Source: an optimization exercise on an open RTL-to-GDS flow (aim: small area). Production flows keep margins and buffers that such runs may drop. Where RTL was checked, it was by simulation tests only, not by an equivalence proof against the original. The series may have gaps, and a smaller design here may also do less where the tests do not look. The RTL of run 3 was laid out without a check of its function. No driver is modelled on the clock port, so clocking that relies on it looks cheaper here than on a real chip.

===== flow/config.mk =====
export PLATFORM = sky130hd
export DESIGN_NAME = Fitbit
export DESIGN_NICKNAME = Fitbit
export VERILOG_FILES = /design/flow/design.v
export SDC_FILE = /design/flow/constraint.sdc
export NUM_CORES = 4
export LEC_CHECK = 0
export CAP_MARGIN = 20
export CORE_MARGIN = 2
export CORE_UTILIZATION = 40
export SLEW_MARGIN = 20

===== flow/constraint.sdc =====
create_clock -name core_clock -period 25.0 [get_ports {CLK}]
set_input_delay 5.0000 -clock core_clock [delete_from_list [all_inputs] [get_ports {CLK}]]
set_output_delay 5.0000 -clock core_clock [all_outputs]
set_load 0.01 [all_outputs]

===== flow/design.v =====
`timescale 1ns / 1ps
module Seconds(pulseBase, reset, seconds, tick);
    input pulseBase, reset;
    output seconds;
    output tick;
    localparam [12:0] countSec = 13'd5000;
    reg [12:0] count;
    reg pulseIt;
    assign seconds = pulseIt;
    assign tick = (count == countSec) & ~pulseIt;
    always@(posedge pulseBase) begin
        if (reset) begin
            count <= 0;
            pulseIt <= 0;
        end
        else if (count == countSec) begin
            pulseIt <= ~pulseIt;
            count <= 1;
        end
        else count <= count + 1;
    end
endmodule
`timescale 1ns / 1ps
module Full_Pulse(start, select, pulseBase, reset, pulseOut);
    input start, pulseBase, reset;
    output pulseOut;
    input [1:0] select;
    reg [8:0] count, countComp, prevComp;
    reg [9:0] clock;
    reg pulseIt;
    wire sec, sec_tick;
    Seconds t1 (pulseBase, reset, sec, sec_tick);
    assign pulseOut = pulseIt;
    always@(posedge pulseBase) begin
        if (reset)
            clock <= 0;
        else if (sec_tick) begin
            if ((select == 2'b11) & start)
                clock <= clock + 1;
            else
                clock <= 0;
        end
    end
    always@(clock, select) begin
            if (select == 2'b00)
                countComp = 9'd156; 
            else begin
            if (select == 2'b01)
                countComp = 9'd78; 
            else begin
            if (select == 2'b10)
                countComp = 9'd39; 
            else begin
            if ((select == 2'b11) & (clock == 0))
                countComp = 9'd250; 
            else begin
            if ((select == 2'b11) & (clock == 1))
                countComp = 9'd152; 
            else begin
            if ((select == 2'b11) & ((clock == 2)|(clock == 8)))
                countComp = 9'd76; 
            else begin
            if ((select == 2'b11) & (clock == 3))
                countComp = 9'd185; 
            else begin
            if ((select == 2'b11) & (clock == 4))
                countComp = 9'd71; 
            else begin
            if ((select == 2'b11) & ((clock == 5)|(clock == 7)))
                countComp = 9'd167; 
            else begin
            if ((select == 2'b11) & (clock == 6))
                countComp = 9'd263; 
            else begin
            if ((select == 2'b11) & (8 < clock) & (clock < 74))
                countComp = 9'd72; 
            else begin
            if ((select == 2'b11) & (73 < clock) & (clock < 80))
                countComp = 9'd147; 
            else begin
            if ((select == 2'b11) & (79 < clock) & (clock < 145))
                countComp = 9'd40; 
            else begin
                countComp = 0;
            end end end end end end end end end end end end end
    end
    always@(posedge pulseBase) begin
        if (reset) begin
            count <= 0;
            prevComp <= 0;
            pulseIt <= 0;
        end
        else if(countComp != prevComp) begin
            count <= 2;
            prevComp <= countComp;
        end else begin
        if(start && (countComp != 0)) begin
            if ((count == countComp) ) begin
                pulseIt <= ~pulseIt;
                count <= 1;
            end
            else count <= count + 1;
        end
        end
    end
endmodule
`timescale 1ns / 1ps
module FitbitTracker(clk,pulse,reset,display,is_miles,SI);
input clk, pulse, reset;
output [15:0] display;  
output is_miles, SI;
reg second;
reg over60;
reg pulse_d;
reg [15:0] display_reg;
reg is_miles_reg;
reg SI_reg;
reg [12:0] second_divider;
reg display_change;
reg [1:0] display_mode;
reg [3:0] nine_seconds_counter;
reg [7:0] steps_per_sec;
reg [31:0] total_steps;
reg [15:0] high_activity_counter;
reg [15:0] displayed_high_activity_counter;
reg [15:0] distance_traveled;
reg [15:0] over32_highest_time;
wire sec_tick;
wire step;
assign display = display_reg;
assign is_miles = is_miles_reg;
assign SI = SI_reg;
assign sec_tick = (second_divider == 13'd5000) & ~second;
always @(posedge clk) 
begin
    if (reset) begin
        second <= 0;
        second_divider <= 0;
    end
    else if(second_divider == 13'd5000) begin 
        second <= ~second;
        second_divider <= 0;
    end
    else
    second_divider <= second_divider + 1;
end
always @(posedge clk) begin
    if (reset)
        pulse_d <= 0;
    else
        pulse_d <= pulse;
end
assign step = pulse & ~pulse_d;
always @(posedge clk) 
begin
    if(reset) 
        total_steps <= 0;
    else if (step)
        total_steps <= total_steps + 1;
end
always @(*) begin
    distance_traveled = total_steps[25:10];
end
always@(posedge clk) begin
    if (reset)
        steps_per_sec <= 0;
    else if (sec_tick)
        steps_per_sec <= {7'd0, step};
    else if (step)
        steps_per_sec <= steps_per_sec + 1;
end
always@(posedge clk) begin
    if (reset) begin
        nine_seconds_counter <= 0;
        over32_highest_time <= 0;
    end else if (sec_tick) begin
        if(nine_seconds_counter < 9) begin
            if(steps_per_sec > 8'd32)
                over32_highest_time <= over32_highest_time + 1;
            nine_seconds_counter <= nine_seconds_counter + 1;
        end
    end
end    
always @(posedge clk) 
begin
    if (reset) begin
        high_activity_counter <= 0;
        displayed_high_activity_counter <= 0;
        over60 <= 0;
    end
    else if (sec_tick) begin
        if(high_activity_counter < 60) begin
            if(steps_per_sec >= 64)
                high_activity_counter <= high_activity_counter + 1;
            else
                high_activity_counter <= 0;
        end
        else begin
            if(steps_per_sec >= 64) begin
                if(over60) 
                    displayed_high_activity_counter <= displayed_high_activity_counter + 1; 
                else
                displayed_high_activity_counter <= displayed_high_activity_counter + high_activity_counter;
                over60 <= 1;
            end
            else begin
                high_activity_counter <= 0;
                over60 <= 0;
            end
        end
    end
end
always @(posedge clk) begin
    if (reset) begin
        display_change <= 0;
        display_mode <= 0;
    end
    else if (sec_tick) begin
        if(display_change)
            display_mode <= display_mode + 1;
        display_change <= ~display_change;
    end
end
always @(*) 
begin
    case (display_mode)
        0: begin
            if(total_steps > 9999) begin
                display_reg = 9999;
                SI_reg = 1;
            end
            else begin
                display_reg = total_steps[15:0];
                SI_reg = 0;
            end
            is_miles_reg = 0;
        end
        1: begin
            display_reg = distance_traveled;
            is_miles_reg = 1;
            SI_reg = 0;
        end
        2: begin    
            display_reg = over32_highest_time;
            is_miles_reg = 0;
            SI_reg = 0;
        end
        default: begin
            display_reg = displayed_high_activity_counter;
            is_miles_reg = 0;
            SI_reg = 0;
        end
    endcase
end
endmodule
`timescale 1ns / 1ps
module bin2BCD(
    input [15:0] bin_value,
    input is_miles,
    output reg [15:0] BCD_value 
    );
    localparam [3:0] UNDERLINE = 4'd15;
    reg [15:0] temp;
    reg dec_flag;
    always @ (*) begin
        temp = bin_value;
        if(is_miles) begin
            dec_flag = temp[0];
            if(dec_flag) BCD_value[3:0] = 5;
            else BCD_value[3:0] = 0;
            temp = temp >> 1;
            BCD_value[7:4] = UNDERLINE;
            BCD_value[11:8] = temp % 10;
            temp = temp/10;
            BCD_value[15:12] = temp % 10; 
        end
        else begin
            dec_flag = 0;
            BCD_value [3:0] = temp % 10;
            temp = temp/10;
            BCD_value [7:4] = temp % 10;
            temp = temp/10;
            BCD_value [11:8] = temp % 10;
            temp = temp/10;
            BCD_value [15:12] = temp % 10;
        end
    end    
endmodule
`timescale 1ns / 1ps
module hexto7segment(
    input [3:0] x,
    output reg [6:0] r
    );
    always @ (*)
        case (x)
            4'b0000: r = 7'b0000001;
            4'b0001: r = 7'b1001111;
            4'b0010: r = 7'b0010010;
            4'b0011: r = 7'b0000110;
            4'b0100: r = 7'b1001100;
            4'b0101: r = 7'b0100100;
            4'b0110: r = 7'b0100000;
            4'b0111: r = 7'b0001111;
            4'b1000: r = 7'b0000000;
            4'b1001: r = 7'b0000100;
            4'd15: r = 7'b1110111;  
            default: r = 7'b1111111;
        endcase
endmodule
`timescale 1ns / 1ps
module SSEGClkDivider(
    input clk,
    input reset,
    output slow_clk,
    output tick
);
reg [4:0] COUNT;
assign slow_clk = COUNT[4];
assign tick = (COUNT == 5'b01111);
always @(posedge clk) begin
    if (reset)
        COUNT <= 0;
    else
        COUNT <= COUNT + 1;
end
endmodule
`timescale 1ns / 1ps
module StopwatchDisplay(
    input clk,
    input reset,
    input tick,
    input [27:0] sev_seg_data,
    output reg [3:0] an,
    output reg [6:0] sseg
    );
    reg [1:0] state;
    reg [1:0] next_state;
    always @ (*) begin
        case (state)
            2'b00: begin
                an = 4'b0111;
                sseg = sev_seg_data[27:21];
                next_state = 2'b01;
            end
            2'b01: begin
                an = 4'b1011;
                sseg = sev_seg_data[20:14];
                next_state = 2'b10;
            end
            2'b10: begin
                an = 4'b1101; 
                sseg = sev_seg_data[13:7];
                next_state = 2'b11;
            end
            default: begin
                an = 4'b1110; 
                sseg = sev_seg_data[6:0];
                next_state = 2'b00;
            end
        endcase
    end
    always @(posedge clk) begin
        if (reset)
            state <= 2'b00;
        else if (tick)
            state <= next_state;
    end
endmodule
`timescale 1ns / 1ps
module DisplayController(
    input clk,
    input reset,
    input [15:0] fitbit_data,
    input is_miles,
    output [3:0] an,
    output [6:0] sseg
);
wire [15:0] digits; 
wire [27:0] sev_seg_data;
wire slow_clk;
wire scan_tick;
SSEGClkDivider div1 (.clk(clk), .reset(reset), .slow_clk(slow_clk), .tick(scan_tick));
bin2BCD b1 (.bin_value(fitbit_data),.is_miles(is_miles),.BCD_value(digits));
hexto7segment left (.x(digits[15:12]),.r(sev_seg_data[27:21]));
hexto7segment mid_left (.x(digits[11:8]),.r(sev_seg_data[20:14]));
hexto7segment mid_right (.x(digits[7:4]),.r(sev_seg_data[13:7]));
hexto7segment right (.x(digits[3:0]),.r(sev_seg_data[6:0]));
StopwatchDisplay d1 (.clk(clk),.reset(reset),.tick(scan_tick),.sev_seg_data(sev_seg_data),.an(an),.sseg(sseg));
endmodule
`timescale 1ns / 1ps
module Fitbit(
    input CLK,
    input start,
    input reset,
    input [1:0] select,
    output [6:0] sseg,
    output [3:0] an,
    output SI,
    output dp
    );
assign dp = 1;
wire pulseOut;
wire [15:0] display;
wire is_miles;
Full_Pulse pulse (.start(start), .select(select),
    .pulseBase(CLK), .reset(reset), .pulseOut(pulseOut));
FitbitTracker fit (.clk(CLK), .pulse(pulseOut), .reset(reset),
    .display(display), .is_miles(is_miles),.SI(SI));
DisplayController dis (.clk(CLK), .reset(reset), .fitbit_data(display), 
    .is_miles(is_miles), .an(an), .sseg(sseg));
endmodule

===== flow/run.sh =====
#!/bin/bash
# synth_recipe.tcl (not shown) runs the flow's synth.tcl, then flattens the netlist and writes it again
# the make line also repeats each setting of config.mk as NAME=value (left out here)
make -C /OpenROAD-flow-scripts/flow DESIGN_CONFIG=/design/flow/config.mk WORK_HOME=/design/flow/orfs CLKGATE_MAP_FILE= SYNTH_SCRIPT=/design/flow/synth_recipe.tcl finish

==> metrics.md, run 1 <==
| Metric | Value |
|---|---|
| Tightest Pin Transition | `1.15 ns` |
| Crit path capture | `sseg[0]` |
| Top Layer Used | `met4` |
| Iter 0 DRT Violations | `1,557` |
| Avg Inst Size Synth | `7.15 sq um` |
| Post-route minimum period | `23.36 ns` |
| Status | `complete, no violations` |
| Yosys top cell by area | `dfxtp_1` |
| TritonCTS clock tree | `built` |
| Commonest non-fill, non-tap cells in the layout | `311 x nor2_1, 285 x nand2_1, 188 x a21oi_1, 161 x dfxtp_1, 151 x o21ai_0` |
| Clk tree area frac | `2.88%` |
| Crit-path slowest cell | `o21ai_2` |
| GRT met1 Usage | `28.2%` |
| Vias | `19,100` |
| Worst R2R Setup Slack | `20.79 ns` |
| Max FFs per register | `32` |
| Reg clk slew, reported paths | `0.06 ns` |
| WS Path Type | `flip-flop to output pin` |
| Final hold viol count | `0` |
| Critical hold path startpoint | `dis.div1.COUNT[0]` |
| Non-clock buffers | `38` |
| Wl on met1 | `24,200 um` |
| Synth Flop Type | `dfxtp_1` |
| Most used cell, CP | `ha_1` |
| Post-Synth Simple-Gate Area | `29.3%` |
| I/O Buffers | `16` |
| IO Count | `18` |
| GRT overflow | `0` |
| H-tree Lvls | `4` |
| Core ar. | `45,400 sq um` |
| Fin. max-slew vios | `0` |
| EDFF count, synth | `0` |
| Sequential element share of the synthesized area | `17.5%` |
| DRC Markers | `0` |
| Final worst-path cycle share | `93.4%` |
| Vias in the first global route | `17,500` |
| Post-CTS Hold Buffers | `0` |
| Synth Net Count | `2,666` |
| Setup TNS | `0 ns` |
| Area-dominant cell class after layout | `multi-input gates` |
| Number of multi-input logic gates | `2,221` |
| Inst Count DP | `3,092` |
| First-pass GRT wire length | `86,600 um` |
| CTS Root Cell | `clkbuf_16` |
| Pin count of the biggest net entering global routing | `106` |
| Placement Setup Slack | `2.02 ns` |
| Die width | `219 um` |
| Fin nets | `2,602` |
| Final worst setup slack | `1.64 ns` |
| Worst EP required | `20.00 ns` |
| # Post-CTS Setup Buffers | `0` |
| N_diodes | `0` |
| Global Route Usage Sum | `21.4%` |
| Placement Cell Area | `19,000 sq um` |
| Worst Skew | `0.00976 ns` |
| Post-CTS sizing | `0` |
| CP delay by family, top | `compound AO/OA/AOI/OAI gates` |
| Multi-input logic area | `14,500 sq um` |
| Routability congestion estimate | `0.908` |
| CP bufs+invs | `4` |
| Register area | `3220 sq um` |
| M2 GR Usage | `37.0%` |
| FFs & Latches | `161` |
| Clock sinks | `161` |
| Number of setup violations in the final report | `0` |
| Final WL | `52,300 um` |
| Initial antenna violation count | `0` |
| Worst-path fanout max | `23` |
| Finished Layout Cells | `3,125` |
| Layout area overhead | `6.36%` |
| WP depth | `51` |
| Layer with the highest usage | `met2` |
| Hold EP | `dis.div1.COUNT[0]` |
| Sequential share of cell area | `16.4%` |
| Clk Latency, worst-skew pair | `0.43 ns` |
| Rel. slew slack | `22.6%` |
| Synth top area cells | `dfxtp_1 17%, nor2_1 6.3%, nand2_1 5.8%` |
| Post-Synth XOR/XNOR Area | `8.64%` |
| Met2 wire length | `24,900 um` |
| Antenna-violating nets left | `0` |
| Max clock buf depth | `2` |
| Post-Syn Area | `18,400 sq um` |
| Critical Path AT | `18.36 ns` |
| FP Rows | `78` |
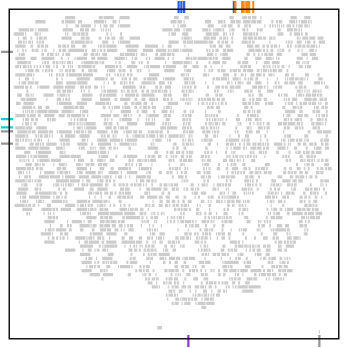
**Above:** run 1 (ports around the boundary).
Drawn at 1.5 px/um. Pins as bars across the die edge, other pins in gray.
cyan -> `select`  # pins 2, direction input, edge west
blue -> `an`  # pins 4, direction output, edge north
purple -> `SI`  # pins 1, direction output, edge south
orange -> `sseg`  # pins 7, direction output, edge north
all pins by edge = 11 north, 5 west, 2 south

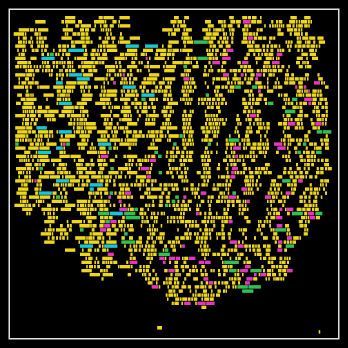
**Above:** run 1 (drive-strength map).
Drawn at 1.5 px/um.
green -> drive 3 to 4  # cells 55, share 2.2%, most used buf_4
cyan -> drive 6 and up  # cells 22, share 0.87%, most used clkbuf_16
magenta -> drive 2  # cells 91, share 3.6%, most used or2_2
yellow -> drive 1 or less  # cells 2,357, share 93%, most used nor2_1

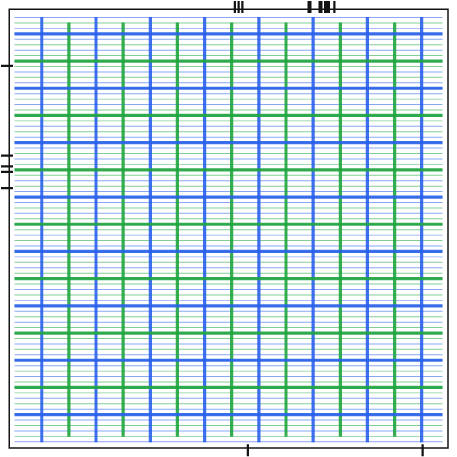
**Above:** run 1 (floorplan with the power grid).
Drawn at 2 px/um. Pins as bars on the die edge.
green -> VDD
blue -> VSS
rows = 78
met4 straps = 15
die height: 219 um

**Run 1: clock nets**

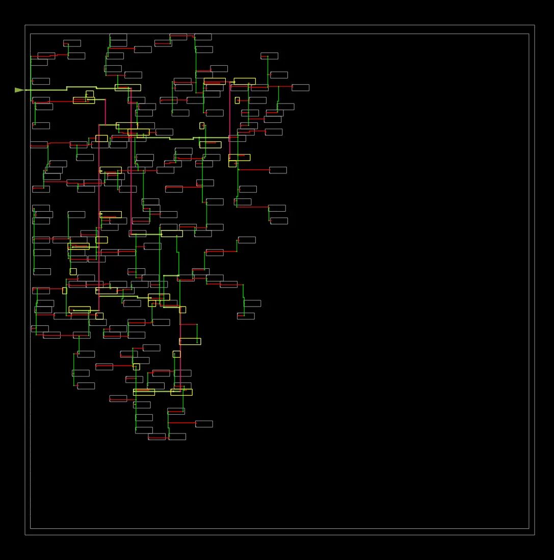

==> run 2: a larger rewrite; changed files in full <==
==> flow/design.v <==
`timescale 1ns / 1ps
module Fitbit(
    input CLK,
    input start,
    input reset,
    input [1:0] select,
    output [6:0] sseg,
    output [3:0] an,
    output SI,
    output dp
    );
assign dp = 1'b1;
reg [12:0] g_cnt;
reg        g_sec;
wire g_end  = (g_cnt[12] & g_cnt[9] & g_cnt[8] & g_cnt[7] & g_cnt[3]);  
wire g_tick = g_end & ~g_sec;
always @(posedge CLK) begin
    if (reset) begin
        g_cnt <= 13'd0;
        g_sec <= 1'b0;
    end else if (g_end) begin
        g_cnt <= 13'd1;
        g_sec <= ~g_sec;
    end else
        g_cnt <= g_cnt + 13'd1;
end
reg [9:0] hclk;
always @(posedge CLK) begin
    if (reset)
        hclk <= 10'd0;
    else if (g_tick) begin
        if ((select == 2'b11) & start)
            hclk <= hclk + 10'd1;
        else
            hclk <= 10'd0;
    end
end
reg [3:0] code;
always @(*) begin
    case (select)
        2'b00: code = 4'd1;
        2'b01: code = 4'd2;
        2'b10: code = 4'd3;
        default: begin
            if (hclk == 10'd0)                       code = 4'd4;
            else if (hclk == 10'd1)                  code = 4'd5;
            else if (hclk == 10'd2 || hclk == 10'd8) code = 4'd6;
            else if (hclk == 10'd3)                  code = 4'd7;
            else if (hclk == 10'd4)                  code = 4'd8;
            else if (hclk == 10'd5 || hclk == 10'd7) code = 4'd9;
            else if (hclk == 10'd6)                  code = 4'd10;
            else if (hclk < 10'd74)                  code = 4'd11;
            else if (hclk < 10'd80)                  code = 4'd12;
            else if (hclk < 10'd145)                 code = 4'd13;
            else                                     code = 4'd0;
        end
    endcase
end
reg [8:0] half;
always @(*) begin
    case (code)
        4'd1:  half = 9'd156;
        4'd2:  half = 9'd78;
        4'd3:  half = 9'd39;
        4'd4:  half = 9'd250;
        4'd5:  half = 9'd152;
        4'd6:  half = 9'd76;
        4'd7:  half = 9'd185;
        4'd8:  half = 9'd71;
        4'd9:  half = 9'd167;
        4'd10: half = 9'd263;
        4'd11: half = 9'd72;
        4'd12: half = 9'd147;
        4'd13: half = 9'd40;
        default: half = 9'bxxxxxxxxx;
    endcase
end
reg [3:0] prev_code;
reg [8:0] p_cnt;
reg       pulse;
reg       step;           
wire p_toggle = (code == prev_code) & start & (code != 4'd0) & (p_cnt == half);
always @(posedge CLK) begin
    if (reset)
        prev_code <= 4'd0;
    else
        prev_code <= code;
end
always @(posedge CLK) begin
    if (code != prev_code)
        p_cnt <= 9'd2;
    else if (start & (code != 4'd0)) begin
        if (p_toggle)
            p_cnt <= 9'd1;
        else
            p_cnt <= p_cnt + 9'd1;
    end
end
always @(posedge CLK) begin
    if (reset) begin
        pulse <= 1'b0;
        step  <= 1'b0;
    end else begin
        pulse <= pulse ^ (p_toggle & ~reset);
        step  <= p_toggle & ~pulse;
    end
end
reg [12:0] t_cnt;
reg        t_sec;
wire t_end  = (t_cnt[12] & t_cnt[9] & t_cnt[8] & t_cnt[7] & t_cnt[3]);  
wire tick   = t_end & ~t_sec;
always @(posedge CLK) begin
    if (reset) begin
        t_cnt <= 13'd0;
        t_sec <= 1'b0;
    end else if (t_end) begin
        t_cnt <= 13'd0;
        t_sec <= ~t_sec;
    end else
        t_cnt <= t_cnt + 13'd1;
end
reg [6:0] sps;
wire over32 = sps[6] | (sps[5] & (|sps[4:0]));
wire high   = sps[6];
always @(posedge CLK) begin
    if (reset)
        sps <= 7'd0;
    else if (tick)
        sps <= {6'd0, step};
    else if (step & ~sps[6])
        sps <= sps + 7'd1;
end
reg [3:0] nine;
reg [3:0] o32;
always @(posedge CLK) begin
    if (reset) begin
        nine <= 4'd0;
        o32  <= 4'd0;
    end else if (tick & ~(nine[3] & nine[0])) begin
        nine <= nine + 4'd1;
        if (over32)
            o32 <= o32 + 4'd1;
    end
end
reg [5:0] hac;
reg       over60;
wire hac60 = hac[5] & hac[4] & hac[3] & hac[2];
wire ha_add = tick & hac60 & high;
always @(posedge CLK) begin
    if (reset) begin
        hac    <= 6'd0;
        over60 <= 1'b0;
    end else if (tick) begin
        if (~high) begin
            hac    <= 6'd0;
            over60 <= 1'b0;
        end else if (~hac60)
            hac <= hac + 6'd1;
        else
            over60 <= 1'b1;
    end
end
reg [3:0] ha0, ha1, ha2, ha3;
wire add1  = ha_add & over60;
wire add60 = ha_add & ~over60;
wire c0 = add1 & (ha0 == 4'd9);
wire [4:0] t1 = {1'b0, ha1} + (add60 ? 5'd6 : {4'd0, c0});
wire c1 = (t1 > 5'd9);
wire c2 = c1 & (ha2 == 4'd9);
always @(posedge CLK) begin
    if (reset) begin
        ha0 <= 4'd0; ha1 <= 4'd0; ha2 <= 4'd0; ha3 <= 4'd0;
    end else begin
        if (add1) ha0 <= c0 ? 4'd0 : ha0 + 4'd1;
        ha1 <= c1 ? t1[3:0] - 4'd10 : t1[3:0];
        if (c1) ha2 <= c2 ? 4'd0 : ha2 + 4'd1;
        if (c2) ha3 <= (ha3 == 4'd9) ? 4'd0 : ha3 + 4'd1;
    end
end
reg [3:0] s0, s1, s2, s3;
reg       sat;
wire all9 = s0[3] & s0[0] & s1[3] & s1[0] & s2[3] & s2[0] & s3[3] & s3[0];
wire sinc = step & ~all9;
wire sc0 = sinc & s0[3] & s0[0];
wire sc1 = sc0 & s1[3] & s1[0];
wire sc2 = sc1 & s2[3] & s2[0];
always @(posedge CLK) begin
    if (reset) begin
        s0 <= 4'd0; s1 <= 4'd0; s2 <= 4'd0; s3 <= 4'd0;
        sat <= 1'b0;
    end else begin
        if (step & all9) sat <= 1'b1;
        if (sinc) s0 <= sc0 ? 4'd0 : s0 + 4'd1;
        if (sc0)  s1 <= sc1 ? 4'd0 : s1 + 4'd1;
        if (sc1)  s2 <= sc2 ? 4'd0 : s2 + 4'd1;
        if (sc2)  s3 <= s3 + 4'd1;
    end
end
reg [10:0] pre;
reg [3:0]  m0, m1;
wire minc = step & (&pre);
wire mc0  = minc & m0[3] & m0[0];
always @(posedge CLK) begin
    if (reset) begin
        pre <= 11'd0;
        m0  <= 4'd0;
        m1  <= 4'd0;
    end else begin
        if (step) pre <= pre + 11'd1;
        if (minc) m0 <= mc0 ? 4'd0 : m0 + 4'd1;
        if (mc0)  m1 <= (m1[3] & m1[0]) ? 4'd0 : m1 + 4'd1;
    end
end
reg [2:0] rot;
always @(posedge CLK) begin
    if (reset)
        rot <= 3'd0;
    else if (tick)
        rot <= rot + 3'd1;
end
wire [1:0] mode = rot[2:1];
assign SI = (mode == 2'd0) & sat;
reg [6:0] scan;
always @(posedge CLK) begin
    if (reset)
        scan <= 7'd16;
    else
        scan <= scan + 7'd1;
end
wire [1:0] dig = scan[6:5];
assign an = ~(4'b1000 >> dig);
reg [3:0] d;
always @(*) begin
    case (mode)
        2'd0: case (dig)
                2'd0: d = s3;
                2'd1: d = s2;
                2'd2: d = s1;
                default: d = s0;
              endcase
        2'd1: case (dig)
                2'd0: d = m1;
                2'd1: d = m0;
                2'd2: d = 4'd15;
                default: d = pre[10] ? 4'd5 : 4'd0;
              endcase
        2'd2: d = (dig == 2'd3) ? o32 : 4'd0;
        default: case (dig)
                2'd0: d = ha3;
                2'd1: d = ha2;
                2'd2: d = ha1;
                default: d = ha0;
              endcase
    endcase
end
reg [6:0] seg;
always @(*) begin
    case (d)
        4'd0: seg = 7'b0000001;
        4'd1: seg = 7'b1001111;
        4'd2: seg = 7'b0010010;
        4'd3: seg = 7'b0000110;
        4'd4: seg = 7'b1001100;
        4'd5: seg = 7'b0100100;
        4'd6: seg = 7'b0100000;
        4'd7: seg = 7'b0001111;
        4'd8: seg = 7'b0000000;
        4'd9: seg = 7'b0000100;
        4'd15: seg = 7'b1110111;
        default: seg = 7'bxxxxxxx;
    endcase
end
assign sseg = seg;
endmodule
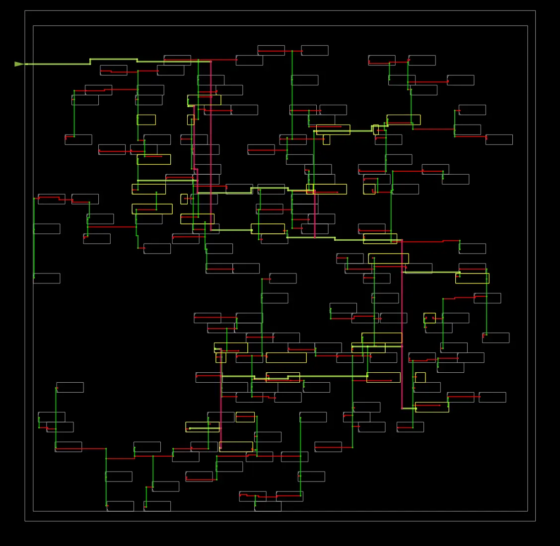
**Above:** run 2 (clock nets).
clock sinks: 137
Worst Skew: 0.00795 ns
final-layout clock buffer total: 20

==> run 2 against run 1 <==
  * Highest routed layer unchanged
  * First-iteration DRC count decreased by 84%
  * Sequential share of layout area up 16 points
  * Still clean on timing, DRC and antenna
  * Die area fell by 59%
  * Critical endpoint is now p_cnt[4]
  * Utilization rose by 3.1 points
==> metrics.md, run 2 <==
| Metric | Value |
|---|---|
| Placement Setup Slack | `15.76 ns (was 2.02 ns)` |
| N_taps | `229 (was 600)` |
| WS Path Type | `input pin to flip-flop (was flip-flop to output pin)` |
| GRT overflow | `0 (unchanged)` |
| Worst R2R Setup Slack | `20.83 ns (was 20.79 ns)` |
| Pin count of the biggest net entering global routing | `73 (was 106)` |
| Sequential element share of the synthesized area | `37.0% (was 17.5%)` |
| GRT met1 Usage | `21.0% (was 28.2%)` |
| Crit. Startpoint | `select[1] (was fit.display_mode[0])` |
| Initial antenna violation count | `0 (unchanged)` |
| Synth Flop Type | `dfxtp_1 (unchanged)` |
| Vias | `5,690 (was 19,100)` |
| Reg clk slew, reported paths | `0.06 ns (about the same)` |
| Crit-path slowest cell | `o31ai_2 (was o21ai_2)` |
| Register area | `2740 sq um (was 3220 sq um)` |
| Most frequent cell after synthesis | `dfxtp_1 (was nor2_1)` |
| Final worst-path cycle share | `35.3% (was 93.4%)` |
| CTS Root Cell | `clkbuf_16 (unchanged)` |
| Final worst setup slack | `16.17 ns (was 1.64 ns)` |
| Tightest Pin Transition | `0.947 ns (was 1.15 ns)` |
| WP depth | `14 (was 51)` |
| Worst path max stage delay | `0.53 ns (was 0.75 ns)` |
| Post-synthesis mux area share | `4.59% (was 2.32%)` |
| Max Freq | `0.113 GHz (was 0.0428 GHz)` |
| Top Layer Used | `met4 (unchanged)` |
| Critical Path AT | `9.12 ns (was 18.36 ns)` |
| Top Registers | `g_cnt (13), t_cnt (13), pre (11)` |
| Clk Latency, worst-skew pair | `0.42 ns (was 0.43 ns)` |
| Routability congestion estimate | `0.885 (was 0.908)` |
| Setup TNS | `0 ns (unchanged)` |
| Finished Layout Cells | `1,104 (was 3,125)` |
| Post-Synth XOR/XNOR Area | `10.7% (was 8.64%)` |
| Yosys top cell by area | `dfxtp_1 (unchanged)` |
| Die height | `140 um (was 219 um)` |
| Asr flop ratio synth | `0% (unchanged)` |
| Layout area overhead | `12.9% (was 6.36%)` |
| Fin. max-slew vios | `0 (unchanged)` |
| WHS Path Cells | `1 (unchanged)` |
| Non-clk invs | `26 (was 74)` |
| Met2 wire length | `6110 um (was 24,900 um)` |
| M2 GR Usage | `23.1% (was 37.0%)` |
| Non-clock buffers, area share | `2.12% (was 1.70%)` |
| N_diodes | `0 (unchanged)` |
| TritonCTS clock tree | `built (unchanged)` |
| Post-Syn Area | `7410 sq um (was 18,400 sq um)` |
| Fin nets | `914 (was 2,602)` |
| EDFF count, synth | `0 (unchanged)` |
| FFs & Latches | `137 (was 161)` |
| Max clock buf depth | `2 (unchanged)` |
| CP bufs+invs | `2 (was 4)` |
| Vias in the first global route | `5,408 (was 17,500)` |
| Status | `complete, no violations (unchanged)` |
| First-pass GRT wire length | `25,100 um (was 86,600 um)` |
| Core ar. | `18,100 sq um (was 45,400 sq um)` |
| Worst r2r dst | `ha3[1] (was fit.displayed_high_activity_counter[15])` |
| Post-Synth Simple-Gate Area | `24.3% (was 29.3%)` |
| CP delay by family, top | `compound AO/OA/AOI/OAI gates (unchanged)` |
| FP Rows | `49 (was 78)` |
| Crit path capture | `p_cnt[4] (was sseg[0])` |
| Avg Inst Size Synth | `8.65 sq um (was 7.15 sq um)` |
| Synth Net Count | `909 (was 2,666)` |
| Share of the synthesized area in the top cell type | `37.0% (was 17.5%)` |
| Wl on met1 | `7330 um (was 24,200 um)` |
| Clk tree area frac | `7.52% (was 2.88%)` |
| Via-to-Cell Ratio | `5.15 (was 6.10)` |
| Rel. slew slack | `36.7% (was 22.6%)` |
| Fraction of area in multi-input gates | `53.0% (was 73.7%)` |
| IO Count | `18 (unchanged)` |
| DR WL/cell | `12.8 um (was 16.7 um)` |
| Synth top area cells | `dfxtp_1 37%, ha_1 7.8%, nor2_1 6.6% (was dfxtp_1 17%, nor2_1 6.3%, nand2_1 5.8%)` |
| Filler Cells Inserted | `1,736 (was 4,657)` |
| H-tree Lvls | `4 (unchanged)` |
| Global Route Usage Sum | `15.2% (was 21.4%)` |
| Final WL | `14,200 um (was 52,300 um)` |
| Number of CTS-inserted buffers | `17 (unchanged)` |
| Final hold viol count | `0 (unchanged)` |
| I/O Buffers | `16 (unchanged)` |
| Worst EP required | `25.29 ns (was 20.00 ns)` |
| Post-CTS sizing | `0 (unchanged)` |
| Post-route minimum period | `8.83 ns (was 23.36 ns)` |
| Crit path cell chain | `clkdlybuf4s50_1 -> ha_1 -> nor3b_2 -> o211ai_2 -> o31ai_2 -> inv_1 -> ha_1 -> nand3b_1 -> o32ai_1 -> a311oi_1 -> a211oi_1 -> nand4_1 -> o31ai_2 -> nor2_1` |
| Die width | `140 um (was 219 um)` |
| Placement Cell Area | `7740 sq um (was 19,000 sq um)` |
| Die area | `19,600 sq um (was 47,800 sq um)` |
| Multi-input logic area | `4440 sq um (was 14,500 sq um)` |
| Commonest non-fill, non-tap cells in the layout | `137 x dfxtp_1, 130 x nor2_1, 75 x nand2_1, 48 x xor2_1, 46 x ha_1 (was 311 x nor2_1, 285 x nand2_1, 188 x a21oi_1, 161 x dfxtp_1, 151 x o21ai_0)` |
| Layer with the highest usage | `met2 (unchanged)` |
| Antenna-violating nets left | `0 (unchanged)` |
| Number of setup violations in the final report | `0 (unchanged)` |
| # Post-CTS Setup Buffers | `0 (unchanged)` |
| Non-clock buffers | `19 (was 38)` |
| Critical hold path startpoint | `scan[0] (was dis.div1.COUNT[0])` |
| Hold EP | `scan[0] (was dis.div1.COUNT[0])` |
| DRC Markers | `0 (unchanged)` |
| Iter 0 DRT Violations | `248 (was 1,557)` |
| Sequential share of cell area | `32.8% (was 16.4%)` |
| Post-CTS Hold Buffers | `0 (unchanged)` |
| Worst-path fanout max | `11 (was 23)` |
| Area-dominant cell class after layout | `multi-input gates (unchanged)` |
| Crit path capture type | `flip-flop (was output pin)` |
| Inst Count DP | `1,072 (was 3,092)` |
| RR Startpoint | `t_cnt[8] (was fit.over60)` |
| Number of multi-input logic gates | `661 (was 2,221)` |
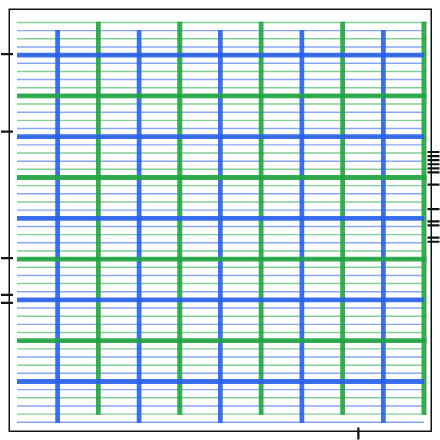
**Above:** run 2 (floorplan with the power grid).
Drawn at 3 px/um. Pins as bars on the die edge.
blue -> VSS
green -> VDD
met5 straps = 9
rows = 49
met4 straps = 10

**Run 2: drive-strength map**

Drawn at 3 px/um.
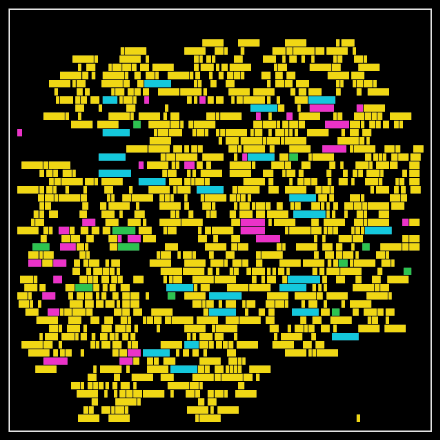

--- run 3 (changed files replaced; the others as in run 2) ---
removed: flow/run.sh
==> flow/design.v <==
`timescale 1ns / 1ps
module Fitbit(
    input CLK,
    input start,
    input reset,
    input [1:0] select,
    output [6:0] sseg,
    output [3:0] an,
    output SI,
    output dp
    );
function [15:0] inc;
    input [15:0] x;
    integer i;
    reg c;
    begin
        c = 1'b1;
        for (i = 0; i < 16; i = i + 1) begin
            inc[i] = x[i] ^ c;
            c = c & x[i];
        end
    end
endfunction
function lt10;
    input [9:0] x;
    input [9:0] k;
    integer i;
    reg r, e;
    begin
        r = 1'b0;
        e = 1'b1;
        for (i = 9; i >= 0; i = i - 1) begin
            r = r | (e & ~x[i] & k[i]);
            e = e & ~(x[i] ^ k[i]);
        end
        lt10 = r;
    end
endfunction
function [3:0] dinc;
    input [3:0] d;
    begin
        dinc[0] = ~d[0];
        dinc[1] = (d[1] ^ d[0]) & ~d[3];
        dinc[2] = d[2] ^ (d[1] & d[0]);
        dinc[3] = (d[3] & ~d[0]) | (d[2] & d[1] & d[0]);
    end
endfunction
function [3:0] dadd6;
    input [3:0] d;
    reg lo;
    begin
        lo = ~d[3] & ~d[2];
        dadd6[0] = d[0];
        dadd6[1] = lo ? ~d[1] : (d[1] & ~d[3]);
        dadd6[2] = lo ? ~d[1] : d[3];
        dadd6[3] = lo & d[1];
    end
endfunction
assign dp = 1'b1;
reg [12:0] g_cnt;
reg        g_sec;
wire [15:0] g_inc = inc({3'd0, g_cnt});
wire g_end  = g_cnt[12] & g_cnt[9] & g_cnt[8] & g_cnt[7] & g_cnt[3];  
wire g_tick = g_end & ~g_sec;
always @(posedge CLK) begin
    if (reset) begin
        g_cnt <= 13'd0;
        g_sec <= 1'b0;
    end else if (g_end) begin
        g_cnt <= 13'd1;
        g_sec <= ~g_sec;
    end else
        g_cnt <= g_inc[12:0];
end
reg [9:0] hclk;
wire [15:0] h_inc = inc({6'd0, hclk});
always @(posedge CLK) begin
    if (reset)
        hclk <= 10'd0;
    else if (g_tick) begin
        if ((select == 2'b11) & start)
            hclk <= h_inc[9:0];
        else
            hclk <= 10'd0;
    end
end
reg [3:0] code;
always @(*) begin
    case (select)
        2'b00: code = 4'd1;
        2'b01: code = 4'd2;
        2'b10: code = 4'd3;
        default: begin
            if (hclk == 10'd0)                       code = 4'd4;
            else if (hclk == 10'd1)                  code = 4'd5;
            else if (hclk == 10'd2 || hclk == 10'd8) code = 4'd6;
            else if (hclk == 10'd3)                  code = 4'd7;
            else if (hclk == 10'd4)                  code = 4'd8;
            else if (hclk == 10'd5 || hclk == 10'd7) code = 4'd9;
            else if (hclk == 10'd6)                  code = 4'd10;
            else if (lt10(hclk, 10'd74))             code = 4'd11;
            else if (lt10(hclk, 10'd80))             code = 4'd12;
            else if (lt10(hclk, 10'd145))            code = 4'd13;
            else                                     code = 4'd0;
        end
    endcase
end
reg [8:0] half;
always @(*) begin
    case (code)
        4'd1:  half = 9'd156;
        4'd2:  half = 9'd78;
        4'd3:  half = 9'd39;
        4'd4:  half = 9'd250;
        4'd5:  half = 9'd152;
        4'd6:  half = 9'd76;
        4'd7:  half = 9'd185;
        4'd8:  half = 9'd71;
        4'd9:  half = 9'd167;
        4'd10: half = 9'd263;
        4'd11: half = 9'd72;
        4'd12: half = 9'd147;
        4'd13: half = 9'd40;
        default: half = 9'bxxxxxxxxx;
    endcase
end
reg [3:0] prev_code;
reg [8:0] p_cnt;
reg       pulse;
reg       step;           
wire same     = (code == prev_code);
wire p_run    = start & (code != 4'd0);
wire p_toggle = same & p_run & (p_cnt == half);
wire [15:0] p_inc = inc({7'd0, p_cnt});
always @(posedge CLK) begin
    if (reset)
        prev_code <= 4'd0;
    else
        prev_code <= code;
end
always @(posedge CLK) begin
    if (~same)
        p_cnt <= 9'd2;
    else if (p_run) begin
        if (p_toggle)
            p_cnt <= 9'd1;
        else
            p_cnt <= p_inc[8:0];
    end
end
always @(posedge CLK) begin
    if (reset) begin
        pulse <= 1'b0;
        step  <= 1'b0;
    end else begin
        pulse <= pulse ^ p_toggle;
        step  <= p_toggle & ~pulse;
    end
end
reg [12:0] t_cnt;
reg        t_sec;
wire [15:0] t_inc = inc({3'd0, t_cnt});
wire t_end  = t_cnt[12] & t_cnt[9] & t_cnt[8] & t_cnt[7] & t_cnt[3];  
wire tick   = t_end & ~t_sec;
always @(posedge CLK) begin
    if (reset) begin
        t_cnt <= 13'd0;
        t_sec <= 1'b0;
    end else if (t_end) begin
        t_cnt <= 13'd0;
        t_sec <= ~t_sec;
    end else
        t_cnt <= t_inc[12:0];
end
reg [6:0] sps;
wire [15:0] sps_inc = inc({9'd0, sps});
wire over32 = sps[6] | (sps[5] & (|sps[4:0]));
wire high   = sps[6];
always @(posedge CLK) begin
    if (reset)
        sps <= 7'd0;
    else if (tick)
        sps <= {6'd0, step};
    else if (step & ~sps[6])
        sps <= sps_inc[6:0];
end
reg [3:0] nine;
reg [3:0] o32;
always @(posedge CLK) begin
    if (reset) begin
        nine <= 4'd0;
        o32  <= 4'd0;
    end else if (tick & ~(nine[3] & nine[0])) begin
        nine <= dinc(nine);
        if (over32)
            o32 <= dinc(o32);
    end
end
reg [5:0] hac;
wire [15:0] hac_inc = inc({10'd0, hac});
wire hac60  = hac[5] & hac[4] & hac[3] & hac[2];
wire over60 = hac[0];
wire ha_add = tick & hac60 & high;
always @(posedge CLK) begin
    if (reset)
        hac <= 6'd0;
    else if (tick) begin
        if (~high)
            hac <= 6'd0;
        else if (~(hac60 & hac[0]))
            hac <= hac_inc[5:0];
    end
end
reg [3:0] ha0, ha1, ha2, ha3;
wire add1  = ha_add & over60;
wire add60 = ha_add & ~over60;
wire c0 = add1 & ha0[3] & ha0[0];
wire c1 = (add60 & (ha1[3] | ha1[2])) | (c0 & ha1[3] & ha1[0]);
wire c2 = c1 & ha2[3] & ha2[0];
always @(posedge CLK) begin
    if (reset) begin
        ha0 <= 4'd0; ha1 <= 4'd0; ha2 <= 4'd0; ha3 <= 4'd0;
    end else begin
        if (add1)  ha0 <= dinc(ha0);
        if (add60) ha1 <= dadd6(ha1);
        else if (c0) ha1 <= dinc(ha1);
        if (c1) ha2 <= dinc(ha2);
        if (c2) ha3 <= dinc(ha3);
    end
end
reg [3:0] s0, s1, s2, s3;
wire sat  = s0[3] & s0[1];
wire all9 = s0[3] & s0[0] & s1[3] & s1[0] & s2[3] & s2[0] & s3[3] & s3[0];
wire sinc = step & ~all9;
wire sc0 = sinc & s0[3] & s0[0];
wire sc1 = sc0 & s1[3] & s1[0];
wire sc2 = sc1 & s2[3] & s2[0];
always @(posedge CLK) begin
    if (reset) begin
        s0 <= 4'd0; s1 <= 4'd0; s2 <= 4'd0; s3 <= 4'd0;
    end else begin
        if (step & all9) s0 <= 4'b1011;
        else if (sinc) s0 <= dinc(s0);
        if (sc0)  s1 <= dinc(s1);
        if (sc1)  s2 <= dinc(s2);
        if (sc2)  s3 <= dinc(s3);
    end
end
reg [10:0] pre;
reg [3:0]  m0, m1;
wire [15:0] pre_inc = inc({5'd0, pre});
wire minc = step & (&pre);
wire mc0  = minc & m0[3] & m0[0];
always @(posedge CLK) begin
    if (reset) begin
        pre <= 11'd0;
        m0  <= 4'd0;
        m1  <= 4'd0;
    end else begin
        if (step) pre <= pre_inc[10:0];
        if (minc) m0 <= dinc(m0);
        if (mc0)  m1 <= dinc(m1);
    end
end
reg [2:0] rot;
wire [15:0] rot_inc = inc({13'd0, rot});
always @(posedge CLK) begin
    if (reset)
        rot <= 3'd0;
    else if (tick)
        rot <= rot_inc[2:0];
end
wire [1:0] mode = rot[2:1];
assign SI = (mode == 2'd0) & sat;
reg [6:0] scan;
wire [15:0] scan_inc = inc({9'd0, scan});
always @(posedge CLK) begin
    if (reset)
        scan <= 7'd16;
    else
        scan <= scan_inc[6:0];
end
wire [1:0] dig = scan[6:5];
assign an = {~(dig == 2'd0), ~(dig == 2'd1), ~(dig == 2'd2), ~(dig == 2'd3)};
reg [3:0] d;
always @(*) begin
    case (mode)
        2'd0: case (dig)
                2'd0: d = s3;
                2'd1: d = s2;
                2'd2: d = s1;
                default: d = s0;
              endcase
        2'd1: case (dig)
                2'd0: d = m1;
                2'd1: d = m0;
                2'd2: d = 4'd15;
                default: d = {1'b0, pre[10], 1'b0, pre[10]};
              endcase
        2'd2: d = (dig == 2'd3) ? o32 : 4'd0;
        default: case (dig)
                2'd0: d = ha3;
                2'd1: d = ha2;
                2'd2: d = ha1;
                default: d = ha0;
              endcase
    endcase
end
reg [6:0] seg;
always @(*) begin
    case (d)
        4'd0: seg = 7'b0000001;
        4'd1: seg = 7'b1001111;
        4'd2: seg = 7'b0010010;
        4'd3: seg = 7'b0000110;
        4'd4: seg = 7'b1001100;
        4'd5: seg = 7'b0100100;
        4'd6: seg = 7'b0100000;
        4'd7: seg = 7'b0001111;
        4'd8: seg = 7'b0000000;
        4'd9: seg = 7'b0000100;
        4'd11: seg = 7'b0000100;
        4'd15: seg = 7'b1110111;
        default: seg = 7'bxxxxxxx;
    endcase
end
assign sseg = seg;
endmodule
==> flow/flow/run.sh <==
#!/bin/bash
# Own layout flow: the standard synthesis, then an area-oriented re-mapping of
# its combinational logic (the registers, their names and cells are kept as
# the standard synthesis made them), then the standard ORFS layout steps with
# a small clock tree and small port buffers.
set -euo pipefail
W=$(pwd)
F=$W/flow
R=$W/orfs/results/$FLOW_PLATFORM/Fitbit/base
LIB=$FLOW_HOME/platforms/sky130hd/lib/sky130_fd_sc_hd__tt_025C_1v80.lib

bash standard.sh synth > $W/log_1_standard_synth.txt 2>&1

cp $R/1_2_yosys.v $W/standard_synth.v
LIB=$LIB IN=$W/standard_synth.v OUT=$W/resynth.v ABC=$F/area.abc \
  yosys -c $F/resynth.tcl > $W/log_2_resynth.txt 2>&1
cp $W/resynth.v $R/1_2_yosys.v
rm -f $R/1_synth.odb $R/1_synth.sdc

CTS="-sink_clustering_enable -repair_clock_nets -buf_list sky130_fd_sc_hd__clkbuf_4 -root_buf sky130_fd_sc_hd__clkbuf_8 -sink_clustering_size 16 -sink_clustering_max_diameter 60 -dont_use_dummy_load"
bash standard.sh finish \
  "CTS_ARGS=$CTS" \
  "BUFFER_PORTS_ARGS=-buffer_cell sky130_fd_sc_hd__buf_1" \
  > $W/log_3_standard_finish.txt 2>&1
test -f $W/out/final.def
==> flow/flow/area.abc <==
strash
balance -l
 resub -K 6 -l
 rewrite -l
 resub -K 6 -N 2 -l
 refactor -l
 resub -K 8 -l
 balance -l
 resub -K 8 -N 2 -l
 rewrite -l
 resub -K 10 -l
 rewrite -z -l
 resub -K 10 -N 2 -l
 balance -l
 resub -K 12 -l
 refactor -z -l
 resub -K 12 -N 2 -l
 rewrite -z -l
 balance -l
dch -f
map -a
strash
balance -l
 resub -K 6 -l
 rewrite -l
 resub -K 6 -N 2 -l
 refactor -l
 resub -K 8 -l
 balance -l
 resub -K 8 -N 2 -l
 rewrite -l
 resub -K 10 -l
 rewrite -z -l
 resub -K 10 -N 2 -l
 balance -l
 resub -K 12 -l
 refactor -z -l
 resub -K 12 -N 2 -l
 rewrite -z -l
 balance -l
dch -f
map -a
==> flow/flow/resynth.tcl <==
# Re-map the combinational logic of the standard synthesis for area.
# Flip-flops and tie cells stay as they are (same instances, names, cells).
yosys read_liberty -ignore_miss_func $::env(LIB)
yosys read_verilog $::env(IN)
yosys hierarchy -top Fitbit
yosys setattr -mod -set keep_hierarchy 1 sky130_fd_sc_hd__dfxtp_1 sky130_fd_sc_hd__conb_1
yosys flatten
yosys opt_clean
yosys abc -liberty $::env(LIB) -script $::env(ABC) -dont_use *lpflow* -dont_use *probe*
yosys opt_clean -purge
yosys hilomap -singleton -hicell sky130_fd_sc_hd__conb_1 HI -locell sky130_fd_sc_hd__conb_1 LO
yosys opt_clean -purge
yosys stat -liberty $::env(LIB)
yosys select Fitbit
yosys write_verilog -selected -noattr -nohex -nodec $::env(OUT)
==> flow/standard.sh <==
#!/bin/bash
# synth_recipe.tcl (not shown) runs the flow's synth.tcl, then flattens the netlist and writes it again
# the make line also repeats each setting of config.mk as NAME=value (left out here)
make -C /OpenROAD-flow-scripts/flow DESIGN_CONFIG=/design/flow/config.mk WORK_HOME=/design/flow/orfs CLKGATE_MAP_FILE= SYNTH_SCRIPT=/design/flow/synth_recipe.tcl "${@:-finish}"
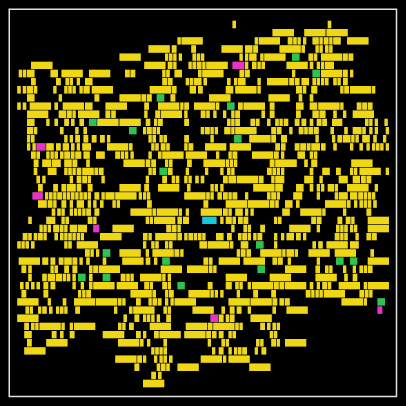
**Above:** run 3 (drive-strength map).
Drawn at 3 px/um.
cyan -> drive 6 and up  # cells 1, share 0.11%, most used clkbuf_8
green -> drive 3 to 4  # cells 18, share 1.9%, most used clkbuf_4
yellow -> drive 1 or less  # cells 915, share 97%, most used nor2_1
magenta -> drive 2  # cells 6, share 0.64%
Non-clock buffers: 18
final worst setup slack: 16.33 ns
post-route cell area: 6660 sq um

==> run 3 against run 2 <==
  * Cell area fell by 20%
  * Sequential cell count fell by 2
  * Critical path depth fell by 1
  * Via count rose by 0.44%
  * Final cell count rose by 2.2%
  * Die area fell by 16%
  * Sequential share of layout area rose by 7.8 points
  * Global-route usage rose by 1.9 points
  * Critical path type is now flip-flop to output pin
  * Critical endpoint is now sseg[6]
  * Largest cell class unchanged
==> metrics.md, run 3 <==
| Metric | Value |
|---|---|
| TritonCTS clock tree | `built (unchanged)` |
| Final-layout clock buffer total | `17 (was 20)` |
| Worst R2R Setup Slack | `20.85 ns (was 20.83 ns)` |
| Register area | `2700 sq um (was 2740 sq um)` |
| Vias | `5,715 (was 5,690)` |
| DR WL/cell | `11.7 um (was 12.8 um)` |
| Share of layout cells above drive strength 1 | `2.66% (was 7.20%)` |
| Number of CTS-inserted buffers | `17 (unchanged)` |
| Area-dominant cell class after layout | `multi-input gates (unchanged)` |
| DP Wirelength | `9560 um (was 9890 um)` |
| CP delay by family, top | `compound AO/OA/AOI/OAI gates (unchanged)` |
| M2 GR Usage | `27.4% (was 23.1%)` |
| DRC Markers | `0 (unchanged)` |
| Worst-path fanout max | `8 (was 11)` |
| RR Startpoint | `hclk[8] (was t_cnt[8])` |
| Non-clk invs | `162 (was 26)` |
| Die height | `129 um (was 140 um)` |
| Vias in the first global route | `5,164 (was 5,408)` |
| Placement Cell Area | `6520 sq um (was 7740 sq um)` |
| Post-layout util | `43.8% (was 46.3%)` |
| Clk Latency, worst-skew pair | `0.42 ns (about the same)` |
| Post-CTS sizing | `0 (unchanged)` |
| Non-clock buffers, area share | `1.15% (was 2.12%)` |
| Die width | `129 um (was 140 um)` |
| WP depth | `13 (was 14)` |
| WS Path Type | `flip-flop to output pin (was input pin to flip-flop)` |
| Top Registers | `g_cnt (13), t_cnt (13), pre (11) (unchanged)` |
| Hold Worst Slack | `0.436 ns (was 0.441 ns)` |
| GRT overflow | `0 (unchanged)` |
| R2r worst-path depth | `20 (was 15)` |
| Rel. slew slack | `55.2% (was 36.7%)` |
| Crit path cell chain | `clkinv_1 -> nor2_1 -> clkinv_1 -> nor2_1 -> clkinv_1 -> o221ai_1 -> o22ai_1 -> a211oi_1 -> nand2_1 -> a2111oi_0 -> nand2_1 -> nand2_1 -> buf_1 (was clkdlybuf4s50_1 -> ha_1 -> nor3b_2 -> o211ai_2 -> o31ai_2 -> inv_1 -> ha_1 -> nand3b_1 -> o32ai_1 -> a311oi_1 -> a211oi_1 -> nand4_1 -> o31ai_2 -> nor2_1)` |
| Worst EP required | `20.00 ns (was 25.29 ns)` |
| Fin nets | `947 (was 914)` |
| GRT met1 Usage | `21.8% (was 21.0%)` |
| Crit. Startpoint | `scan[6] (was select[1])` |
| Die area | `16,500 sq um (was 19,600 sq um)` |
| Pin count of the biggest net entering global routing | `50 (was 73)` |
| Commonest non-fill, non-tap cells in the layout | `199 x nor2_1, 162 x clkinv_1, 135 x dfxtp_1, 105 x o21ai_0, 102 x nand2_1 (was 137 x dfxtp_1, 130 x nor2_1, 75 x nand2_1, 48 x xor2_1, 46 x ha_1)` |
| WHS Path Cells | `1 (unchanged)` |
| Crit-path slowest cell | `a2111oi_0 (was o31ai_2)` |
| N_diodes | `0 (unchanged)` |
| Worst Skew | `0.0402 ns (was 0.00795 ns)` |
| Final hold viol count | `0 (unchanged)` |
| Number of setup violations in the final report | `0 (unchanged)` |
| Sequential share of cell area | `40.6% (was 32.8%)` |
| Iter 0 DRT Violations | `351 (was 248)` |
| Wire length on met3 | `641 um (was 449 um)` |
| Routability congestion estimate | `0.958 (was 0.885)` |
| Status | `complete, no violations (unchanged)` |
| Clk tree area frac | `2.01% (was 7.52%)` |
| Tightest Pin Transition | `0.665 ns (was 0.947 ns)` |
| Layer with the highest usage | `met2 (unchanged)` |
| Commonest non-fill, non-tap cell in the layout | `nor2_1 (was dfxtp_1)` |
| Clock sinks | `135 (was 137)` |
| I/O Buffers | `16 (unchanged)` |
| Antenna-violating nets left | `0 (unchanged)` |
| Wl on met1 | `6480 um (was 7330 um)` |
| Fin. max-slew vios | `0 (unchanged)` |
| Routing usage on met3 | `5.28% (was 3.90%)` |
| Final worst-path cycle share | `34.7% (was 35.3%)` |
| Post-Syn Area | `6210 sq um (was 7410 sq um)` |
| FP Rows | `45 (was 49)` |
| Multi-input logic area | `2900 sq um (was 4440 sq um)` |
| Met2 wire length | `5800 um (was 6110 um)` |
| Post-CTS Hold Buffers | `0 (unchanged)` |
| Global Route Usage Sum | `17.1% (was 15.2%)` |
| Top Layer Used | `met4 (unchanged)` |
| CP bufs+invs | `4 (was 2)` |
| Worst r2r dst | `p_cnt[3] (was ha3[1])` |
| Placement Setup Slack | `16.26 ns (was 15.76 ns)` |
| Inst Count DP | `1,111 (was 1,072)` |
| Hold EP | `scan[0] (unchanged)` |
| Number of multi-input logic gates | `608 (was 661)` |
| Fraction of area in multi-input gates | `43.6% (was 53.0%)` |
| Max clock buf depth | `2 (unchanged)` |
| Worst path max stage delay | `0.61 ns (was 0.53 ns)` |
| Crit path capture type | `output pin (was flip-flop)` |
| Reg clk slew, reported paths | `0.10 ns (was 0.06 ns)` |
| FFs & Latches | `135 (was 137)` |
| Cells after Synth | `905 (was 857)` |
| Critical Path AT | `3.67 ns (was 9.12 ns)` |
| Initial Util | `40.8% (was 41.0%)` |
| Total of max-cap violations | `0 (unchanged)` |
| Core ar. | `15,200 sq um (was 18,100 sq um)` |
| Critical hold path startpoint | `scan[0] (unchanged)` |
| Initial antenna violation count | `0 (unchanged)` |
| IO Count | `18 (unchanged)` |
| Crit path capture | `sseg[6] (was p_cnt[4])` |
| Max Freq | `0.115 GHz (was 0.113 GHz)` |
| CTS Root Cell | `clkbuf_8 (was clkbuf_16)` |
| Number of iterations in the first detailed-routing pass | `5 (was 20)` |
| N_taps | `188 (was 229)` |
| Synth Net Count | `910 (was 909)` |
| First-pass GRT wire length | `23,200 um (was 25,100 um)` |
| Via-to-Cell Ratio | `5.07 (was 5.15)` |
| Avg Inst Size Synth | `6.86 sq um (was 8.65 sq um)` |
| # Post-CTS Setup Buffers | `0 (unchanged)` |
| Layout area overhead | `7.17% (was 12.9%)` |
| Final WL | `13,200 um (was 14,200 um)` |
| Filler Cells Inserted | `1,612 (was 1,736)` |
| H-tree Lvls | `4 (unchanged)` |
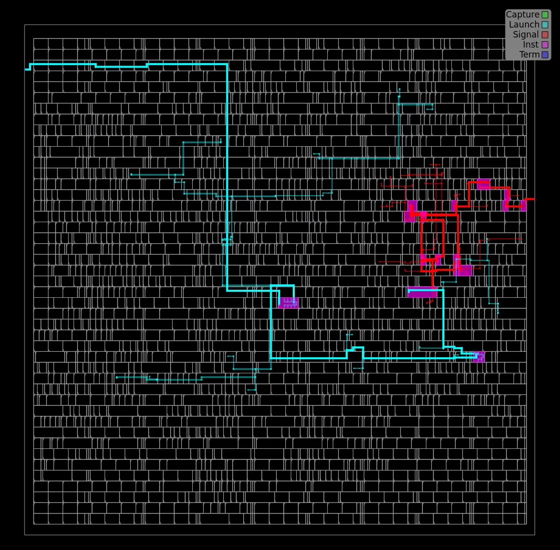
**Above:** run 3 (worst path highlighted).
Setup TNS: 0 ns
post-route minimum period: 8.67 ns
Finished Layout Cells: 1,128

**Run 3: ports around the boundary**

Drawn at 3 px/um. Pins as bars across the die edge, other pins in gray.
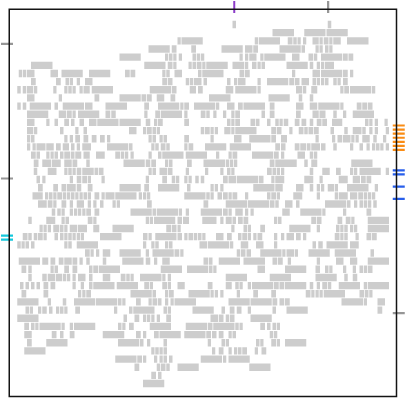

## Run 4: what changed since run 3
--- a/flow/design.v
+++ b/flow/design.v
@@ -59,6 +59,13 @@
 assign dp = 1'b1;
+function [12:0] lfsr;
+    input [12:0] q;
+    lfsr = {q[11:0], ~(q[12] ^ q[11] ^ q[1] ^ q[0])};
+endfunction
+function lfsr_end;
+    input [12:0] q;
+    lfsr_end = ~q[10] & ~q[9] & ~q[8] & ~q[7] & q[6] & q[4] & ~q[3] & q[2] & ~q[1] & ~q[0];
+endfunction
 reg [12:0] g_cnt;
 reg        g_sec;
-wire [15:0] g_inc = inc({3'd0, g_cnt});
-wire g_end  = g_cnt[12] & g_cnt[9] & g_cnt[8] & g_cnt[7] & g_cnt[3];  
+wire g_end  = lfsr_end(g_cnt);
 wire g_tick = g_end & ~g_sec;
@@ -69,6 +76,6 @@
     end else if (g_end) begin
-        g_cnt <= 13'd1;
+        g_cnt <= 13'd1;           
         g_sec <= ~g_sec;
     end else
-        g_cnt <= g_inc[12:0];
+        g_cnt <= lfsr(g_cnt);
 end
@@ -161,4 +168,3 @@
 reg        t_sec;
-wire [15:0] t_inc = inc({3'd0, t_cnt});
-wire t_end  = t_cnt[12] & t_cnt[9] & t_cnt[8] & t_cnt[7] & t_cnt[3];  
+wire t_end  = lfsr_end(t_cnt);
 wire tick   = t_end & ~t_sec;
@@ -172,3 +178,3 @@
     end else
-        t_cnt <= t_inc[12:0];
+        t_cnt <= lfsr(t_cnt);
 end
--- a/flow/flow/run.sh
+++ b/flow/flow/run.sh
@@ -19,3 +19,3 @@
 
-CTS="-sink_clustering_enable -repair_clock_nets -buf_list sky130_fd_sc_hd__clkbuf_4 -root_buf sky130_fd_sc_hd__clkbuf_8 -sink_clustering_size 16 -sink_clustering_max_diameter 60 -dont_use_dummy_load"
+CTS="-sink_clustering_enable -repair_clock_nets -dont_use_dummy_load $(cat $F/cts_args.txt)"
 bash standard.sh finish \
--- a/flow/flow/area.abc
+++ b/flow/flow/area.abc
@@ -19,5 +19,6 @@
  balance -l
-dch -f
-map -a
-strash
+
+&get -n
+&deepsyn -J 100 -T 400 -v
+&put
 balance -l
@@ -40,3 +41,6 @@
  balance -l
-dch -f
-map -a
+
+&get -n
+&dch -f
+&nf -R 1000
+&put
==> flow/flow/cts_args.txt (new file) <==
-buf_list sky130_fd_sc_hd__clkbuf_8 -root_buf sky130_fd_sc_hd__clkbuf_8 -sink_clustering_size 30 -sink_clustering_max_diameter 100
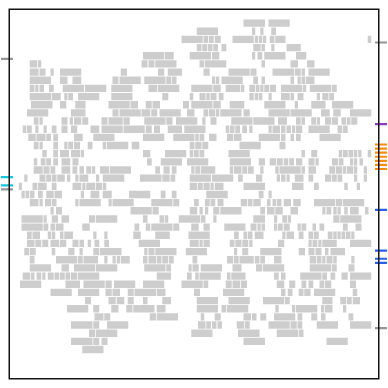
**Above:** run 4 (ports around the boundary).
Drawn at 3 px/um. Pins as bars across the die edge, other pins in gray.
purple -> `SI`  # pins 1, direction output, edge east
blue -> `an`  # pins 4, direction output, edge east
orange -> `sseg`  # pins 7, direction output, edge east
cyan -> `select`  # pins 2, direction input, edge west
all pins by edge = 14 east, 4 west
I/O Buffers: 16
die height: 123 um

==> run 4 against run 3 <==
  * Via count is 16% lower
  * First-iteration DRC count decreased by 33%
  * Clock skew down 0.022 ns
  * Wire length is 12% lower
  * Count of clock-buffer cells in the layout stayed put
  * Utilization up 0.85 points
  * Register-to-register slack lost 0.11 ns
  * Maximum frequency increased by 3.4%
  * Non-clock buffer count stayed put
  * Critical endpoint is now sseg[5]
  * Largest cell class unchanged
==> metrics.md, run 4 <==
| Metric | Value |
|---|---|
| M2 GR Usage | `28.9% (was 27.4%)` |
| Routability congestion estimate | `0.846 (was 0.958)` |
| Placement Cell Area | `5940 sq um (was 6520 sq um)` |
| Critical hold path startpoint | `t_cnt[12] (was scan[0])` |
| Crit. Startpoint | `scan[5] (was scan[6])` |
| Non-clock buffers, area share | `1.24% (was 1.15%)` |
| Avg Inst Size Synth | `8.54 sq um (was 6.86 sq um)` |
| Wl on met1 | `5430 um (was 6480 um)` |
| Fin. max-slew vios | `0 (unchanged)` |
| CTS Root Cell | `clkbuf_8 (unchanged)` |
| Routing usage on met3 | `5.30% (was 5.28%)` |
| Status | `complete, no violations (unchanged)` |
| DP Wirelength | `8280 um (was 9560 um)` |
| Fraction of area in multi-input gates | `47.0% (was 43.6%)` |
| CP delay by family, top | `compound AO/OA/AOI/OAI gates (unchanged)` |
| DRC Markers | `0 (unchanged)` |
| GRT met1 Usage | `19.7% (was 21.8%)` |
| Worst r2r dst | `ha3[2] (was p_cnt[3])` |
| Post-CTS Hold Buffers | `0 (unchanged)` |
| Worst path max stage delay | `0.49 ns (was 0.61 ns)` |
| WP depth | `14 (was 13)` |
| RR Startpoint | `t_cnt[3] (was hclk[8])` |
| Commonest non-fill, non-tap cell in the layout | `dfxtp_1 (was nor2_1)` |
| Post-Syn Area | `5640 sq um (was 6210 sq um)` |
| Number of iterations in the first detailed-routing pass | `4 (was 5)` |
| Met2 wire length | `5680 um (was 5800 um)` |
| Inst Count DP | `858 (was 1,111)` |
| Post-layout util | `44.6% (was 43.8%)` |
| TritonCTS clock tree | `built (unchanged)` |
| Reg clk slew, reported paths | `0.06 ns (was 0.10 ns)` |
| Worst EP required | `20.00 ns (about the same)` |
| Finished Layout Cells | `875 (was 1,128)` |
| Fin nets | `702 (was 947)` |
| Clk tree area frac | `3.79% (was 2.01%)` |
| Via-to-Cell Ratio | `5.46 (was 5.07)` |
| Critical Path AT | `3.39 ns (was 3.67 ns)` |
| FP Rows | `43 (was 45)` |
| Area-dominant cell class after layout | `multi-input gates (unchanged)` |
| Post-CTS sizing | `0 (unchanged)` |
| Vias in the first global route | `4,482 (was 5,164)` |
| Multi-input logic area | `2900 sq um (about the same)` |
| GRT overflow | `0 (unchanged)` |
| Non-clk invs | `8 (was 162)` |
| Top Registers | `g_cnt (13), t_cnt (13), pre (11) (unchanged)` |
| CP bufs+invs | `3 (was 4)` |
| Non-clock buffers | `18 (unchanged)` |
| Sequential share of cell area | `43.8% (was 40.6%)` |
| Crit path capture type | `output pin (unchanged)` |
| WS Path Type | `flip-flop to output pin (unchanged)` |
| Share of layout cells above drive strength 1 | `2.88% (was 2.66%)` |
| Most used cell, CP | `nor2_1` |
| IO Count | `18 (unchanged)` |
| Rel. slew slack | `49.7% (was 55.2%)` |
| Worst R2R Setup Slack | `20.74 ns (was 20.85 ns)` |
| Crit-path slowest cell | `dfxtp_1 (was a2111oi_0)` |
| Tightest Pin Transition | `0.747 ns (was 0.665 ns)` |
| Wire length on met3 | `409 um (was 641 um)` |
| Final hold viol count | `0 (unchanged)` |
| Final worst-path cycle share | `33.6% (was 34.7%)` |
| Worst-path fanout max | `10 (was 8)` |
| DR WL/cell | `13.3 um (was 11.7 um)` |
| Worst Skew | `0.0178 ns (was 0.0402 ns)` |
| Iter 0 DRT Violations | `234 (was 351)` |
| N_taps | `180 (was 188)` |
| Hold EP | `t_cnt[0] (was scan[0])` |
| Crit path cell chain | `clkinv_1 -> nor2_1 -> clkinv_1 -> o22ai_1 -> nor3_1 -> a211oi_1 -> o21ai_0 -> nor2b_1 -> o22ai_1 -> a21oi_1 -> nor2_1 -> nor2_1 -> nor2_1 -> buf_1 (was clkinv_1 -> nor2_1 -> clkinv_1 -> nor2_1 -> clkinv_1 -> o221ai_1 -> o22ai_1 -> a211oi_1 -> nand2_1 -> a2111oi_0 -> nand2_1 -> nand2_1 -> buf_1)` |
| Post-route cell area | `6170 sq um (was 6660 sq um)` |
| Top Layer Used | `met4 (unchanged)` |
| Placement Setup Slack | `16.85 ns (was 16.26 ns)` |
| Hold Worst Slack | `0.425 ns (was 0.436 ns)` |
| Synth Net Count | `665 (was 910)` |
| Crit path capture | `sseg[5] (was sseg[6])` |
| Die area | `15,100 sq um (was 16,500 sq um)` |
| # Post-CTS Setup Buffers | `0 (unchanged)` |
| Total of max-cap violations | `0 (unchanged)` |
| Initial antenna violation count | `0 (unchanged)` |
| Register area | `2700 sq um (unchanged)` |
| WHS Path Cells | `1 (unchanged)` |
| Cells after Synth | `660 (was 905)` |
| Number of setup violations in the final report | `0 (unchanged)` |
| Final worst setup slack | `16.61 ns (was 16.33 ns)` |
| Max Freq | `0.119 GHz (was 0.115 GHz)` |
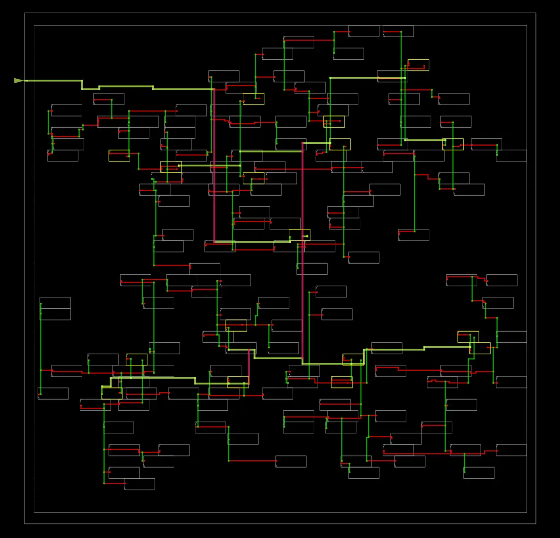
**Above:** run 4 (clock nets).
number of CTS-inserted buffers: 17
FFs & Latches: 135
final-layout clock buffer total: 17
clock sinks: 135

**Run 4: gate-type map**

Drawn at 4 px/um.
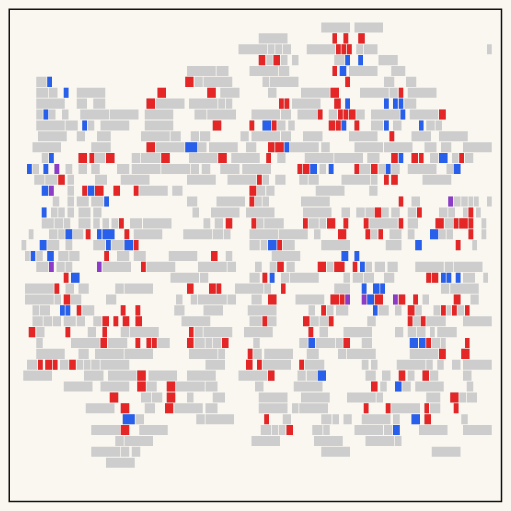

## Run 5: what changed since run 4
==> flow/flow/cts_args.txt (replaced) <==
-buf_list sky130_fd_sc_hd__clkbuf_4 -root_buf sky130_fd_sc_hd__clkbuf_8 -sink_clustering_size 16 -sink_clustering_max_diameter 60
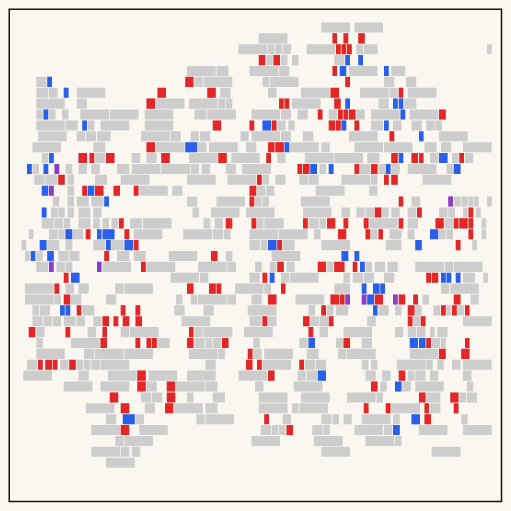
**Above:** run 5 (gate-type map).
Drawn at 4 px/um.
purple -> inverters  # cells 8, most used clkinv_1
red -> NOR gates  # cells 168, most used nor2_1
blue -> NAND gates  # cells 65, most used nand2_1

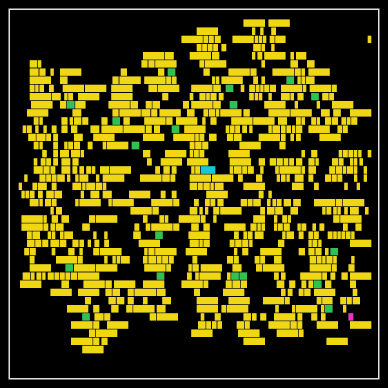
**Above:** run 5 (drive-strength map).
Drawn at 3 px/um.
magenta -> drive 2  # cells 1, share 0.14%, most used buf_2
cyan -> drive 6 and up  # cells 1, share 0.14%, most used clkbuf_8
yellow -> drive 1 or less  # cells 675, share 97%, most used dfxtp_1
green -> drive 3 to 4  # cells 18, share 2.6%, most used clkbuf_4

==> run 5 against run 4 <==
  * Still clean
  * Maximum frequency is essentially flat
  * First-iteration DRC count grew 13%
  * Synthesized cell count is the same
  * Setup slack lost 0.0023 ns
  * Area after synthesis is the same
  * Non-clock buffer count is the same
  * Die area is the same
  * Via count grew 0.44%
==> metrics.md, run 5 <==
| Metric | Value |
|---|---|
| Status | `complete, no violations (unchanged)` |
| Multi-input logic area | `2900 sq um (unchanged)` |
| Met2 wire length | `5750 um (was 5680 um)` |
| Antenna-violating nets left | `0 (unchanged)` |
| Via-to-Cell Ratio | `5.48 (was 5.46)` |
| Synth Net Count | `665 (unchanged)` |
| Cells after Synth | `660 (unchanged)` |
| Final hold viol count | `0 (unchanged)` |
| Worst-path fanout max | `10 (unchanged)` |
| Fraction of area in multi-input gates | `47.8% (was 47.0%)` |
| Max Freq | `0.119 GHz (about the same)` |
| Worst r2r dst | `ha3[2] (unchanged)` |
| Post-Syn Area | `5640 sq um (unchanged)` |
| WP depth | `14 (unchanged)` |
| Placement Setup Slack | `16.85 ns (unchanged)` |
| Vias | `4,798 (was 4,777)` |
| Post-CTS Hold Buffers | `0 (unchanged)` |
| Placement Cell Area | `5940 sq um (unchanged)` |
| I/O Buffers | `16 (unchanged)` |
| Rel. slew slack | `51.0% (was 49.7%)` |
| Layer with the highest usage | `met2 (unchanged)` |
| Initial Util | `40.8% (unchanged)` |
| Top Layer Used | `met4 (unchanged)` |
| Post-CTS sizing | `0 (unchanged)` |
| Number of multi-input logic gates | `517 (unchanged)` |
| Routing usage on met3 | `5.44% (was 5.30%)` |
| Clk tree area frac | `2.21% (was 3.79%)` |
| Die area | `15,100 sq um (unchanged)` |
| Crit-path slowest cell | `dfxtp_1 (unchanged)` |
| FP Rows | `43 (unchanged)` |
| Total of max-cap violations | `0 (unchanged)` |
| Setup TNS | `0 ns (unchanged)` |
| Post-route minimum period | `8.39 ns (about the same)` |
| Post-layout util | `43.9% (was 44.6%)` |
| Most used cell, CP | `nor2_1 (unchanged)` |
| Fin. max-slew vios | `0 (unchanged)` |
| Fin nets | `702 (unchanged)` |
| Vias in the first global route | `4,473 (was 4,482)` |
| GRT met1 Usage | `19.8% (was 19.7%)` |
| Worst R2R Setup Slack | `20.71 ns (was 20.74 ns)` |
| Commonest non-fill, non-tap cell in the layout | `dfxtp_1 (unchanged)` |
| N_taps | `180 (unchanged)` |
| Final worst-path cycle share | `33.6% (about the same)` |
| Number of CTS-inserted buffers | `17 (unchanged)` |
| Max clock buf depth | `2 (unchanged)` |
| DP Wirelength | `8280 um (unchanged)` |
| Reg clk slew, reported paths | `0.09 ns (was 0.06 ns)` |
| Top Registers | `g_cnt (13), t_cnt (13), pre (11) (unchanged)` |
| RR Startpoint | `t_cnt[3] (unchanged)` |
| Layout area overhead | `7.73% (was 9.50%)` |
| DR WL/cell | `13.3 um (about the same)` |
| FFs & Latches | `135 (unchanged)` |
| Tightest Pin Transition | `0.727 ns (was 0.747 ns)` |
| Crit path capture | `sseg[5] (unchanged)` |
| Crit. Startpoint | `scan[5] (unchanged)` |
| CTS Root Cell | `clkbuf_8 (unchanged)` |
| GRT overflow | `0 (unchanged)` |
| Final worst setup slack | `16.61 ns (about the same)` |
| Die width | `123 um (unchanged)` |
| Number of iterations in the first detailed-routing pass | `4 (unchanged)` |
| Area-dominant cell class after layout | `multi-input gates (unchanged)` |
| Register area | `2700 sq um (unchanged)` |
| Inst Count DP | `858 (unchanged)` |
| Number of setup violations in the final report | `0 (unchanged)` |
| Iter 0 DRT Violations | `264 (was 234)` |
| Commonest non-fill, non-tap cells in the layout | `135 x dfxtp_1, 90 x nor2_1, 68 x a21oi_1, 46 x nor3_1, 37 x nand2_1 (unchanged)` |
| WHS Path Cells | `1 (unchanged)` |
| WS Path Type | `flip-flop to output pin (unchanged)` |
| Post-route cell area | `6070 sq um (was 6170 sq um)` |
| Final WL | `11,700 um (was 11,600 um)` |
| Clk Latency, worst-skew pair | `0.41 ns (was 0.43 ns)` |
| Worst path max stage delay | `0.50 ns (was 0.49 ns)` |
| Routability congestion estimate | `0.846 (unchanged)` |
| Crit path capture type | `output pin (unchanged)` |
| Core ar. | `13,800 sq um (unchanged)` |
| IO Count | `18 (unchanged)` |
| Avg Inst Size Synth | `8.54 sq um (unchanged)` |
| Share of layout cells above drive strength 1 | `2.88% (unchanged)` |
| First-pass GRT wire length | `20,100 um (was 20,200 um)` |
| Die height | `123 um (unchanged)` |
| Sequential share of cell area | `44.5% (was 43.8%)` |
| Pin count of the biggest net entering global routing | `60 (unchanged)` |
| Critical Path AT | `3.39 ns (about the same)` |
| R2r worst-path depth | `15 (unchanged)` |
| Final-layout clock buffer total | `17 (unchanged)` |
| Wl on met1 | `5310 um (was 5430 um)` |
| Finished Layout Cells | `875 (unchanged)` |
| Non-clk invs | `8 (unchanged)` |
| CP bufs+invs | `3 (unchanged)` |
| Wire length on met3 | `504 um (was 409 um)` |
| N_diodes | `0 (unchanged)` |
| Critical hold path startpoint | `t_cnt[12] (unchanged)` |
| Worst Skew | `0.0269 ns (was 0.0178 ns)` |
| Hold EP | `t_cnt[0] (unchanged)` |
| TritonCTS clock tree | `built (unchanged)` |
| Clock sinks | `135 (unchanged)` |
| Initial antenna violation count | `0 (unchanged)` |
| Hold Worst Slack | `0.429 ns (was 0.425 ns)` |
| H-tree Lvls | `4 (unchanged)` |
| CP delay by family, top | `compound AO/OA/AOI/OAI gates (unchanged)` |
| Global Route Usage Sum | `16.8% (was 16.7%)` |
| Non-clock buffers, area share | `1.26% (was 1.24%)` |
**Run 5: ports around the boundary**

Drawn at 3 px/um. Pins as bars across the die edge, other pins in gray.
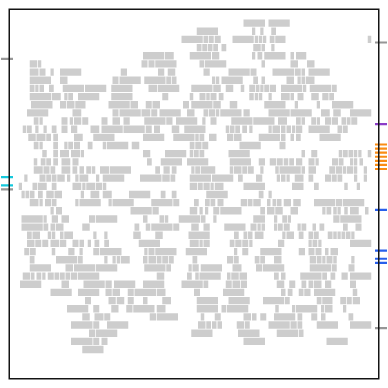

## Run 6: what changed since run 5
--- a/flow/design.v
+++ b/flow/design.v
@@ -139,3 +139,3 @@
 wire p_run    = start & (code != 4'd0);
-wire p_toggle = same & p_run & (p_cnt == half);
+wire p_toggle = same & p_run & (&(p_cnt | ~half));
 wire [15:0] p_inc = inc({7'd0, p_cnt});
@@ -143,6 +143,7 @@
     if (reset)
-        prev_code <= 4'd0;
+        prev_code[3] <= 1'b1;
     else
-        prev_code <= code;
+        prev_code[3] <= code[3];
 end
+always @(posedge CLK) prev_code[2:0] <= code[2:0];
 always @(posedge CLK) begin
@@ -316,16 +317,13 @@
 always @(*) begin
-    case (d)
-        4'd0: seg = 7'b0000001;
-        4'd1: seg = 7'b1001111;
-        4'd2: seg = 7'b0010010;
-        4'd3: seg = 7'b0000110;
-        4'd4: seg = 7'b1001100;
-        4'd5: seg = 7'b0100100;
-        4'd6: seg = 7'b0100000;
-        4'd7: seg = 7'b0001111;
-        4'd8: seg = 7'b0000000;
-        4'd9: seg = 7'b0000100;
-        4'd11: seg = 7'b0000100;
-        4'd15: seg = 7'b1110111;
-        default: seg = 7'bxxxxxxx;
+    if (d[3])
+        seg = d[2] ? 7'b1110111 : (d[0] ? 7'b0000100 : 7'b0000000);
+    else case (d[2:0])
+        3'd0: seg = 7'b0000001;
+        3'd1: seg = 7'b1001111;
+        3'd2: seg = 7'b0010010;
+        3'd3: seg = 7'b0000110;
+        3'd4: seg = 7'b1001100;
+        3'd5: seg = 7'b0100100;
+        3'd6: seg = 7'b0100000;
+        default: seg = 7'b0001111;
     endcase
--- a/flow/flow/area.abc
+++ b/flow/flow/area.abc
@@ -21,3 +21,3 @@
 &get -n
-&deepsyn -J 100 -T 400 -v
+&deepsyn -J 100 -T 500
 &put
@@ -46 +46,4 @@
 &put
+mfs3 -ar
+mfs3 -a
+mfs3 -ar
--- a/flow/config.mk
+++ b/flow/config.mk
@@ -9,3 +9,3 @@
 export CORE_MARGIN = 2
-export CORE_UTILIZATION = 40
+export CORE_UTILIZATION = 55
 export SLEW_MARGIN = 20
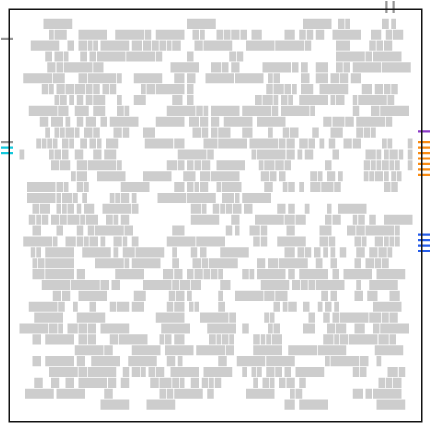
**Above:** run 6 (ports around the boundary).
Drawn at 4 px/um. Pins as bars across the die edge, other pins in gray.
purple -> `SI`  # pins 1, direction output, edge east
cyan -> `select`  # pins 2, direction input, edge west
blue -> `an`  # pins 4, direction output, edge east
orange -> `sseg`  # pins 7, direction output, edge east
all pins by edge = 12 east, 4 west, 2 north

==> run 6 against run 5 <==
  * Area after synthesis down 4.8%
  * Synthesized cell count decreased by 5.5%
  * Largest cell class is now flip-flops and latches
  * Setup slack gained 0.078 ns
  * Still clean
  * Non-clock buffer count is the same
  * Final cell count shrank 9.5%
  * First-iteration DRC count decreased by 25%
  * Register-to-register slack better by 0.39 ns
  * Global-route usage increased by 4.9 points
==> metrics.md, run 6 <==
| Metric | Value |
|---|---|
| H-tree Lvls | `4 (unchanged)` |
| Max Freq | `0.120 GHz (was 0.119 GHz)` |
| Clk Latency, worst-skew pair | `0.42 ns (was 0.41 ns)` |
| CP bufs+invs | `1 (was 3)` |
| Wl on met1 | `5230 um (was 5310 um)` |
| Worst R2R Setup Slack | `21.10 ns (was 20.71 ns)` |
| Top Layer Used | `met4 (unchanged)` |
| Initial Util | `55.6% (was 40.8%)` |
| Worst Skew | `0.0365 ns (was 0.0269 ns)` |
| Post-Syn Area | `5360 sq um (was 5640 sq um)` |
| Crit path capture | `sseg[3] (was sseg[5])` |
| RR Startpoint | `t_cnt[3] (unchanged)` |
| Pin count of the biggest net entering global routing | `52 (was 60)` |
| Post-route cell area | `5740 sq um (was 6070 sq um)` |
| I/O Buffers | `16 (unchanged)` |
| CTS Root Cell | `clkbuf_8 (unchanged)` |
| Crit path cell chain | `or2_0 -> o22ai_1 -> nor2_1 -> a2111oi_0 -> and2_0 -> nor2_1 -> nor2_1 -> nand2_1 -> o21ai_0 -> buf_1 (was clkinv_1 -> nor2_1 -> clkinv_1 -> o22ai_1 -> nor3_1 -> a211oi_1 -> o21ai_0 -> nor2b_1 -> o22ai_1 -> a21oi_1 -> nor2_1 -> nor2_1 -> nor2_1 -> buf_1)` |
| N_diodes | `0 (unchanged)` |
| Number of iterations in the first detailed-routing pass | `4 (unchanged)` |
| GRT overflow | `0 (unchanged)` |
| Vias | `4,464 (was 4,798)` |
| Rel. slew slack | `27.2% (was 51.0%)` |
| Clock sinks | `135 (unchanged)` |
| Iter 0 DRT Violations | `199 (was 264)` |
| DRC Markers | `0 (unchanged)` |
| Synth Net Count | `629 (was 665)` |
| Antenna-violating nets left | `0 (unchanged)` |
| Crit-path slowest cell | `a2111oi_0 (was dfxtp_1)` |
| Crit. Startpoint | `scan[5] (unchanged)` |
| Post-CTS sizing | `0 (unchanged)` |
| # Post-CTS Setup Buffers | `0 (unchanged)` |
| Initial antenna violation count | `0 (unchanged)` |
| Layer with the highest usage | `met2 (unchanged)` |
| Fraction of area in multi-input gates | `45.6% (was 47.8%)` |
| Layout area overhead | `7.02% (was 7.73%)` |
| M2 GR Usage | `34.6% (was 28.8%)` |
| Hold WC Path Type | `flip-flop to flip-flop (unchanged)` |
| Avg Inst Size Synth | `8.59 sq um (was 8.54 sq um)` |
| Fin. max-slew vios | `0 (unchanged)` |
| Via-to-Cell Ratio | `5.64 (was 5.48)` |
| Non-clock buffers, area share | `1.33% (was 1.26%)` |
| Tightest Pin Transition | `1.06 ns (was 0.727 ns)` |
| WP depth | `10 (was 14)` |
| Global Route Usage Sum | `21.7% (was 16.8%)` |
| IO Count | `18 (unchanged)` |
| Cells after Synth | `624 (was 660)` |
| FP Rows | `36 (was 43)` |
| Inst Count DP | `775 (was 858)` |
| Crit path capture type | `output pin (unchanged)` |
| Worst r2r dst | `ha3[2] (unchanged)` |
| Sequential share of cell area | `47.1% (was 44.5%)` |
| TritonCTS clock tree | `built (unchanged)` |
| Worst path max stage delay | `0.91 ns (was 0.50 ns)` |
| Status | `complete, no violations (unchanged)` |
| Critical hold path startpoint | `t_cnt[12] (unchanged)` |
| Number of CTS-inserted buffers | `17 (unchanged)` |
| Clk tree area frac | `2.33% (was 2.21%)` |
| Final WL | `10,700 um (was 11,700 um)` |
| Critical Path AT | `3.31 ns (was 3.39 ns)` |
| RSZ-0062 raised after global routing | `no (unchanged)` |
| Post-CTS Hold Buffers | `0 (unchanged)` |
| Placement Cell Area | `5610 sq um (was 5940 sq um)` |
| Vias in the first global route | `3,998 (was 4,473)` |
| Core ar. | `9640 sq um (was 13,800 sq um)` |
| Setup crit start kind | `flip-flop (unchanged)` |
| Final-layout clock buffer total | `17 (unchanged)` |
| Filler Cells Inserted | `879 (was 1,367)` |
| Die width | `103 um (was 123 um)` |
| Commonest non-fill, non-tap cell in the layout | `dfxtp_1 (unchanged)` |
| Area-dominant cell class after layout | `flip-flops and latches (was multi-input gates)` |
| Met2 wire length | `4940 um (was 5750 um)` |
| Hold Worst Slack | `0.441 ns (was 0.429 ns)` |
| Commonest non-fill, non-tap cells in the layout | `135 x dfxtp_1, 83 x nor2_1, 80 x a21oi_1, 49 x nor3_1, 38 x o21ai_0 (was 135 x dfxtp_1, 90 x nor2_1, 68 x a21oi_1, 46 x nor3_1, 37 x nand2_1)` |
| Number of multi-input logic gates | `478 (was 517)` |
| Total of max-cap violations | `0 (unchanged)` |
| Wire length on met3 | `341 um (was 504 um)` |
| Die height | `103 um (was 123 um)` |
| Setup TNS | `0 ns (unchanged)` |
| Worst-path fanout max | `12 (was 10)` |
| Die area | `10,600 sq um (was 15,100 sq um)` |
| Hold EP | `t_cnt[0] (unchanged)` |
| DR WL/cell | `13.4 um (was 13.3 um)` |
| Non-clk invs | `11 (was 8)` |
| Top Registers | `g_cnt (13), t_cnt (13), pre (11) (unchanged)` |
| Number of setup violations in the final report | `0 (unchanged)` |
| Reg clk slew, reported paths | `0.11 ns (was 0.09 ns)` |
| WHS Path Cells | `1 (unchanged)` |
| R2r worst-path depth | `12 (was 15)` |
| First-pass GRT wire length | `18,000 um (was 20,100 um)` |
| Finished Layout Cells | `792 (was 875)` |
| Non-clock buffers | `18 (unchanged)` |
| Routing usage on met3 | `7.25% (was 5.44%)` |
| WS Path Type | `flip-flop to output pin (unchanged)` |
| Register area | `2700 sq um (unchanged)` |
| Routability congestion estimate | `0.883 (was 0.846)` |
| Share of layout cells above drive strength 1 | `3.03% (was 2.88%)` |
| Fin nets | `666 (was 702)` |
| GRT met1 Usage | `27.9% (was 19.8%)` |
| Final hold viol count | `0 (unchanged)` |
| FFs & Latches | `135 (unchanged)` |
| Placement Setup Slack | `17.15 ns (was 16.85 ns)` |
| Final worst-path cycle share | `33.3% (was 33.6%)` |
| Most used cell, CP | `nor2_1 (unchanged)` |
| Worst EP required | `20.00 ns (about the same)` |
| Max clock buf depth | `2 (unchanged)` |
| Synth Warn # | `1 (unchanged)` |
| N_taps | `133 (was 180)` |
| Multi-input logic area | `2620 sq um (was 2900 sq um)` |
| DP Wirelength | `7410 um (was 8280 um)` |
| CP delay by family, top | `compound AO/OA/AOI/OAI gates (unchanged)` |
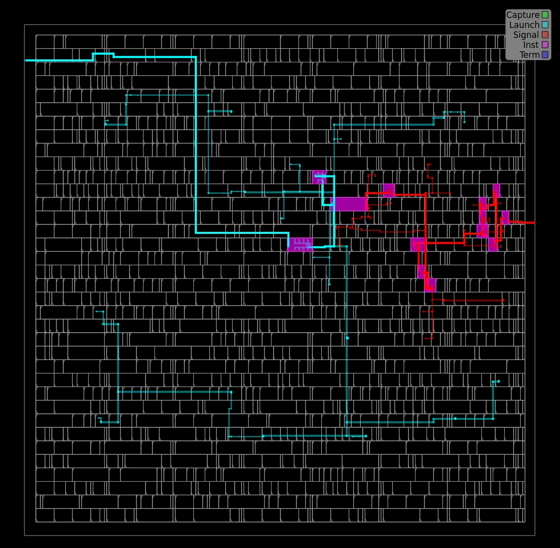
**Above:** run 6 (worst path highlighted).
post-route minimum period: 8.31 ns
final worst setup slack: 16.69 ns
post-layout util: 59.5%

**Run 6: clock nets**

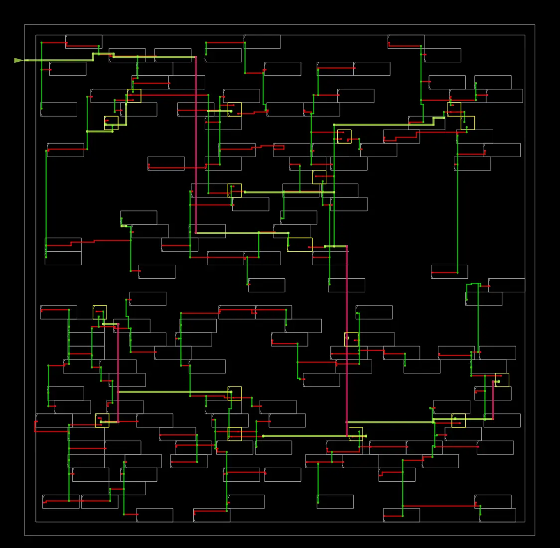

## Run 7: what changed since run 6
--- a/flow/flow/area.abc
+++ b/flow/flow/area.abc
@@ -21,3 +21,3 @@
 &get -n
-&deepsyn -J 100 -T 500
+&deepsyn -J 100 -T 400 -v
 &put
@@ -46,4 +46 @@
 &put
-mfs3 -ar
-mfs3 -a
-mfs3 -ar
--- a/flow/config.mk
+++ b/flow/config.mk
@@ -9,3 +9,3 @@
 export CORE_MARGIN = 2
-export CORE_UTILIZATION = 55
+export CORE_UTILIZATION = 40
 export SLEW_MARGIN = 20
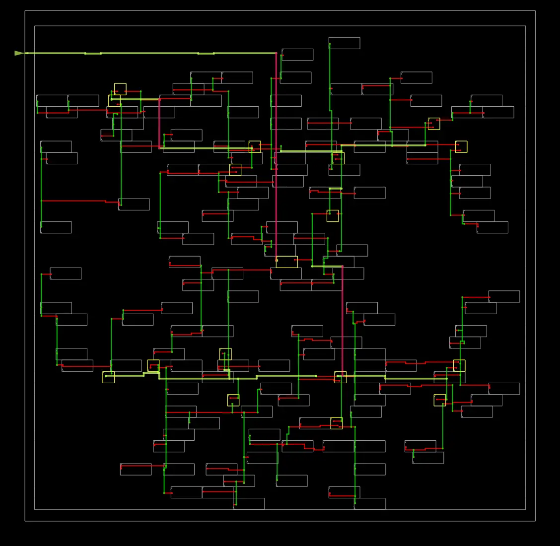
**Above:** run 7 (clock nets).
Worst Skew: 0.0386 ns
Clk Latency, worst-skew pair: 0.42 ns

==> run 7 against run 6 <==
  * Still clean
  * Cell area grew 2.0%
  * Sequential share of layout area shrank 0.95 points
  * Worst hold slack lost 0.010 ns
  * Area after synthesis grew 1.3%
  * Critical endpoint unchanged
  * Highest routed layer unchanged
==> metrics.md, run 7 <==
| Metric | Value |
|---|---|
| R2r worst-path depth | `15 (was 12)` |
| Multi-input logic area | `2680 sq um (was 2620 sq um)` |
| Register area | `2700 sq um (unchanged)` |
| Top Registers | `g_cnt (13), t_cnt (13), pre (11) (unchanged)` |
| RR Startpoint | `hclk[2] (was t_cnt[3])` |
| Post-layout util | `44.2% (was 59.5%)` |
| Clk tree area frac | `2.29% (was 2.33%)` |
| Placement Setup Slack | `17.08 ns (was 17.15 ns)` |
| Antenna-violating nets left | `0 (unchanged)` |
| Critical hold path startpoint | `t_cnt[5] (was t_cnt[12])` |
| Sequential share of cell area | `46.1% (was 47.1%)` |
| Fin. max-slew vios | `0 (unchanged)` |
| Post-CTS sizing | `0 (unchanged)` |
| Max Freq | `0.122 GHz (was 0.120 GHz)` |
| Non-clk invs | `13 (was 11)` |
| Routing usage on met3 | `5.19% (was 7.25%)` |
| WP depth | `10 (unchanged)` |
| Avg Inst Size Synth | `8.61 sq um (was 8.59 sq um)` |
| CP bufs+invs | `1 (unchanged)` |
| TritonCTS clock tree | `built (unchanged)` |
| FP Rows | `42 (was 36)` |
| Layer with the highest usage | `met2 (unchanged)` |
| N_diodes | `0 (unchanged)` |
| GRT overflow | `0 (unchanged)` |
| Routability congestion estimate | `0.891 (was 0.883)` |
| IO Count | `18 (unchanged)` |
| Most used cell, CP | `nor2_1 (unchanged)` |
| Finished Layout Cells | `841 (was 792)` |
| Crit path capture type | `output pin (unchanged)` |
| Final worst-path cycle share | `32.8% (was 33.3%)` |
| Placement Cell Area | `5720 sq um (was 5610 sq um)` |
| Share of layout cells above drive strength 1 | `2.86% (was 3.03%)` |
| Synth Net Count | `636 (was 629)` |
| Max clock buf depth | `2 (unchanged)` |
| Global Route Usage Sum | `16.3% (was 21.7%)` |
| Post-Syn Area | `5430 sq um (was 5360 sq um)` |
| DRC Markers | `0 (unchanged)` |
| Worst-path fanout max | `12 (unchanged)` |
| Layout area overhead | `7.81% (was 7.02%)` |
| Worst r2r dst | `step (was ha3[2])` |
| Initial Util | `41.0% (was 55.6%)` |
| Filler Cells Inserted | `1,322 (was 879)` |
| Number of multi-input logic gates | `483 (was 478)` |
| Pin count of the biggest net entering global routing | `79 (was 52)` |
| Cells after Synth | `631 (was 624)` |
| Clock sinks | `135 (unchanged)` |
| Fin nets | `672 (was 666)` |
| DR WL/cell | `13.3 um (was 13.4 um)` |
| Top Layer Used | `met4 (unchanged)` |
| Rel. slew slack | `45.7% (was 27.2%)` |
| Number of CTS-inserted buffers | `17 (unchanged)` |
| WHS Path Cells | `1 (unchanged)` |
| First-pass GRT wire length | `19,300 um (was 18,000 um)` |
| Worst path max stage delay | `0.75 ns (was 0.91 ns)` |
| Crit. Startpoint | `scan[5] (unchanged)` |
| CTS Root Cell | `clkbuf_8 (unchanged)` |
| Number of iterations in the first detailed-routing pass | `5 (was 4)` |
| Initial antenna violation count | `0 (unchanged)` |
| Worst EP required | `20.00 ns (about the same)` |
| Setup TNS | `0 ns (unchanged)` |
| Iter 0 DRT Violations | `226 (was 199)` |
| WS Path Type | `flip-flop to output pin (unchanged)` |
| Worst R2R Setup Slack | `21.32 ns (was 21.10 ns)` |
| Final WL | `11,200 um (was 10,700 um)` |
| Non-clock buffers | `17 (was 18)` |
| Wl on met1 | `5440 um (was 5230 um)` |
| I/O Buffers | `16 (unchanged)` |
| M2 GR Usage | `26.5% (was 34.6%)` |
| Status | `complete, no violations (unchanged)` |
| N_taps | `176 (was 133)` |
| Post-CTS Hold Buffers | `0 (unchanged)` |
| Area-dominant cell class after layout | `flip-flops and latches (unchanged)` |
| Die height | `121 um (was 103 um)` |
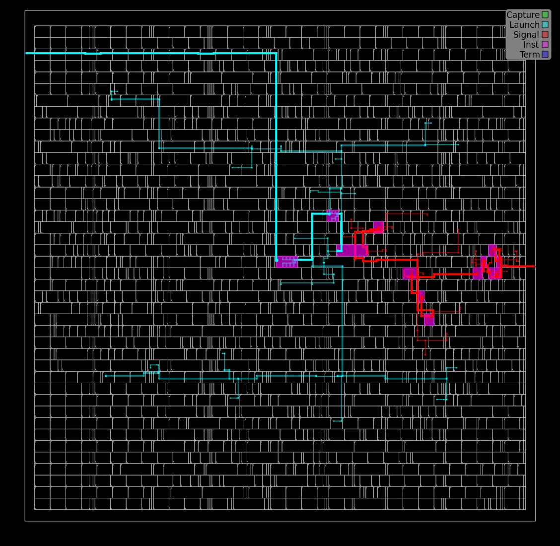
**Above:** run 7 (worst path highlighted).
final worst setup slack: 16.81 ns
post-route minimum period: 8.19 ns

**Run 7: drive-strength map**

Drawn at 3 px/um.
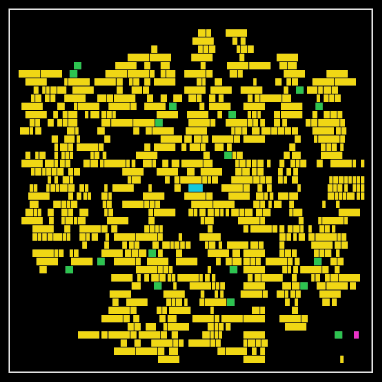

## Run 8: what changed since run 7
--- a/flow/flow/run.sh
+++ b/flow/flow/run.sh
@@ -23,2 +23,3 @@
   "BUFFER_PORTS_ARGS=-buffer_cell sky130_fd_sc_hd__buf_1" \
+  "POST_CTS_TCL=$F/post_cts.tcl" \
   > $W/log_3_standard_finish.txt 2>&1
--- a/flow/flow/area.abc
+++ b/flow/flow/area.abc
@@ -21,3 +21,3 @@
 &get -n
-&deepsyn -J 100 -T 400 -v
+&deepsyn -J 100 -T 500
 &put
@@ -46 +46,4 @@
 &put
+mfs3 -ar
+mfs3 -a
+mfs3 -ar
==> flow/flow/post_cts.tcl (new file) <==
estimate_parasitics -placement
set limit 0.095
foreach inst [get_cells -filter "ref_name == sky130_fd_sc_hd__clkbuf_4"] {
  set net [get_nets -of_objects [get_pins [get_full_name $inst]/X]]
  set worst 0
  foreach pin [get_pins -of_objects $net -filter "direction == input"] {
    set s [get_property $pin slew_max]
    if {$s > $worst} { set worst $s }
  }
  if {$worst > $limit} {
    puts "post_cts: [get_full_name $inst] worst sink slew $worst, upsizing"
    replace_cell $inst sky130_fd_sc_hd__clkbuf_8
  }
}
detailed_placement
estimate_parasitics -placement
--- a/flow/config.mk
+++ b/flow/config.mk
@@ -9,3 +9,3 @@
 export CORE_MARGIN = 2
-export CORE_UTILIZATION = 40
+export CORE_UTILIZATION = 55
 export SLEW_MARGIN = 20
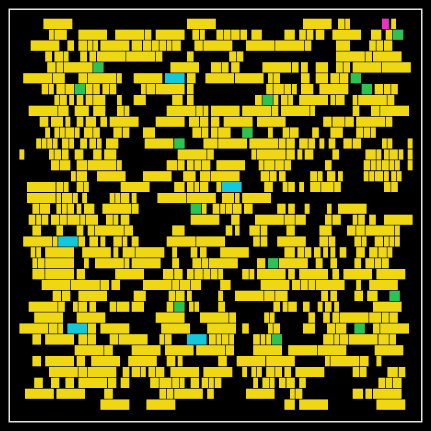
**Above:** run 8 (drive-strength map).
Drawn at 4 px/um.
magenta -> drive 2  # cells 1, share 0.15%, most used clkbuf_2
yellow -> drive 1 or less  # cells 639, share 97%, most used dfxtp_1
green -> drive 3 to 4  # cells 14, share 2.1%, most used clkbuf_4
cyan -> drive 6 and up  # cells 5, share 0.76%, most used clkbuf_8

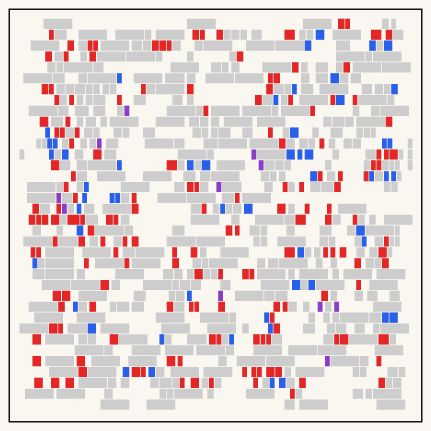
**Above:** run 8 (gate-type map).
Drawn at 4 px/um.
purple -> inverters  # cells 11, most used clkinv_1
red -> NOR gates  # cells 164, most used nor2_1, where spread over the die
blue -> NAND gates  # cells 55, most used nand2_1, where spread over the die
fraction of area in multi-input gates: 45.4%
Finished Layout Cells: 792

==> run 8 against run 7 <==
  * Via count is 2.0% lower
  * Die area is 27% lower
  * Utilization is 16 points higher
  * Synthesized cell count is 1.1% lower
  * Register-to-register slack worse by 0.17 ns
  * Worst hold slack better by 0.00083 ns
==> metrics.md, run 8 <==
| Metric | Value |
|---|---|
| Status | `complete, no violations (unchanged)` |
| I/O Buffers | `16 (unchanged)` |
| Die area | `10,600 sq um (was 14,500 sq um)` |
| Clk tree area frac | `2.76% (was 2.29%)` |
| DP Wirelength | `7410 um (was 7730 um)` |
| Reg clk slew, reported paths | `0.08 ns (about the same)` |
| Initial Util | `55.6% (was 41.0%)` |
| Non-clk invs | `11 (was 13)` |
| Share of layout cells above drive strength 1 | `3.03% (was 2.86%)` |
| Fin. max-slew vios | `0 (unchanged)` |
| Worst R2R Setup Slack | `21.15 ns (was 21.32 ns)` |
| Max Freq | `0.120 GHz (was 0.122 GHz)` |
| Routability congestion estimate | `0.883 (was 0.891)` |
| Register area | `2700 sq um (unchanged)` |
| Hold WC Path Type | `flip-flop to flip-flop (unchanged)` |
| Antenna-violating nets left | `0 (unchanged)` |
| Tightest Pin Transition | `1.09 ns (was 0.812 ns)` |
| WP depth | `10 (unchanged)` |
| Via-to-Cell Ratio | `5.65 (was 5.42)` |
| Sequential share of cell area | `46.9% (was 46.1%)` |
| Inst Count DP | `775 (was 824)` |
| R2r worst-path depth | `12 (was 15)` |
| Final worst-path cycle share | `33.4% (was 32.8%)` |
| TritonCTS clock tree | `built (unchanged)` |
| Non-clock buffers, area share | `1.32% (was 1.17%)` |
| Post-layout util | `59.8% (was 44.2%)` |
| Setup TNS | `0 ns (unchanged)` |
| CP delay by family, top | `compound AO/OA/AOI/OAI gates (was simple AND/OR/NAND/NOR gates)` |
| Final hold viol count | `0 (unchanged)` |
| Final-layout clock buffer total | `17 (unchanged)` |
| Pin count of the biggest net entering global routing | `52 (was 79)` |
| Worst EP required | `20.00 ns (about the same)` |
| Final WL | `10,700 um (was 11,200 um)` |
| Worst r2r dst | `ha3[2] (was step)` |
| Wl on met1 | `5170 um (was 5440 um)` |
| Iter 0 DRT Violations | `234 (was 226)` |
| Area-dominant cell class after layout | `flip-flops and latches (unchanged)` |
| Crit path cell chain | `or2_0 -> o22ai_1 -> nor2_1 -> a2111oi_0 -> and2_0 -> nor2_1 -> nor2_1 -> nand2_1 -> o21ai_0 -> buf_1 (was or2_0 -> o22ai_1 -> nor2_1 -> a2111oi_1 -> and2_0 -> nor2_1 -> nor2_1 -> nand2_1 -> o21ai_0 -> buf_1)` |
| Layout area overhead | `7.49% (was 7.81%)` |
| Rel. slew slack | `25.5% (was 45.7%)` |
| Placement Cell Area | `5610 sq um (was 5720 sq um)` |
| Die height | `103 um (was 121 um)` |
| Total of max-cap violations | `0 (unchanged)` |
| Initial antenna violation count | `0 (unchanged)` |
| Hold EP | `t_cnt[6] (unchanged)` |
| Vias in the first global route | `4,003 (was 4,268)` |
| Placement Setup Slack | `17.15 ns (was 17.08 ns)` |
| M2 GR Usage | `34.8% (was 26.5%)` |
| Layer with the highest usage | `met2 (unchanged)` |
| Filler Cells Inserted | `879 (was 1,322)` |
| Most used cell, CP | `nor2_1 (unchanged)` |
| N_taps | `133 (was 176)` |
| Synth Net Count | `629 (was 636)` |
| Multi-input logic area | `2620 sq um (was 2680 sq um)` |
| Commonest non-fill, non-tap cells in the layout | `135 x dfxtp_1, 83 x nor2_1, 80 x a21oi_1, 49 x nor3_1, 38 x o21ai_0 (was 135 x dfxtp_1, 81 x nor2_1, 74 x a21oi_1, 49 x nor3_1, 39 x and3_1)` |
| RSZ-0062 raised after global routing | `no (unchanged)` |
| Vias | `4,471 (was 4,560)` |
| Commonest non-fill, non-tap cell in the layout | `dfxtp_1 (unchanged)` |
| FFs & Latches | `135 (unchanged)` |
| WHS Path Cells | `1 (unchanged)` |
| Clk Latency, worst-skew pair | `0.41 ns (was 0.42 ns)` |
| Global Route Usage Sum | `21.7% (was 16.3%)` |
| Top Layer Used | `met4 (unchanged)` |
| Critical Path AT | `3.36 ns (was 3.19 ns)` |
| GRT met1 Usage | `28.0% (was 20.4%)` |
| Critical hold path startpoint | `t_cnt[5] (unchanged)` |
| FP Rows | `36 (was 42)` |
| Wire length on met3 | `404 um (was 429 um)` |
## Run 9: what changed since run 8
--- a/flow/flow/run.sh
+++ b/flow/flow/run.sh
@@ -14,5 +14,23 @@
 cp $R/1_2_yosys.v $W/standard_synth.v
-LIB=$LIB IN=$W/standard_synth.v OUT=$W/resynth.v ABC=$F/area.abc \
-  yosys -c $F/resynth.tcl > $W/log_2_resynth.txt 2>&1
-cp $W/resynth.v $R/1_2_yosys.v
+# Three ABC scripts run side by side; the smallest netlist that comes out
+# is kept. ABC's don't-care pass can crash on some netlists, hence more than
+# one; if all fail, the standard synthesis is kept unchanged.
+best=""; best_area=""
+for k in 1 2 3; do
+  ( LIB=$LIB IN=$W/standard_synth.v OUT=$W/resynth_$k.v ABC=$F/area$k.abc \
+      timeout 1200 yosys -c $F/resynth.tcl > $W/log_2_resynth_$k.txt 2>&1 || true ) &
+done
+wait
+for k in 1 2 3; do
+  a=$(grep "Chip area for top module" $W/log_2_resynth_$k.txt 2>/dev/null | awk '{print $NF}' || true)
+  if [[ -n "$a" && -s $W/resynth_$k.v ]] && grep -q "^endmodule" $W/resynth_$k.v; then
+    if [[ -z "$best" ]] || awk -v a="$a" -v b="$best_area" 'BEGIN{exit !(a<b)}'; then
+      best=$k; best_area=$a
+    fi
+  fi
+done
+echo "resynth choice: ${best:-none} area ${best_area:-n/a}" > $W/log_2_resynth_choice.txt
+if [[ -n "$best" ]]; then
+  cp $W/resynth_$best.v $R/1_2_yosys.v
+fi
 rm -f $R/1_synth.odb $R/1_synth.sdc
==> flow/flow/area1.abc (new file) <==
strash
balance -l
 resub -K 6 -l
 rewrite -l
 resub -K 6 -N 2 -l
 refactor -l
 resub -K 8 -l
 balance -l
 resub -K 8 -N 2 -l
 rewrite -l
 resub -K 10 -l
 rewrite -z -l
 resub -K 10 -N 2 -l
 balance -l
 resub -K 12 -l
 refactor -z -l
 resub -K 12 -N 2 -l
 rewrite -z -l
 balance -l

&get -n
&deepsyn -J 100 -T 500
&put
balance -l
 resub -K 6 -l
 rewrite -l
 resub -K 6 -N 2 -l
 refactor -l
 resub -K 8 -l
 balance -l
 resub -K 8 -N 2 -l
 rewrite -l
 resub -K 10 -l
 rewrite -z -l
 resub -K 10 -N 2 -l
 balance -l
 resub -K 12 -l
 refactor -z -l
 resub -K 12 -N 2 -l
 rewrite -z -l
 balance -l

&get -n
&dch -f
&nf -R 1000
&put
mfs3 -ar
mfs3 -a
mfs3 -ar
==> flow/flow/area2.abc (new file) <==
strash
balance -l
 resub -K 6 -l
 rewrite -l
 resub -K 6 -N 2 -l
 refactor -l
 resub -K 8 -l
 balance -l
 resub -K 8 -N 2 -l
 rewrite -l
 resub -K 10 -l
 rewrite -z -l
 resub -K 10 -N 2 -l
 balance -l
 resub -K 12 -l
 refactor -z -l
 resub -K 12 -N 2 -l
 rewrite -z -l
 balance -l

&get -n
&deepsyn -J 100 -T 500
&put
balance -l
 resub -K 6 -l
 rewrite -l
 resub -K 6 -N 2 -l
 refactor -l
 resub -K 8 -l
 balance -l
 resub -K 8 -N 2 -l
 rewrite -l
 resub -K 10 -l
 rewrite -z -l
 resub -K 10 -N 2 -l
 balance -l
 resub -K 12 -l
 refactor -z -l
 resub -K 12 -N 2 -l
 rewrite -z -l
 balance -l

&get -n
&dch -f
&nf -R 1000
&put
mfs3 -a
mfs3 -a
==> flow/flow/area3.abc (new file) <==
strash
balance -l
 resub -K 6 -l
 rewrite -l
 resub -K 6 -N 2 -l
 refactor -l
 resub -K 8 -l
 balance -l
 resub -K 8 -N 2 -l
 rewrite -l
 resub -K 10 -l
 rewrite -z -l
 resub -K 10 -N 2 -l
 balance -l
 resub -K 12 -l
 refactor -z -l
 resub -K 12 -N 2 -l
 rewrite -z -l
 balance -l

&get -n
&deepsyn -J 100 -T 400 -v
&put
balance -l
 resub -K 6 -l
 rewrite -l
 resub -K 6 -N 2 -l
 refactor -l
 resub -K 8 -l
 balance -l
 resub -K 8 -N 2 -l
 rewrite -l
 resub -K 10 -l
 rewrite -z -l
 resub -K 10 -N 2 -l
 balance -l
 resub -K 12 -l
 refactor -z -l
 resub -K 12 -N 2 -l
 rewrite -z -l
 balance -l

&get -n
&dch -f
&nf -R 1000
&put
removed: flow/flow/area.abc
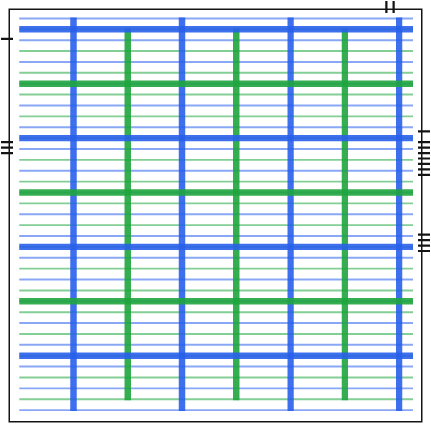
**Above:** run 9 (floorplan with the power grid).
Drawn at 4 px/um. Pins as bars on the die edge.
blue -> VSS
green -> VDD
met1 rails = 37
met4 straps = 7
rows = 36
met5 straps = 7
signal pins = 18

==> run 9 against run 8 <==
  * Final cell count unchanged
  * Count of clock-buffer cells in the layout unchanged
  * Clock skew unchanged
==> metrics.md, run 9 <==
| Metric | Value |
|---|---|
| Status | `complete, no violations (unchanged)` |
| Layout area overhead | `7.49% (unchanged)` |
| Area-dominant cell class after layout | `flip-flops and latches (unchanged)` |
| Register area | `2700 sq um (unchanged)` |
| Number of iterations in the first detailed-routing pass | `5 (unchanged)` |
| Pin count of the biggest net entering global routing | `52 (unchanged)` |
| Critical hold path startpoint | `t_cnt[5] (unchanged)` |
| Worst EP required | `20.00 ns (about the same)` |
| Top Registers | `g_cnt (13), t_cnt (13), pre (11) (unchanged)` |
| M2 GR Usage | `34.8% (unchanged)` |
| Number of setup violations in the final report | `0 (unchanged)` |
| Synth Warn # | `1 (unchanged)` |
| Synth Net Count | `629 (unchanged)` |
| RSZ-0062 raised after global routing | `no (unchanged)` |
| Worst R2R Setup Slack | `21.15 ns (about the same)` |
| IO Count | `18 (unchanged)` |
| Antenna-violating nets left | `0 (unchanged)` |
| Placement Setup Slack | `17.15 ns (unchanged)` |
| Routability congestion estimate | `0.883 (unchanged)` |
| Crit path cell chain | `or2_0 -> o22ai_1 -> nor2_1 -> a2111oi_0 -> and2_0 -> nor2_1 -> nor2_1 -> nand2_1 -> o21ai_0 -> buf_1 (unchanged)` |
| Met2 wire length | `5000 um (unchanged)` |
| WP depth | `10 (unchanged)` |
| Fraction of area in multi-input gates | `45.4% (unchanged)` |
| Final worst-path cycle share | `33.4% (unchanged)` |
| Clock sinks | `135 (unchanged)` |
| Critical Path AT | `3.36 ns (about the same)` |
| Tightest Pin Transition | `1.09 ns (unchanged)` |
| Iter 0 DRT Violations | `234 (unchanged)` |
| FP Rows | `36 (unchanged)` |
| CP delay by family, top | `compound AO/OA/AOI/OAI gates (unchanged)` |
| Cells after Synth | `624 (unchanged)` |
| R2r worst-path depth | `12 (unchanged)` |
| WS Path Type | `flip-flop to output pin (unchanged)` |
| DP Wirelength | `7410 um (unchanged)` |
| N_diodes | `0 (unchanged)` |
| Most used cell, CP | `nor2_1 (unchanged)` |
| Total of max-cap violations | `0 (unchanged)` |
| Worst Skew | `0.0216 ns (unchanged)` |
| Inst Count DP | `775 (unchanged)` |
| DR WL/cell | `13.5 um (unchanged)` |
| Die area | `10,600 sq um (unchanged)` |
| CP bufs+invs | `1 (unchanged)` |
| Rel. slew slack | `25.5% (unchanged)` |
| Wl on met1 | `5170 um (unchanged)` |
| DRC Markers | `0 (unchanged)` |
| Commonest non-fill, non-tap cells in the layout | `135 x dfxtp_1, 83 x nor2_1, 80 x a21oi_1, 49 x nor3_1, 38 x o21ai_0 (unchanged)` |
| Non-clock buffers | `18 (unchanged)` |
| Clk tree area frac | `2.76% (unchanged)` |
| Fin nets | `666 (unchanged)` |
| Vias in the first global route | `4,003 (unchanged)` |
| Global Route Usage Sum | `21.7% (unchanged)` |
| WHS Path Cells | `1 (unchanged)` |
| N_taps | `133 (unchanged)` |
| Non-clk invs | `11 (unchanged)` |
| Die height | `103 um (unchanged)` |
| Filler Cells Inserted | `879 (unchanged)` |
| Reg clk slew, reported paths | `0.08 ns (about the same)` |
| Worst path max stage delay | `0.92 ns (about the same)` |
| Final worst setup slack | `16.64 ns (unchanged)` |
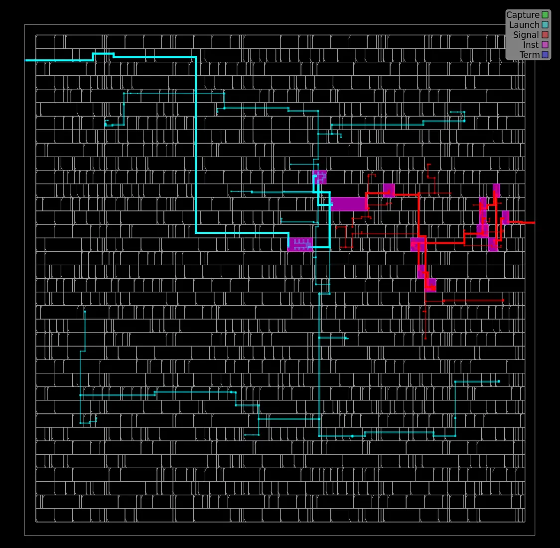
**Above:** run 9 (worst path highlighted).
post-route minimum period: 8.36 ns
post-layout util: 59.8%


==> notes/layouts.md <==
Pictures saved along the way, in no particular order.

Clock nets.
picture 1
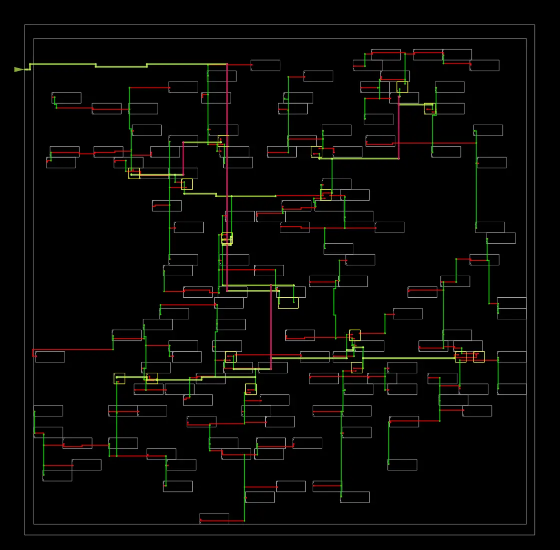
picture 2
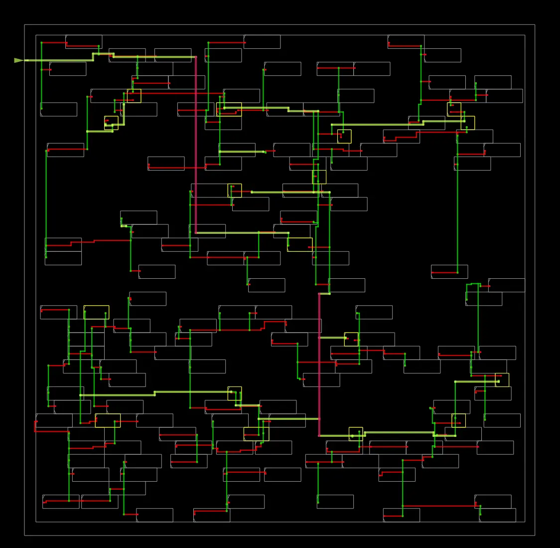
picture 3
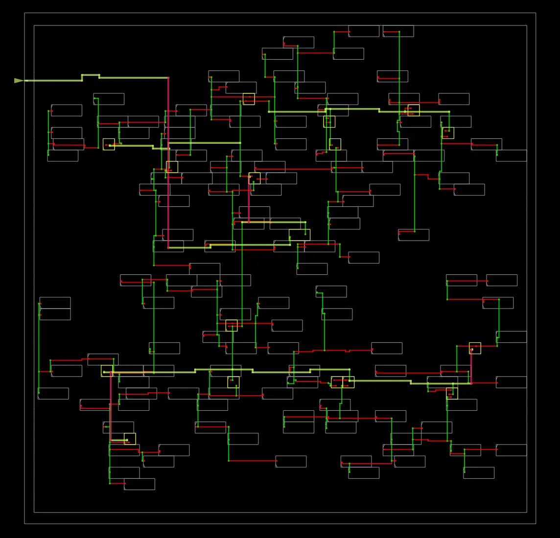
- picture 3 = run 5
- picture 1 = run 3
- picture 2 = run 8


==> notes/layouts.md <==
Pictures saved along the way, in no particular order.

Floorplan with the power grid.
Drawn at 4 px/um. Pins as bars on the die edge.
Plate I
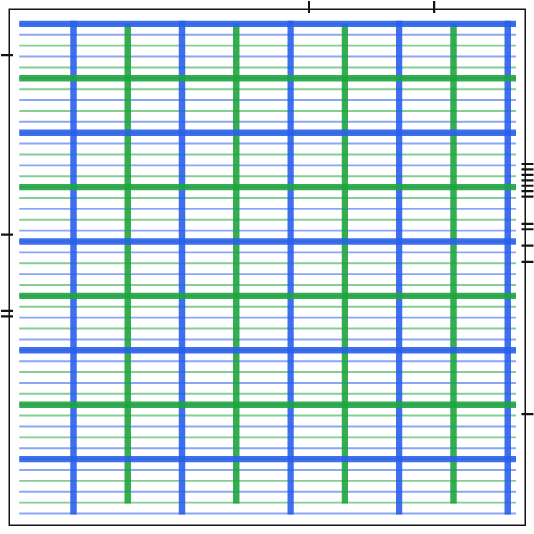
Plate II
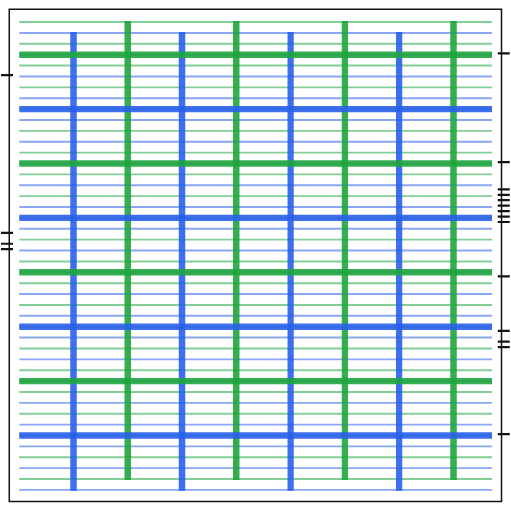
Plate III
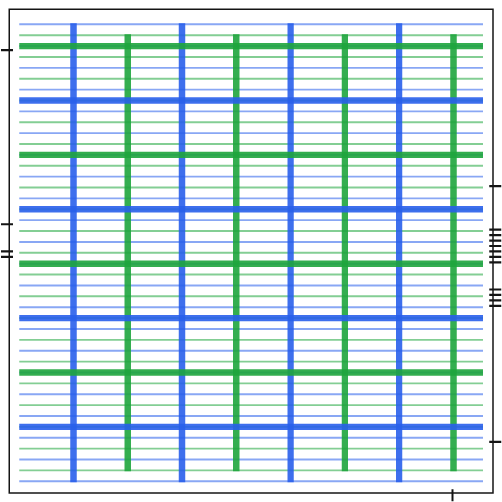
For run 3, see Plate I.
For run 4, see Plate II.
For run 7, see Plate III.

Key to Plate III:
blue -> VSS
green -> VDD
met5 straps = 8
signal pins = 18

[what the ideal ports hide]
The results above use ideal ports. As a check the final layouts listed here were re-extracted and re-timed, cells and wires unchanged.
Step 1 (the two cells are an assumption about what drives the block):
set clk [get_ports {CLK}]
set_driving_cell -lib_cell sky130_fd_sc_hd__clkbuf_16 $clk
set_driving_cell -lib_cell sky130_fd_sc_hd__buf_2 [delete_from_list [all_inputs] $clk]
Step 2 moves the port delays by t, midway between the first and last clock arrival at a register: inputs arrive t later, outputs are due t later. That takes back most of the time a late clock gives input paths.
a / b / c = no drivers / after step 1 / after step 2; a / b = the first two.
run | t (ns) | slack for setup (ns) | hold WS [ns] | latest minus earliest clock arrival (ns)
run 1 | 0.474 | 1.638 / 1.593 / 2.067 | 0.450 / 0.450 / 0.450 | 0.012 / 0.012
run 2 | 0.455 | 16.174 / 16.192 / 15.737 | 0.441 / 0.441 / 0.441 | 0.009 / 0.009
run 3 | 0.440 | 16.329 / 16.292 / 16.187 | 0.436 / 0.436 / 0.436 | 0.041 / 0.041
run 4 | 0.460 | 16.611 / 16.577 / 16.850 | 0.425 / 0.425 / 0.425 | 0.018 / 0.018
run 5 | 0.430 | 16.609 / 16.575 / 16.863 | 0.429 / 0.429 / 0.429 | 0.027 / 0.027
run 6 | 0.436 | 16.686 / 16.654 / 17.090 | 0.441 / 0.441 / 0.441 | 0.046 / 0.046
run 7 | 0.431 | 16.810 / 16.776 / 17.207 | 0.431 / 0.431 / 0.431 | 0.039 / 0.040
run 8 | 0.436 | 16.644 / 16.612 / 17.048 | 0.431 / 0.431 / 0.431 | 0.022 / 0.022
run 9 | 0.436 | 16.644 / 16.612 / 17.048 | 0.431 / 0.431 / 0.431 | 0.022 / 0.022
After both steps every run listed still meets setup and hold. For run 2, which loses most, drivers alone change the setup slack by +0.018 ns; drivers and shift together by -0.437 ns.
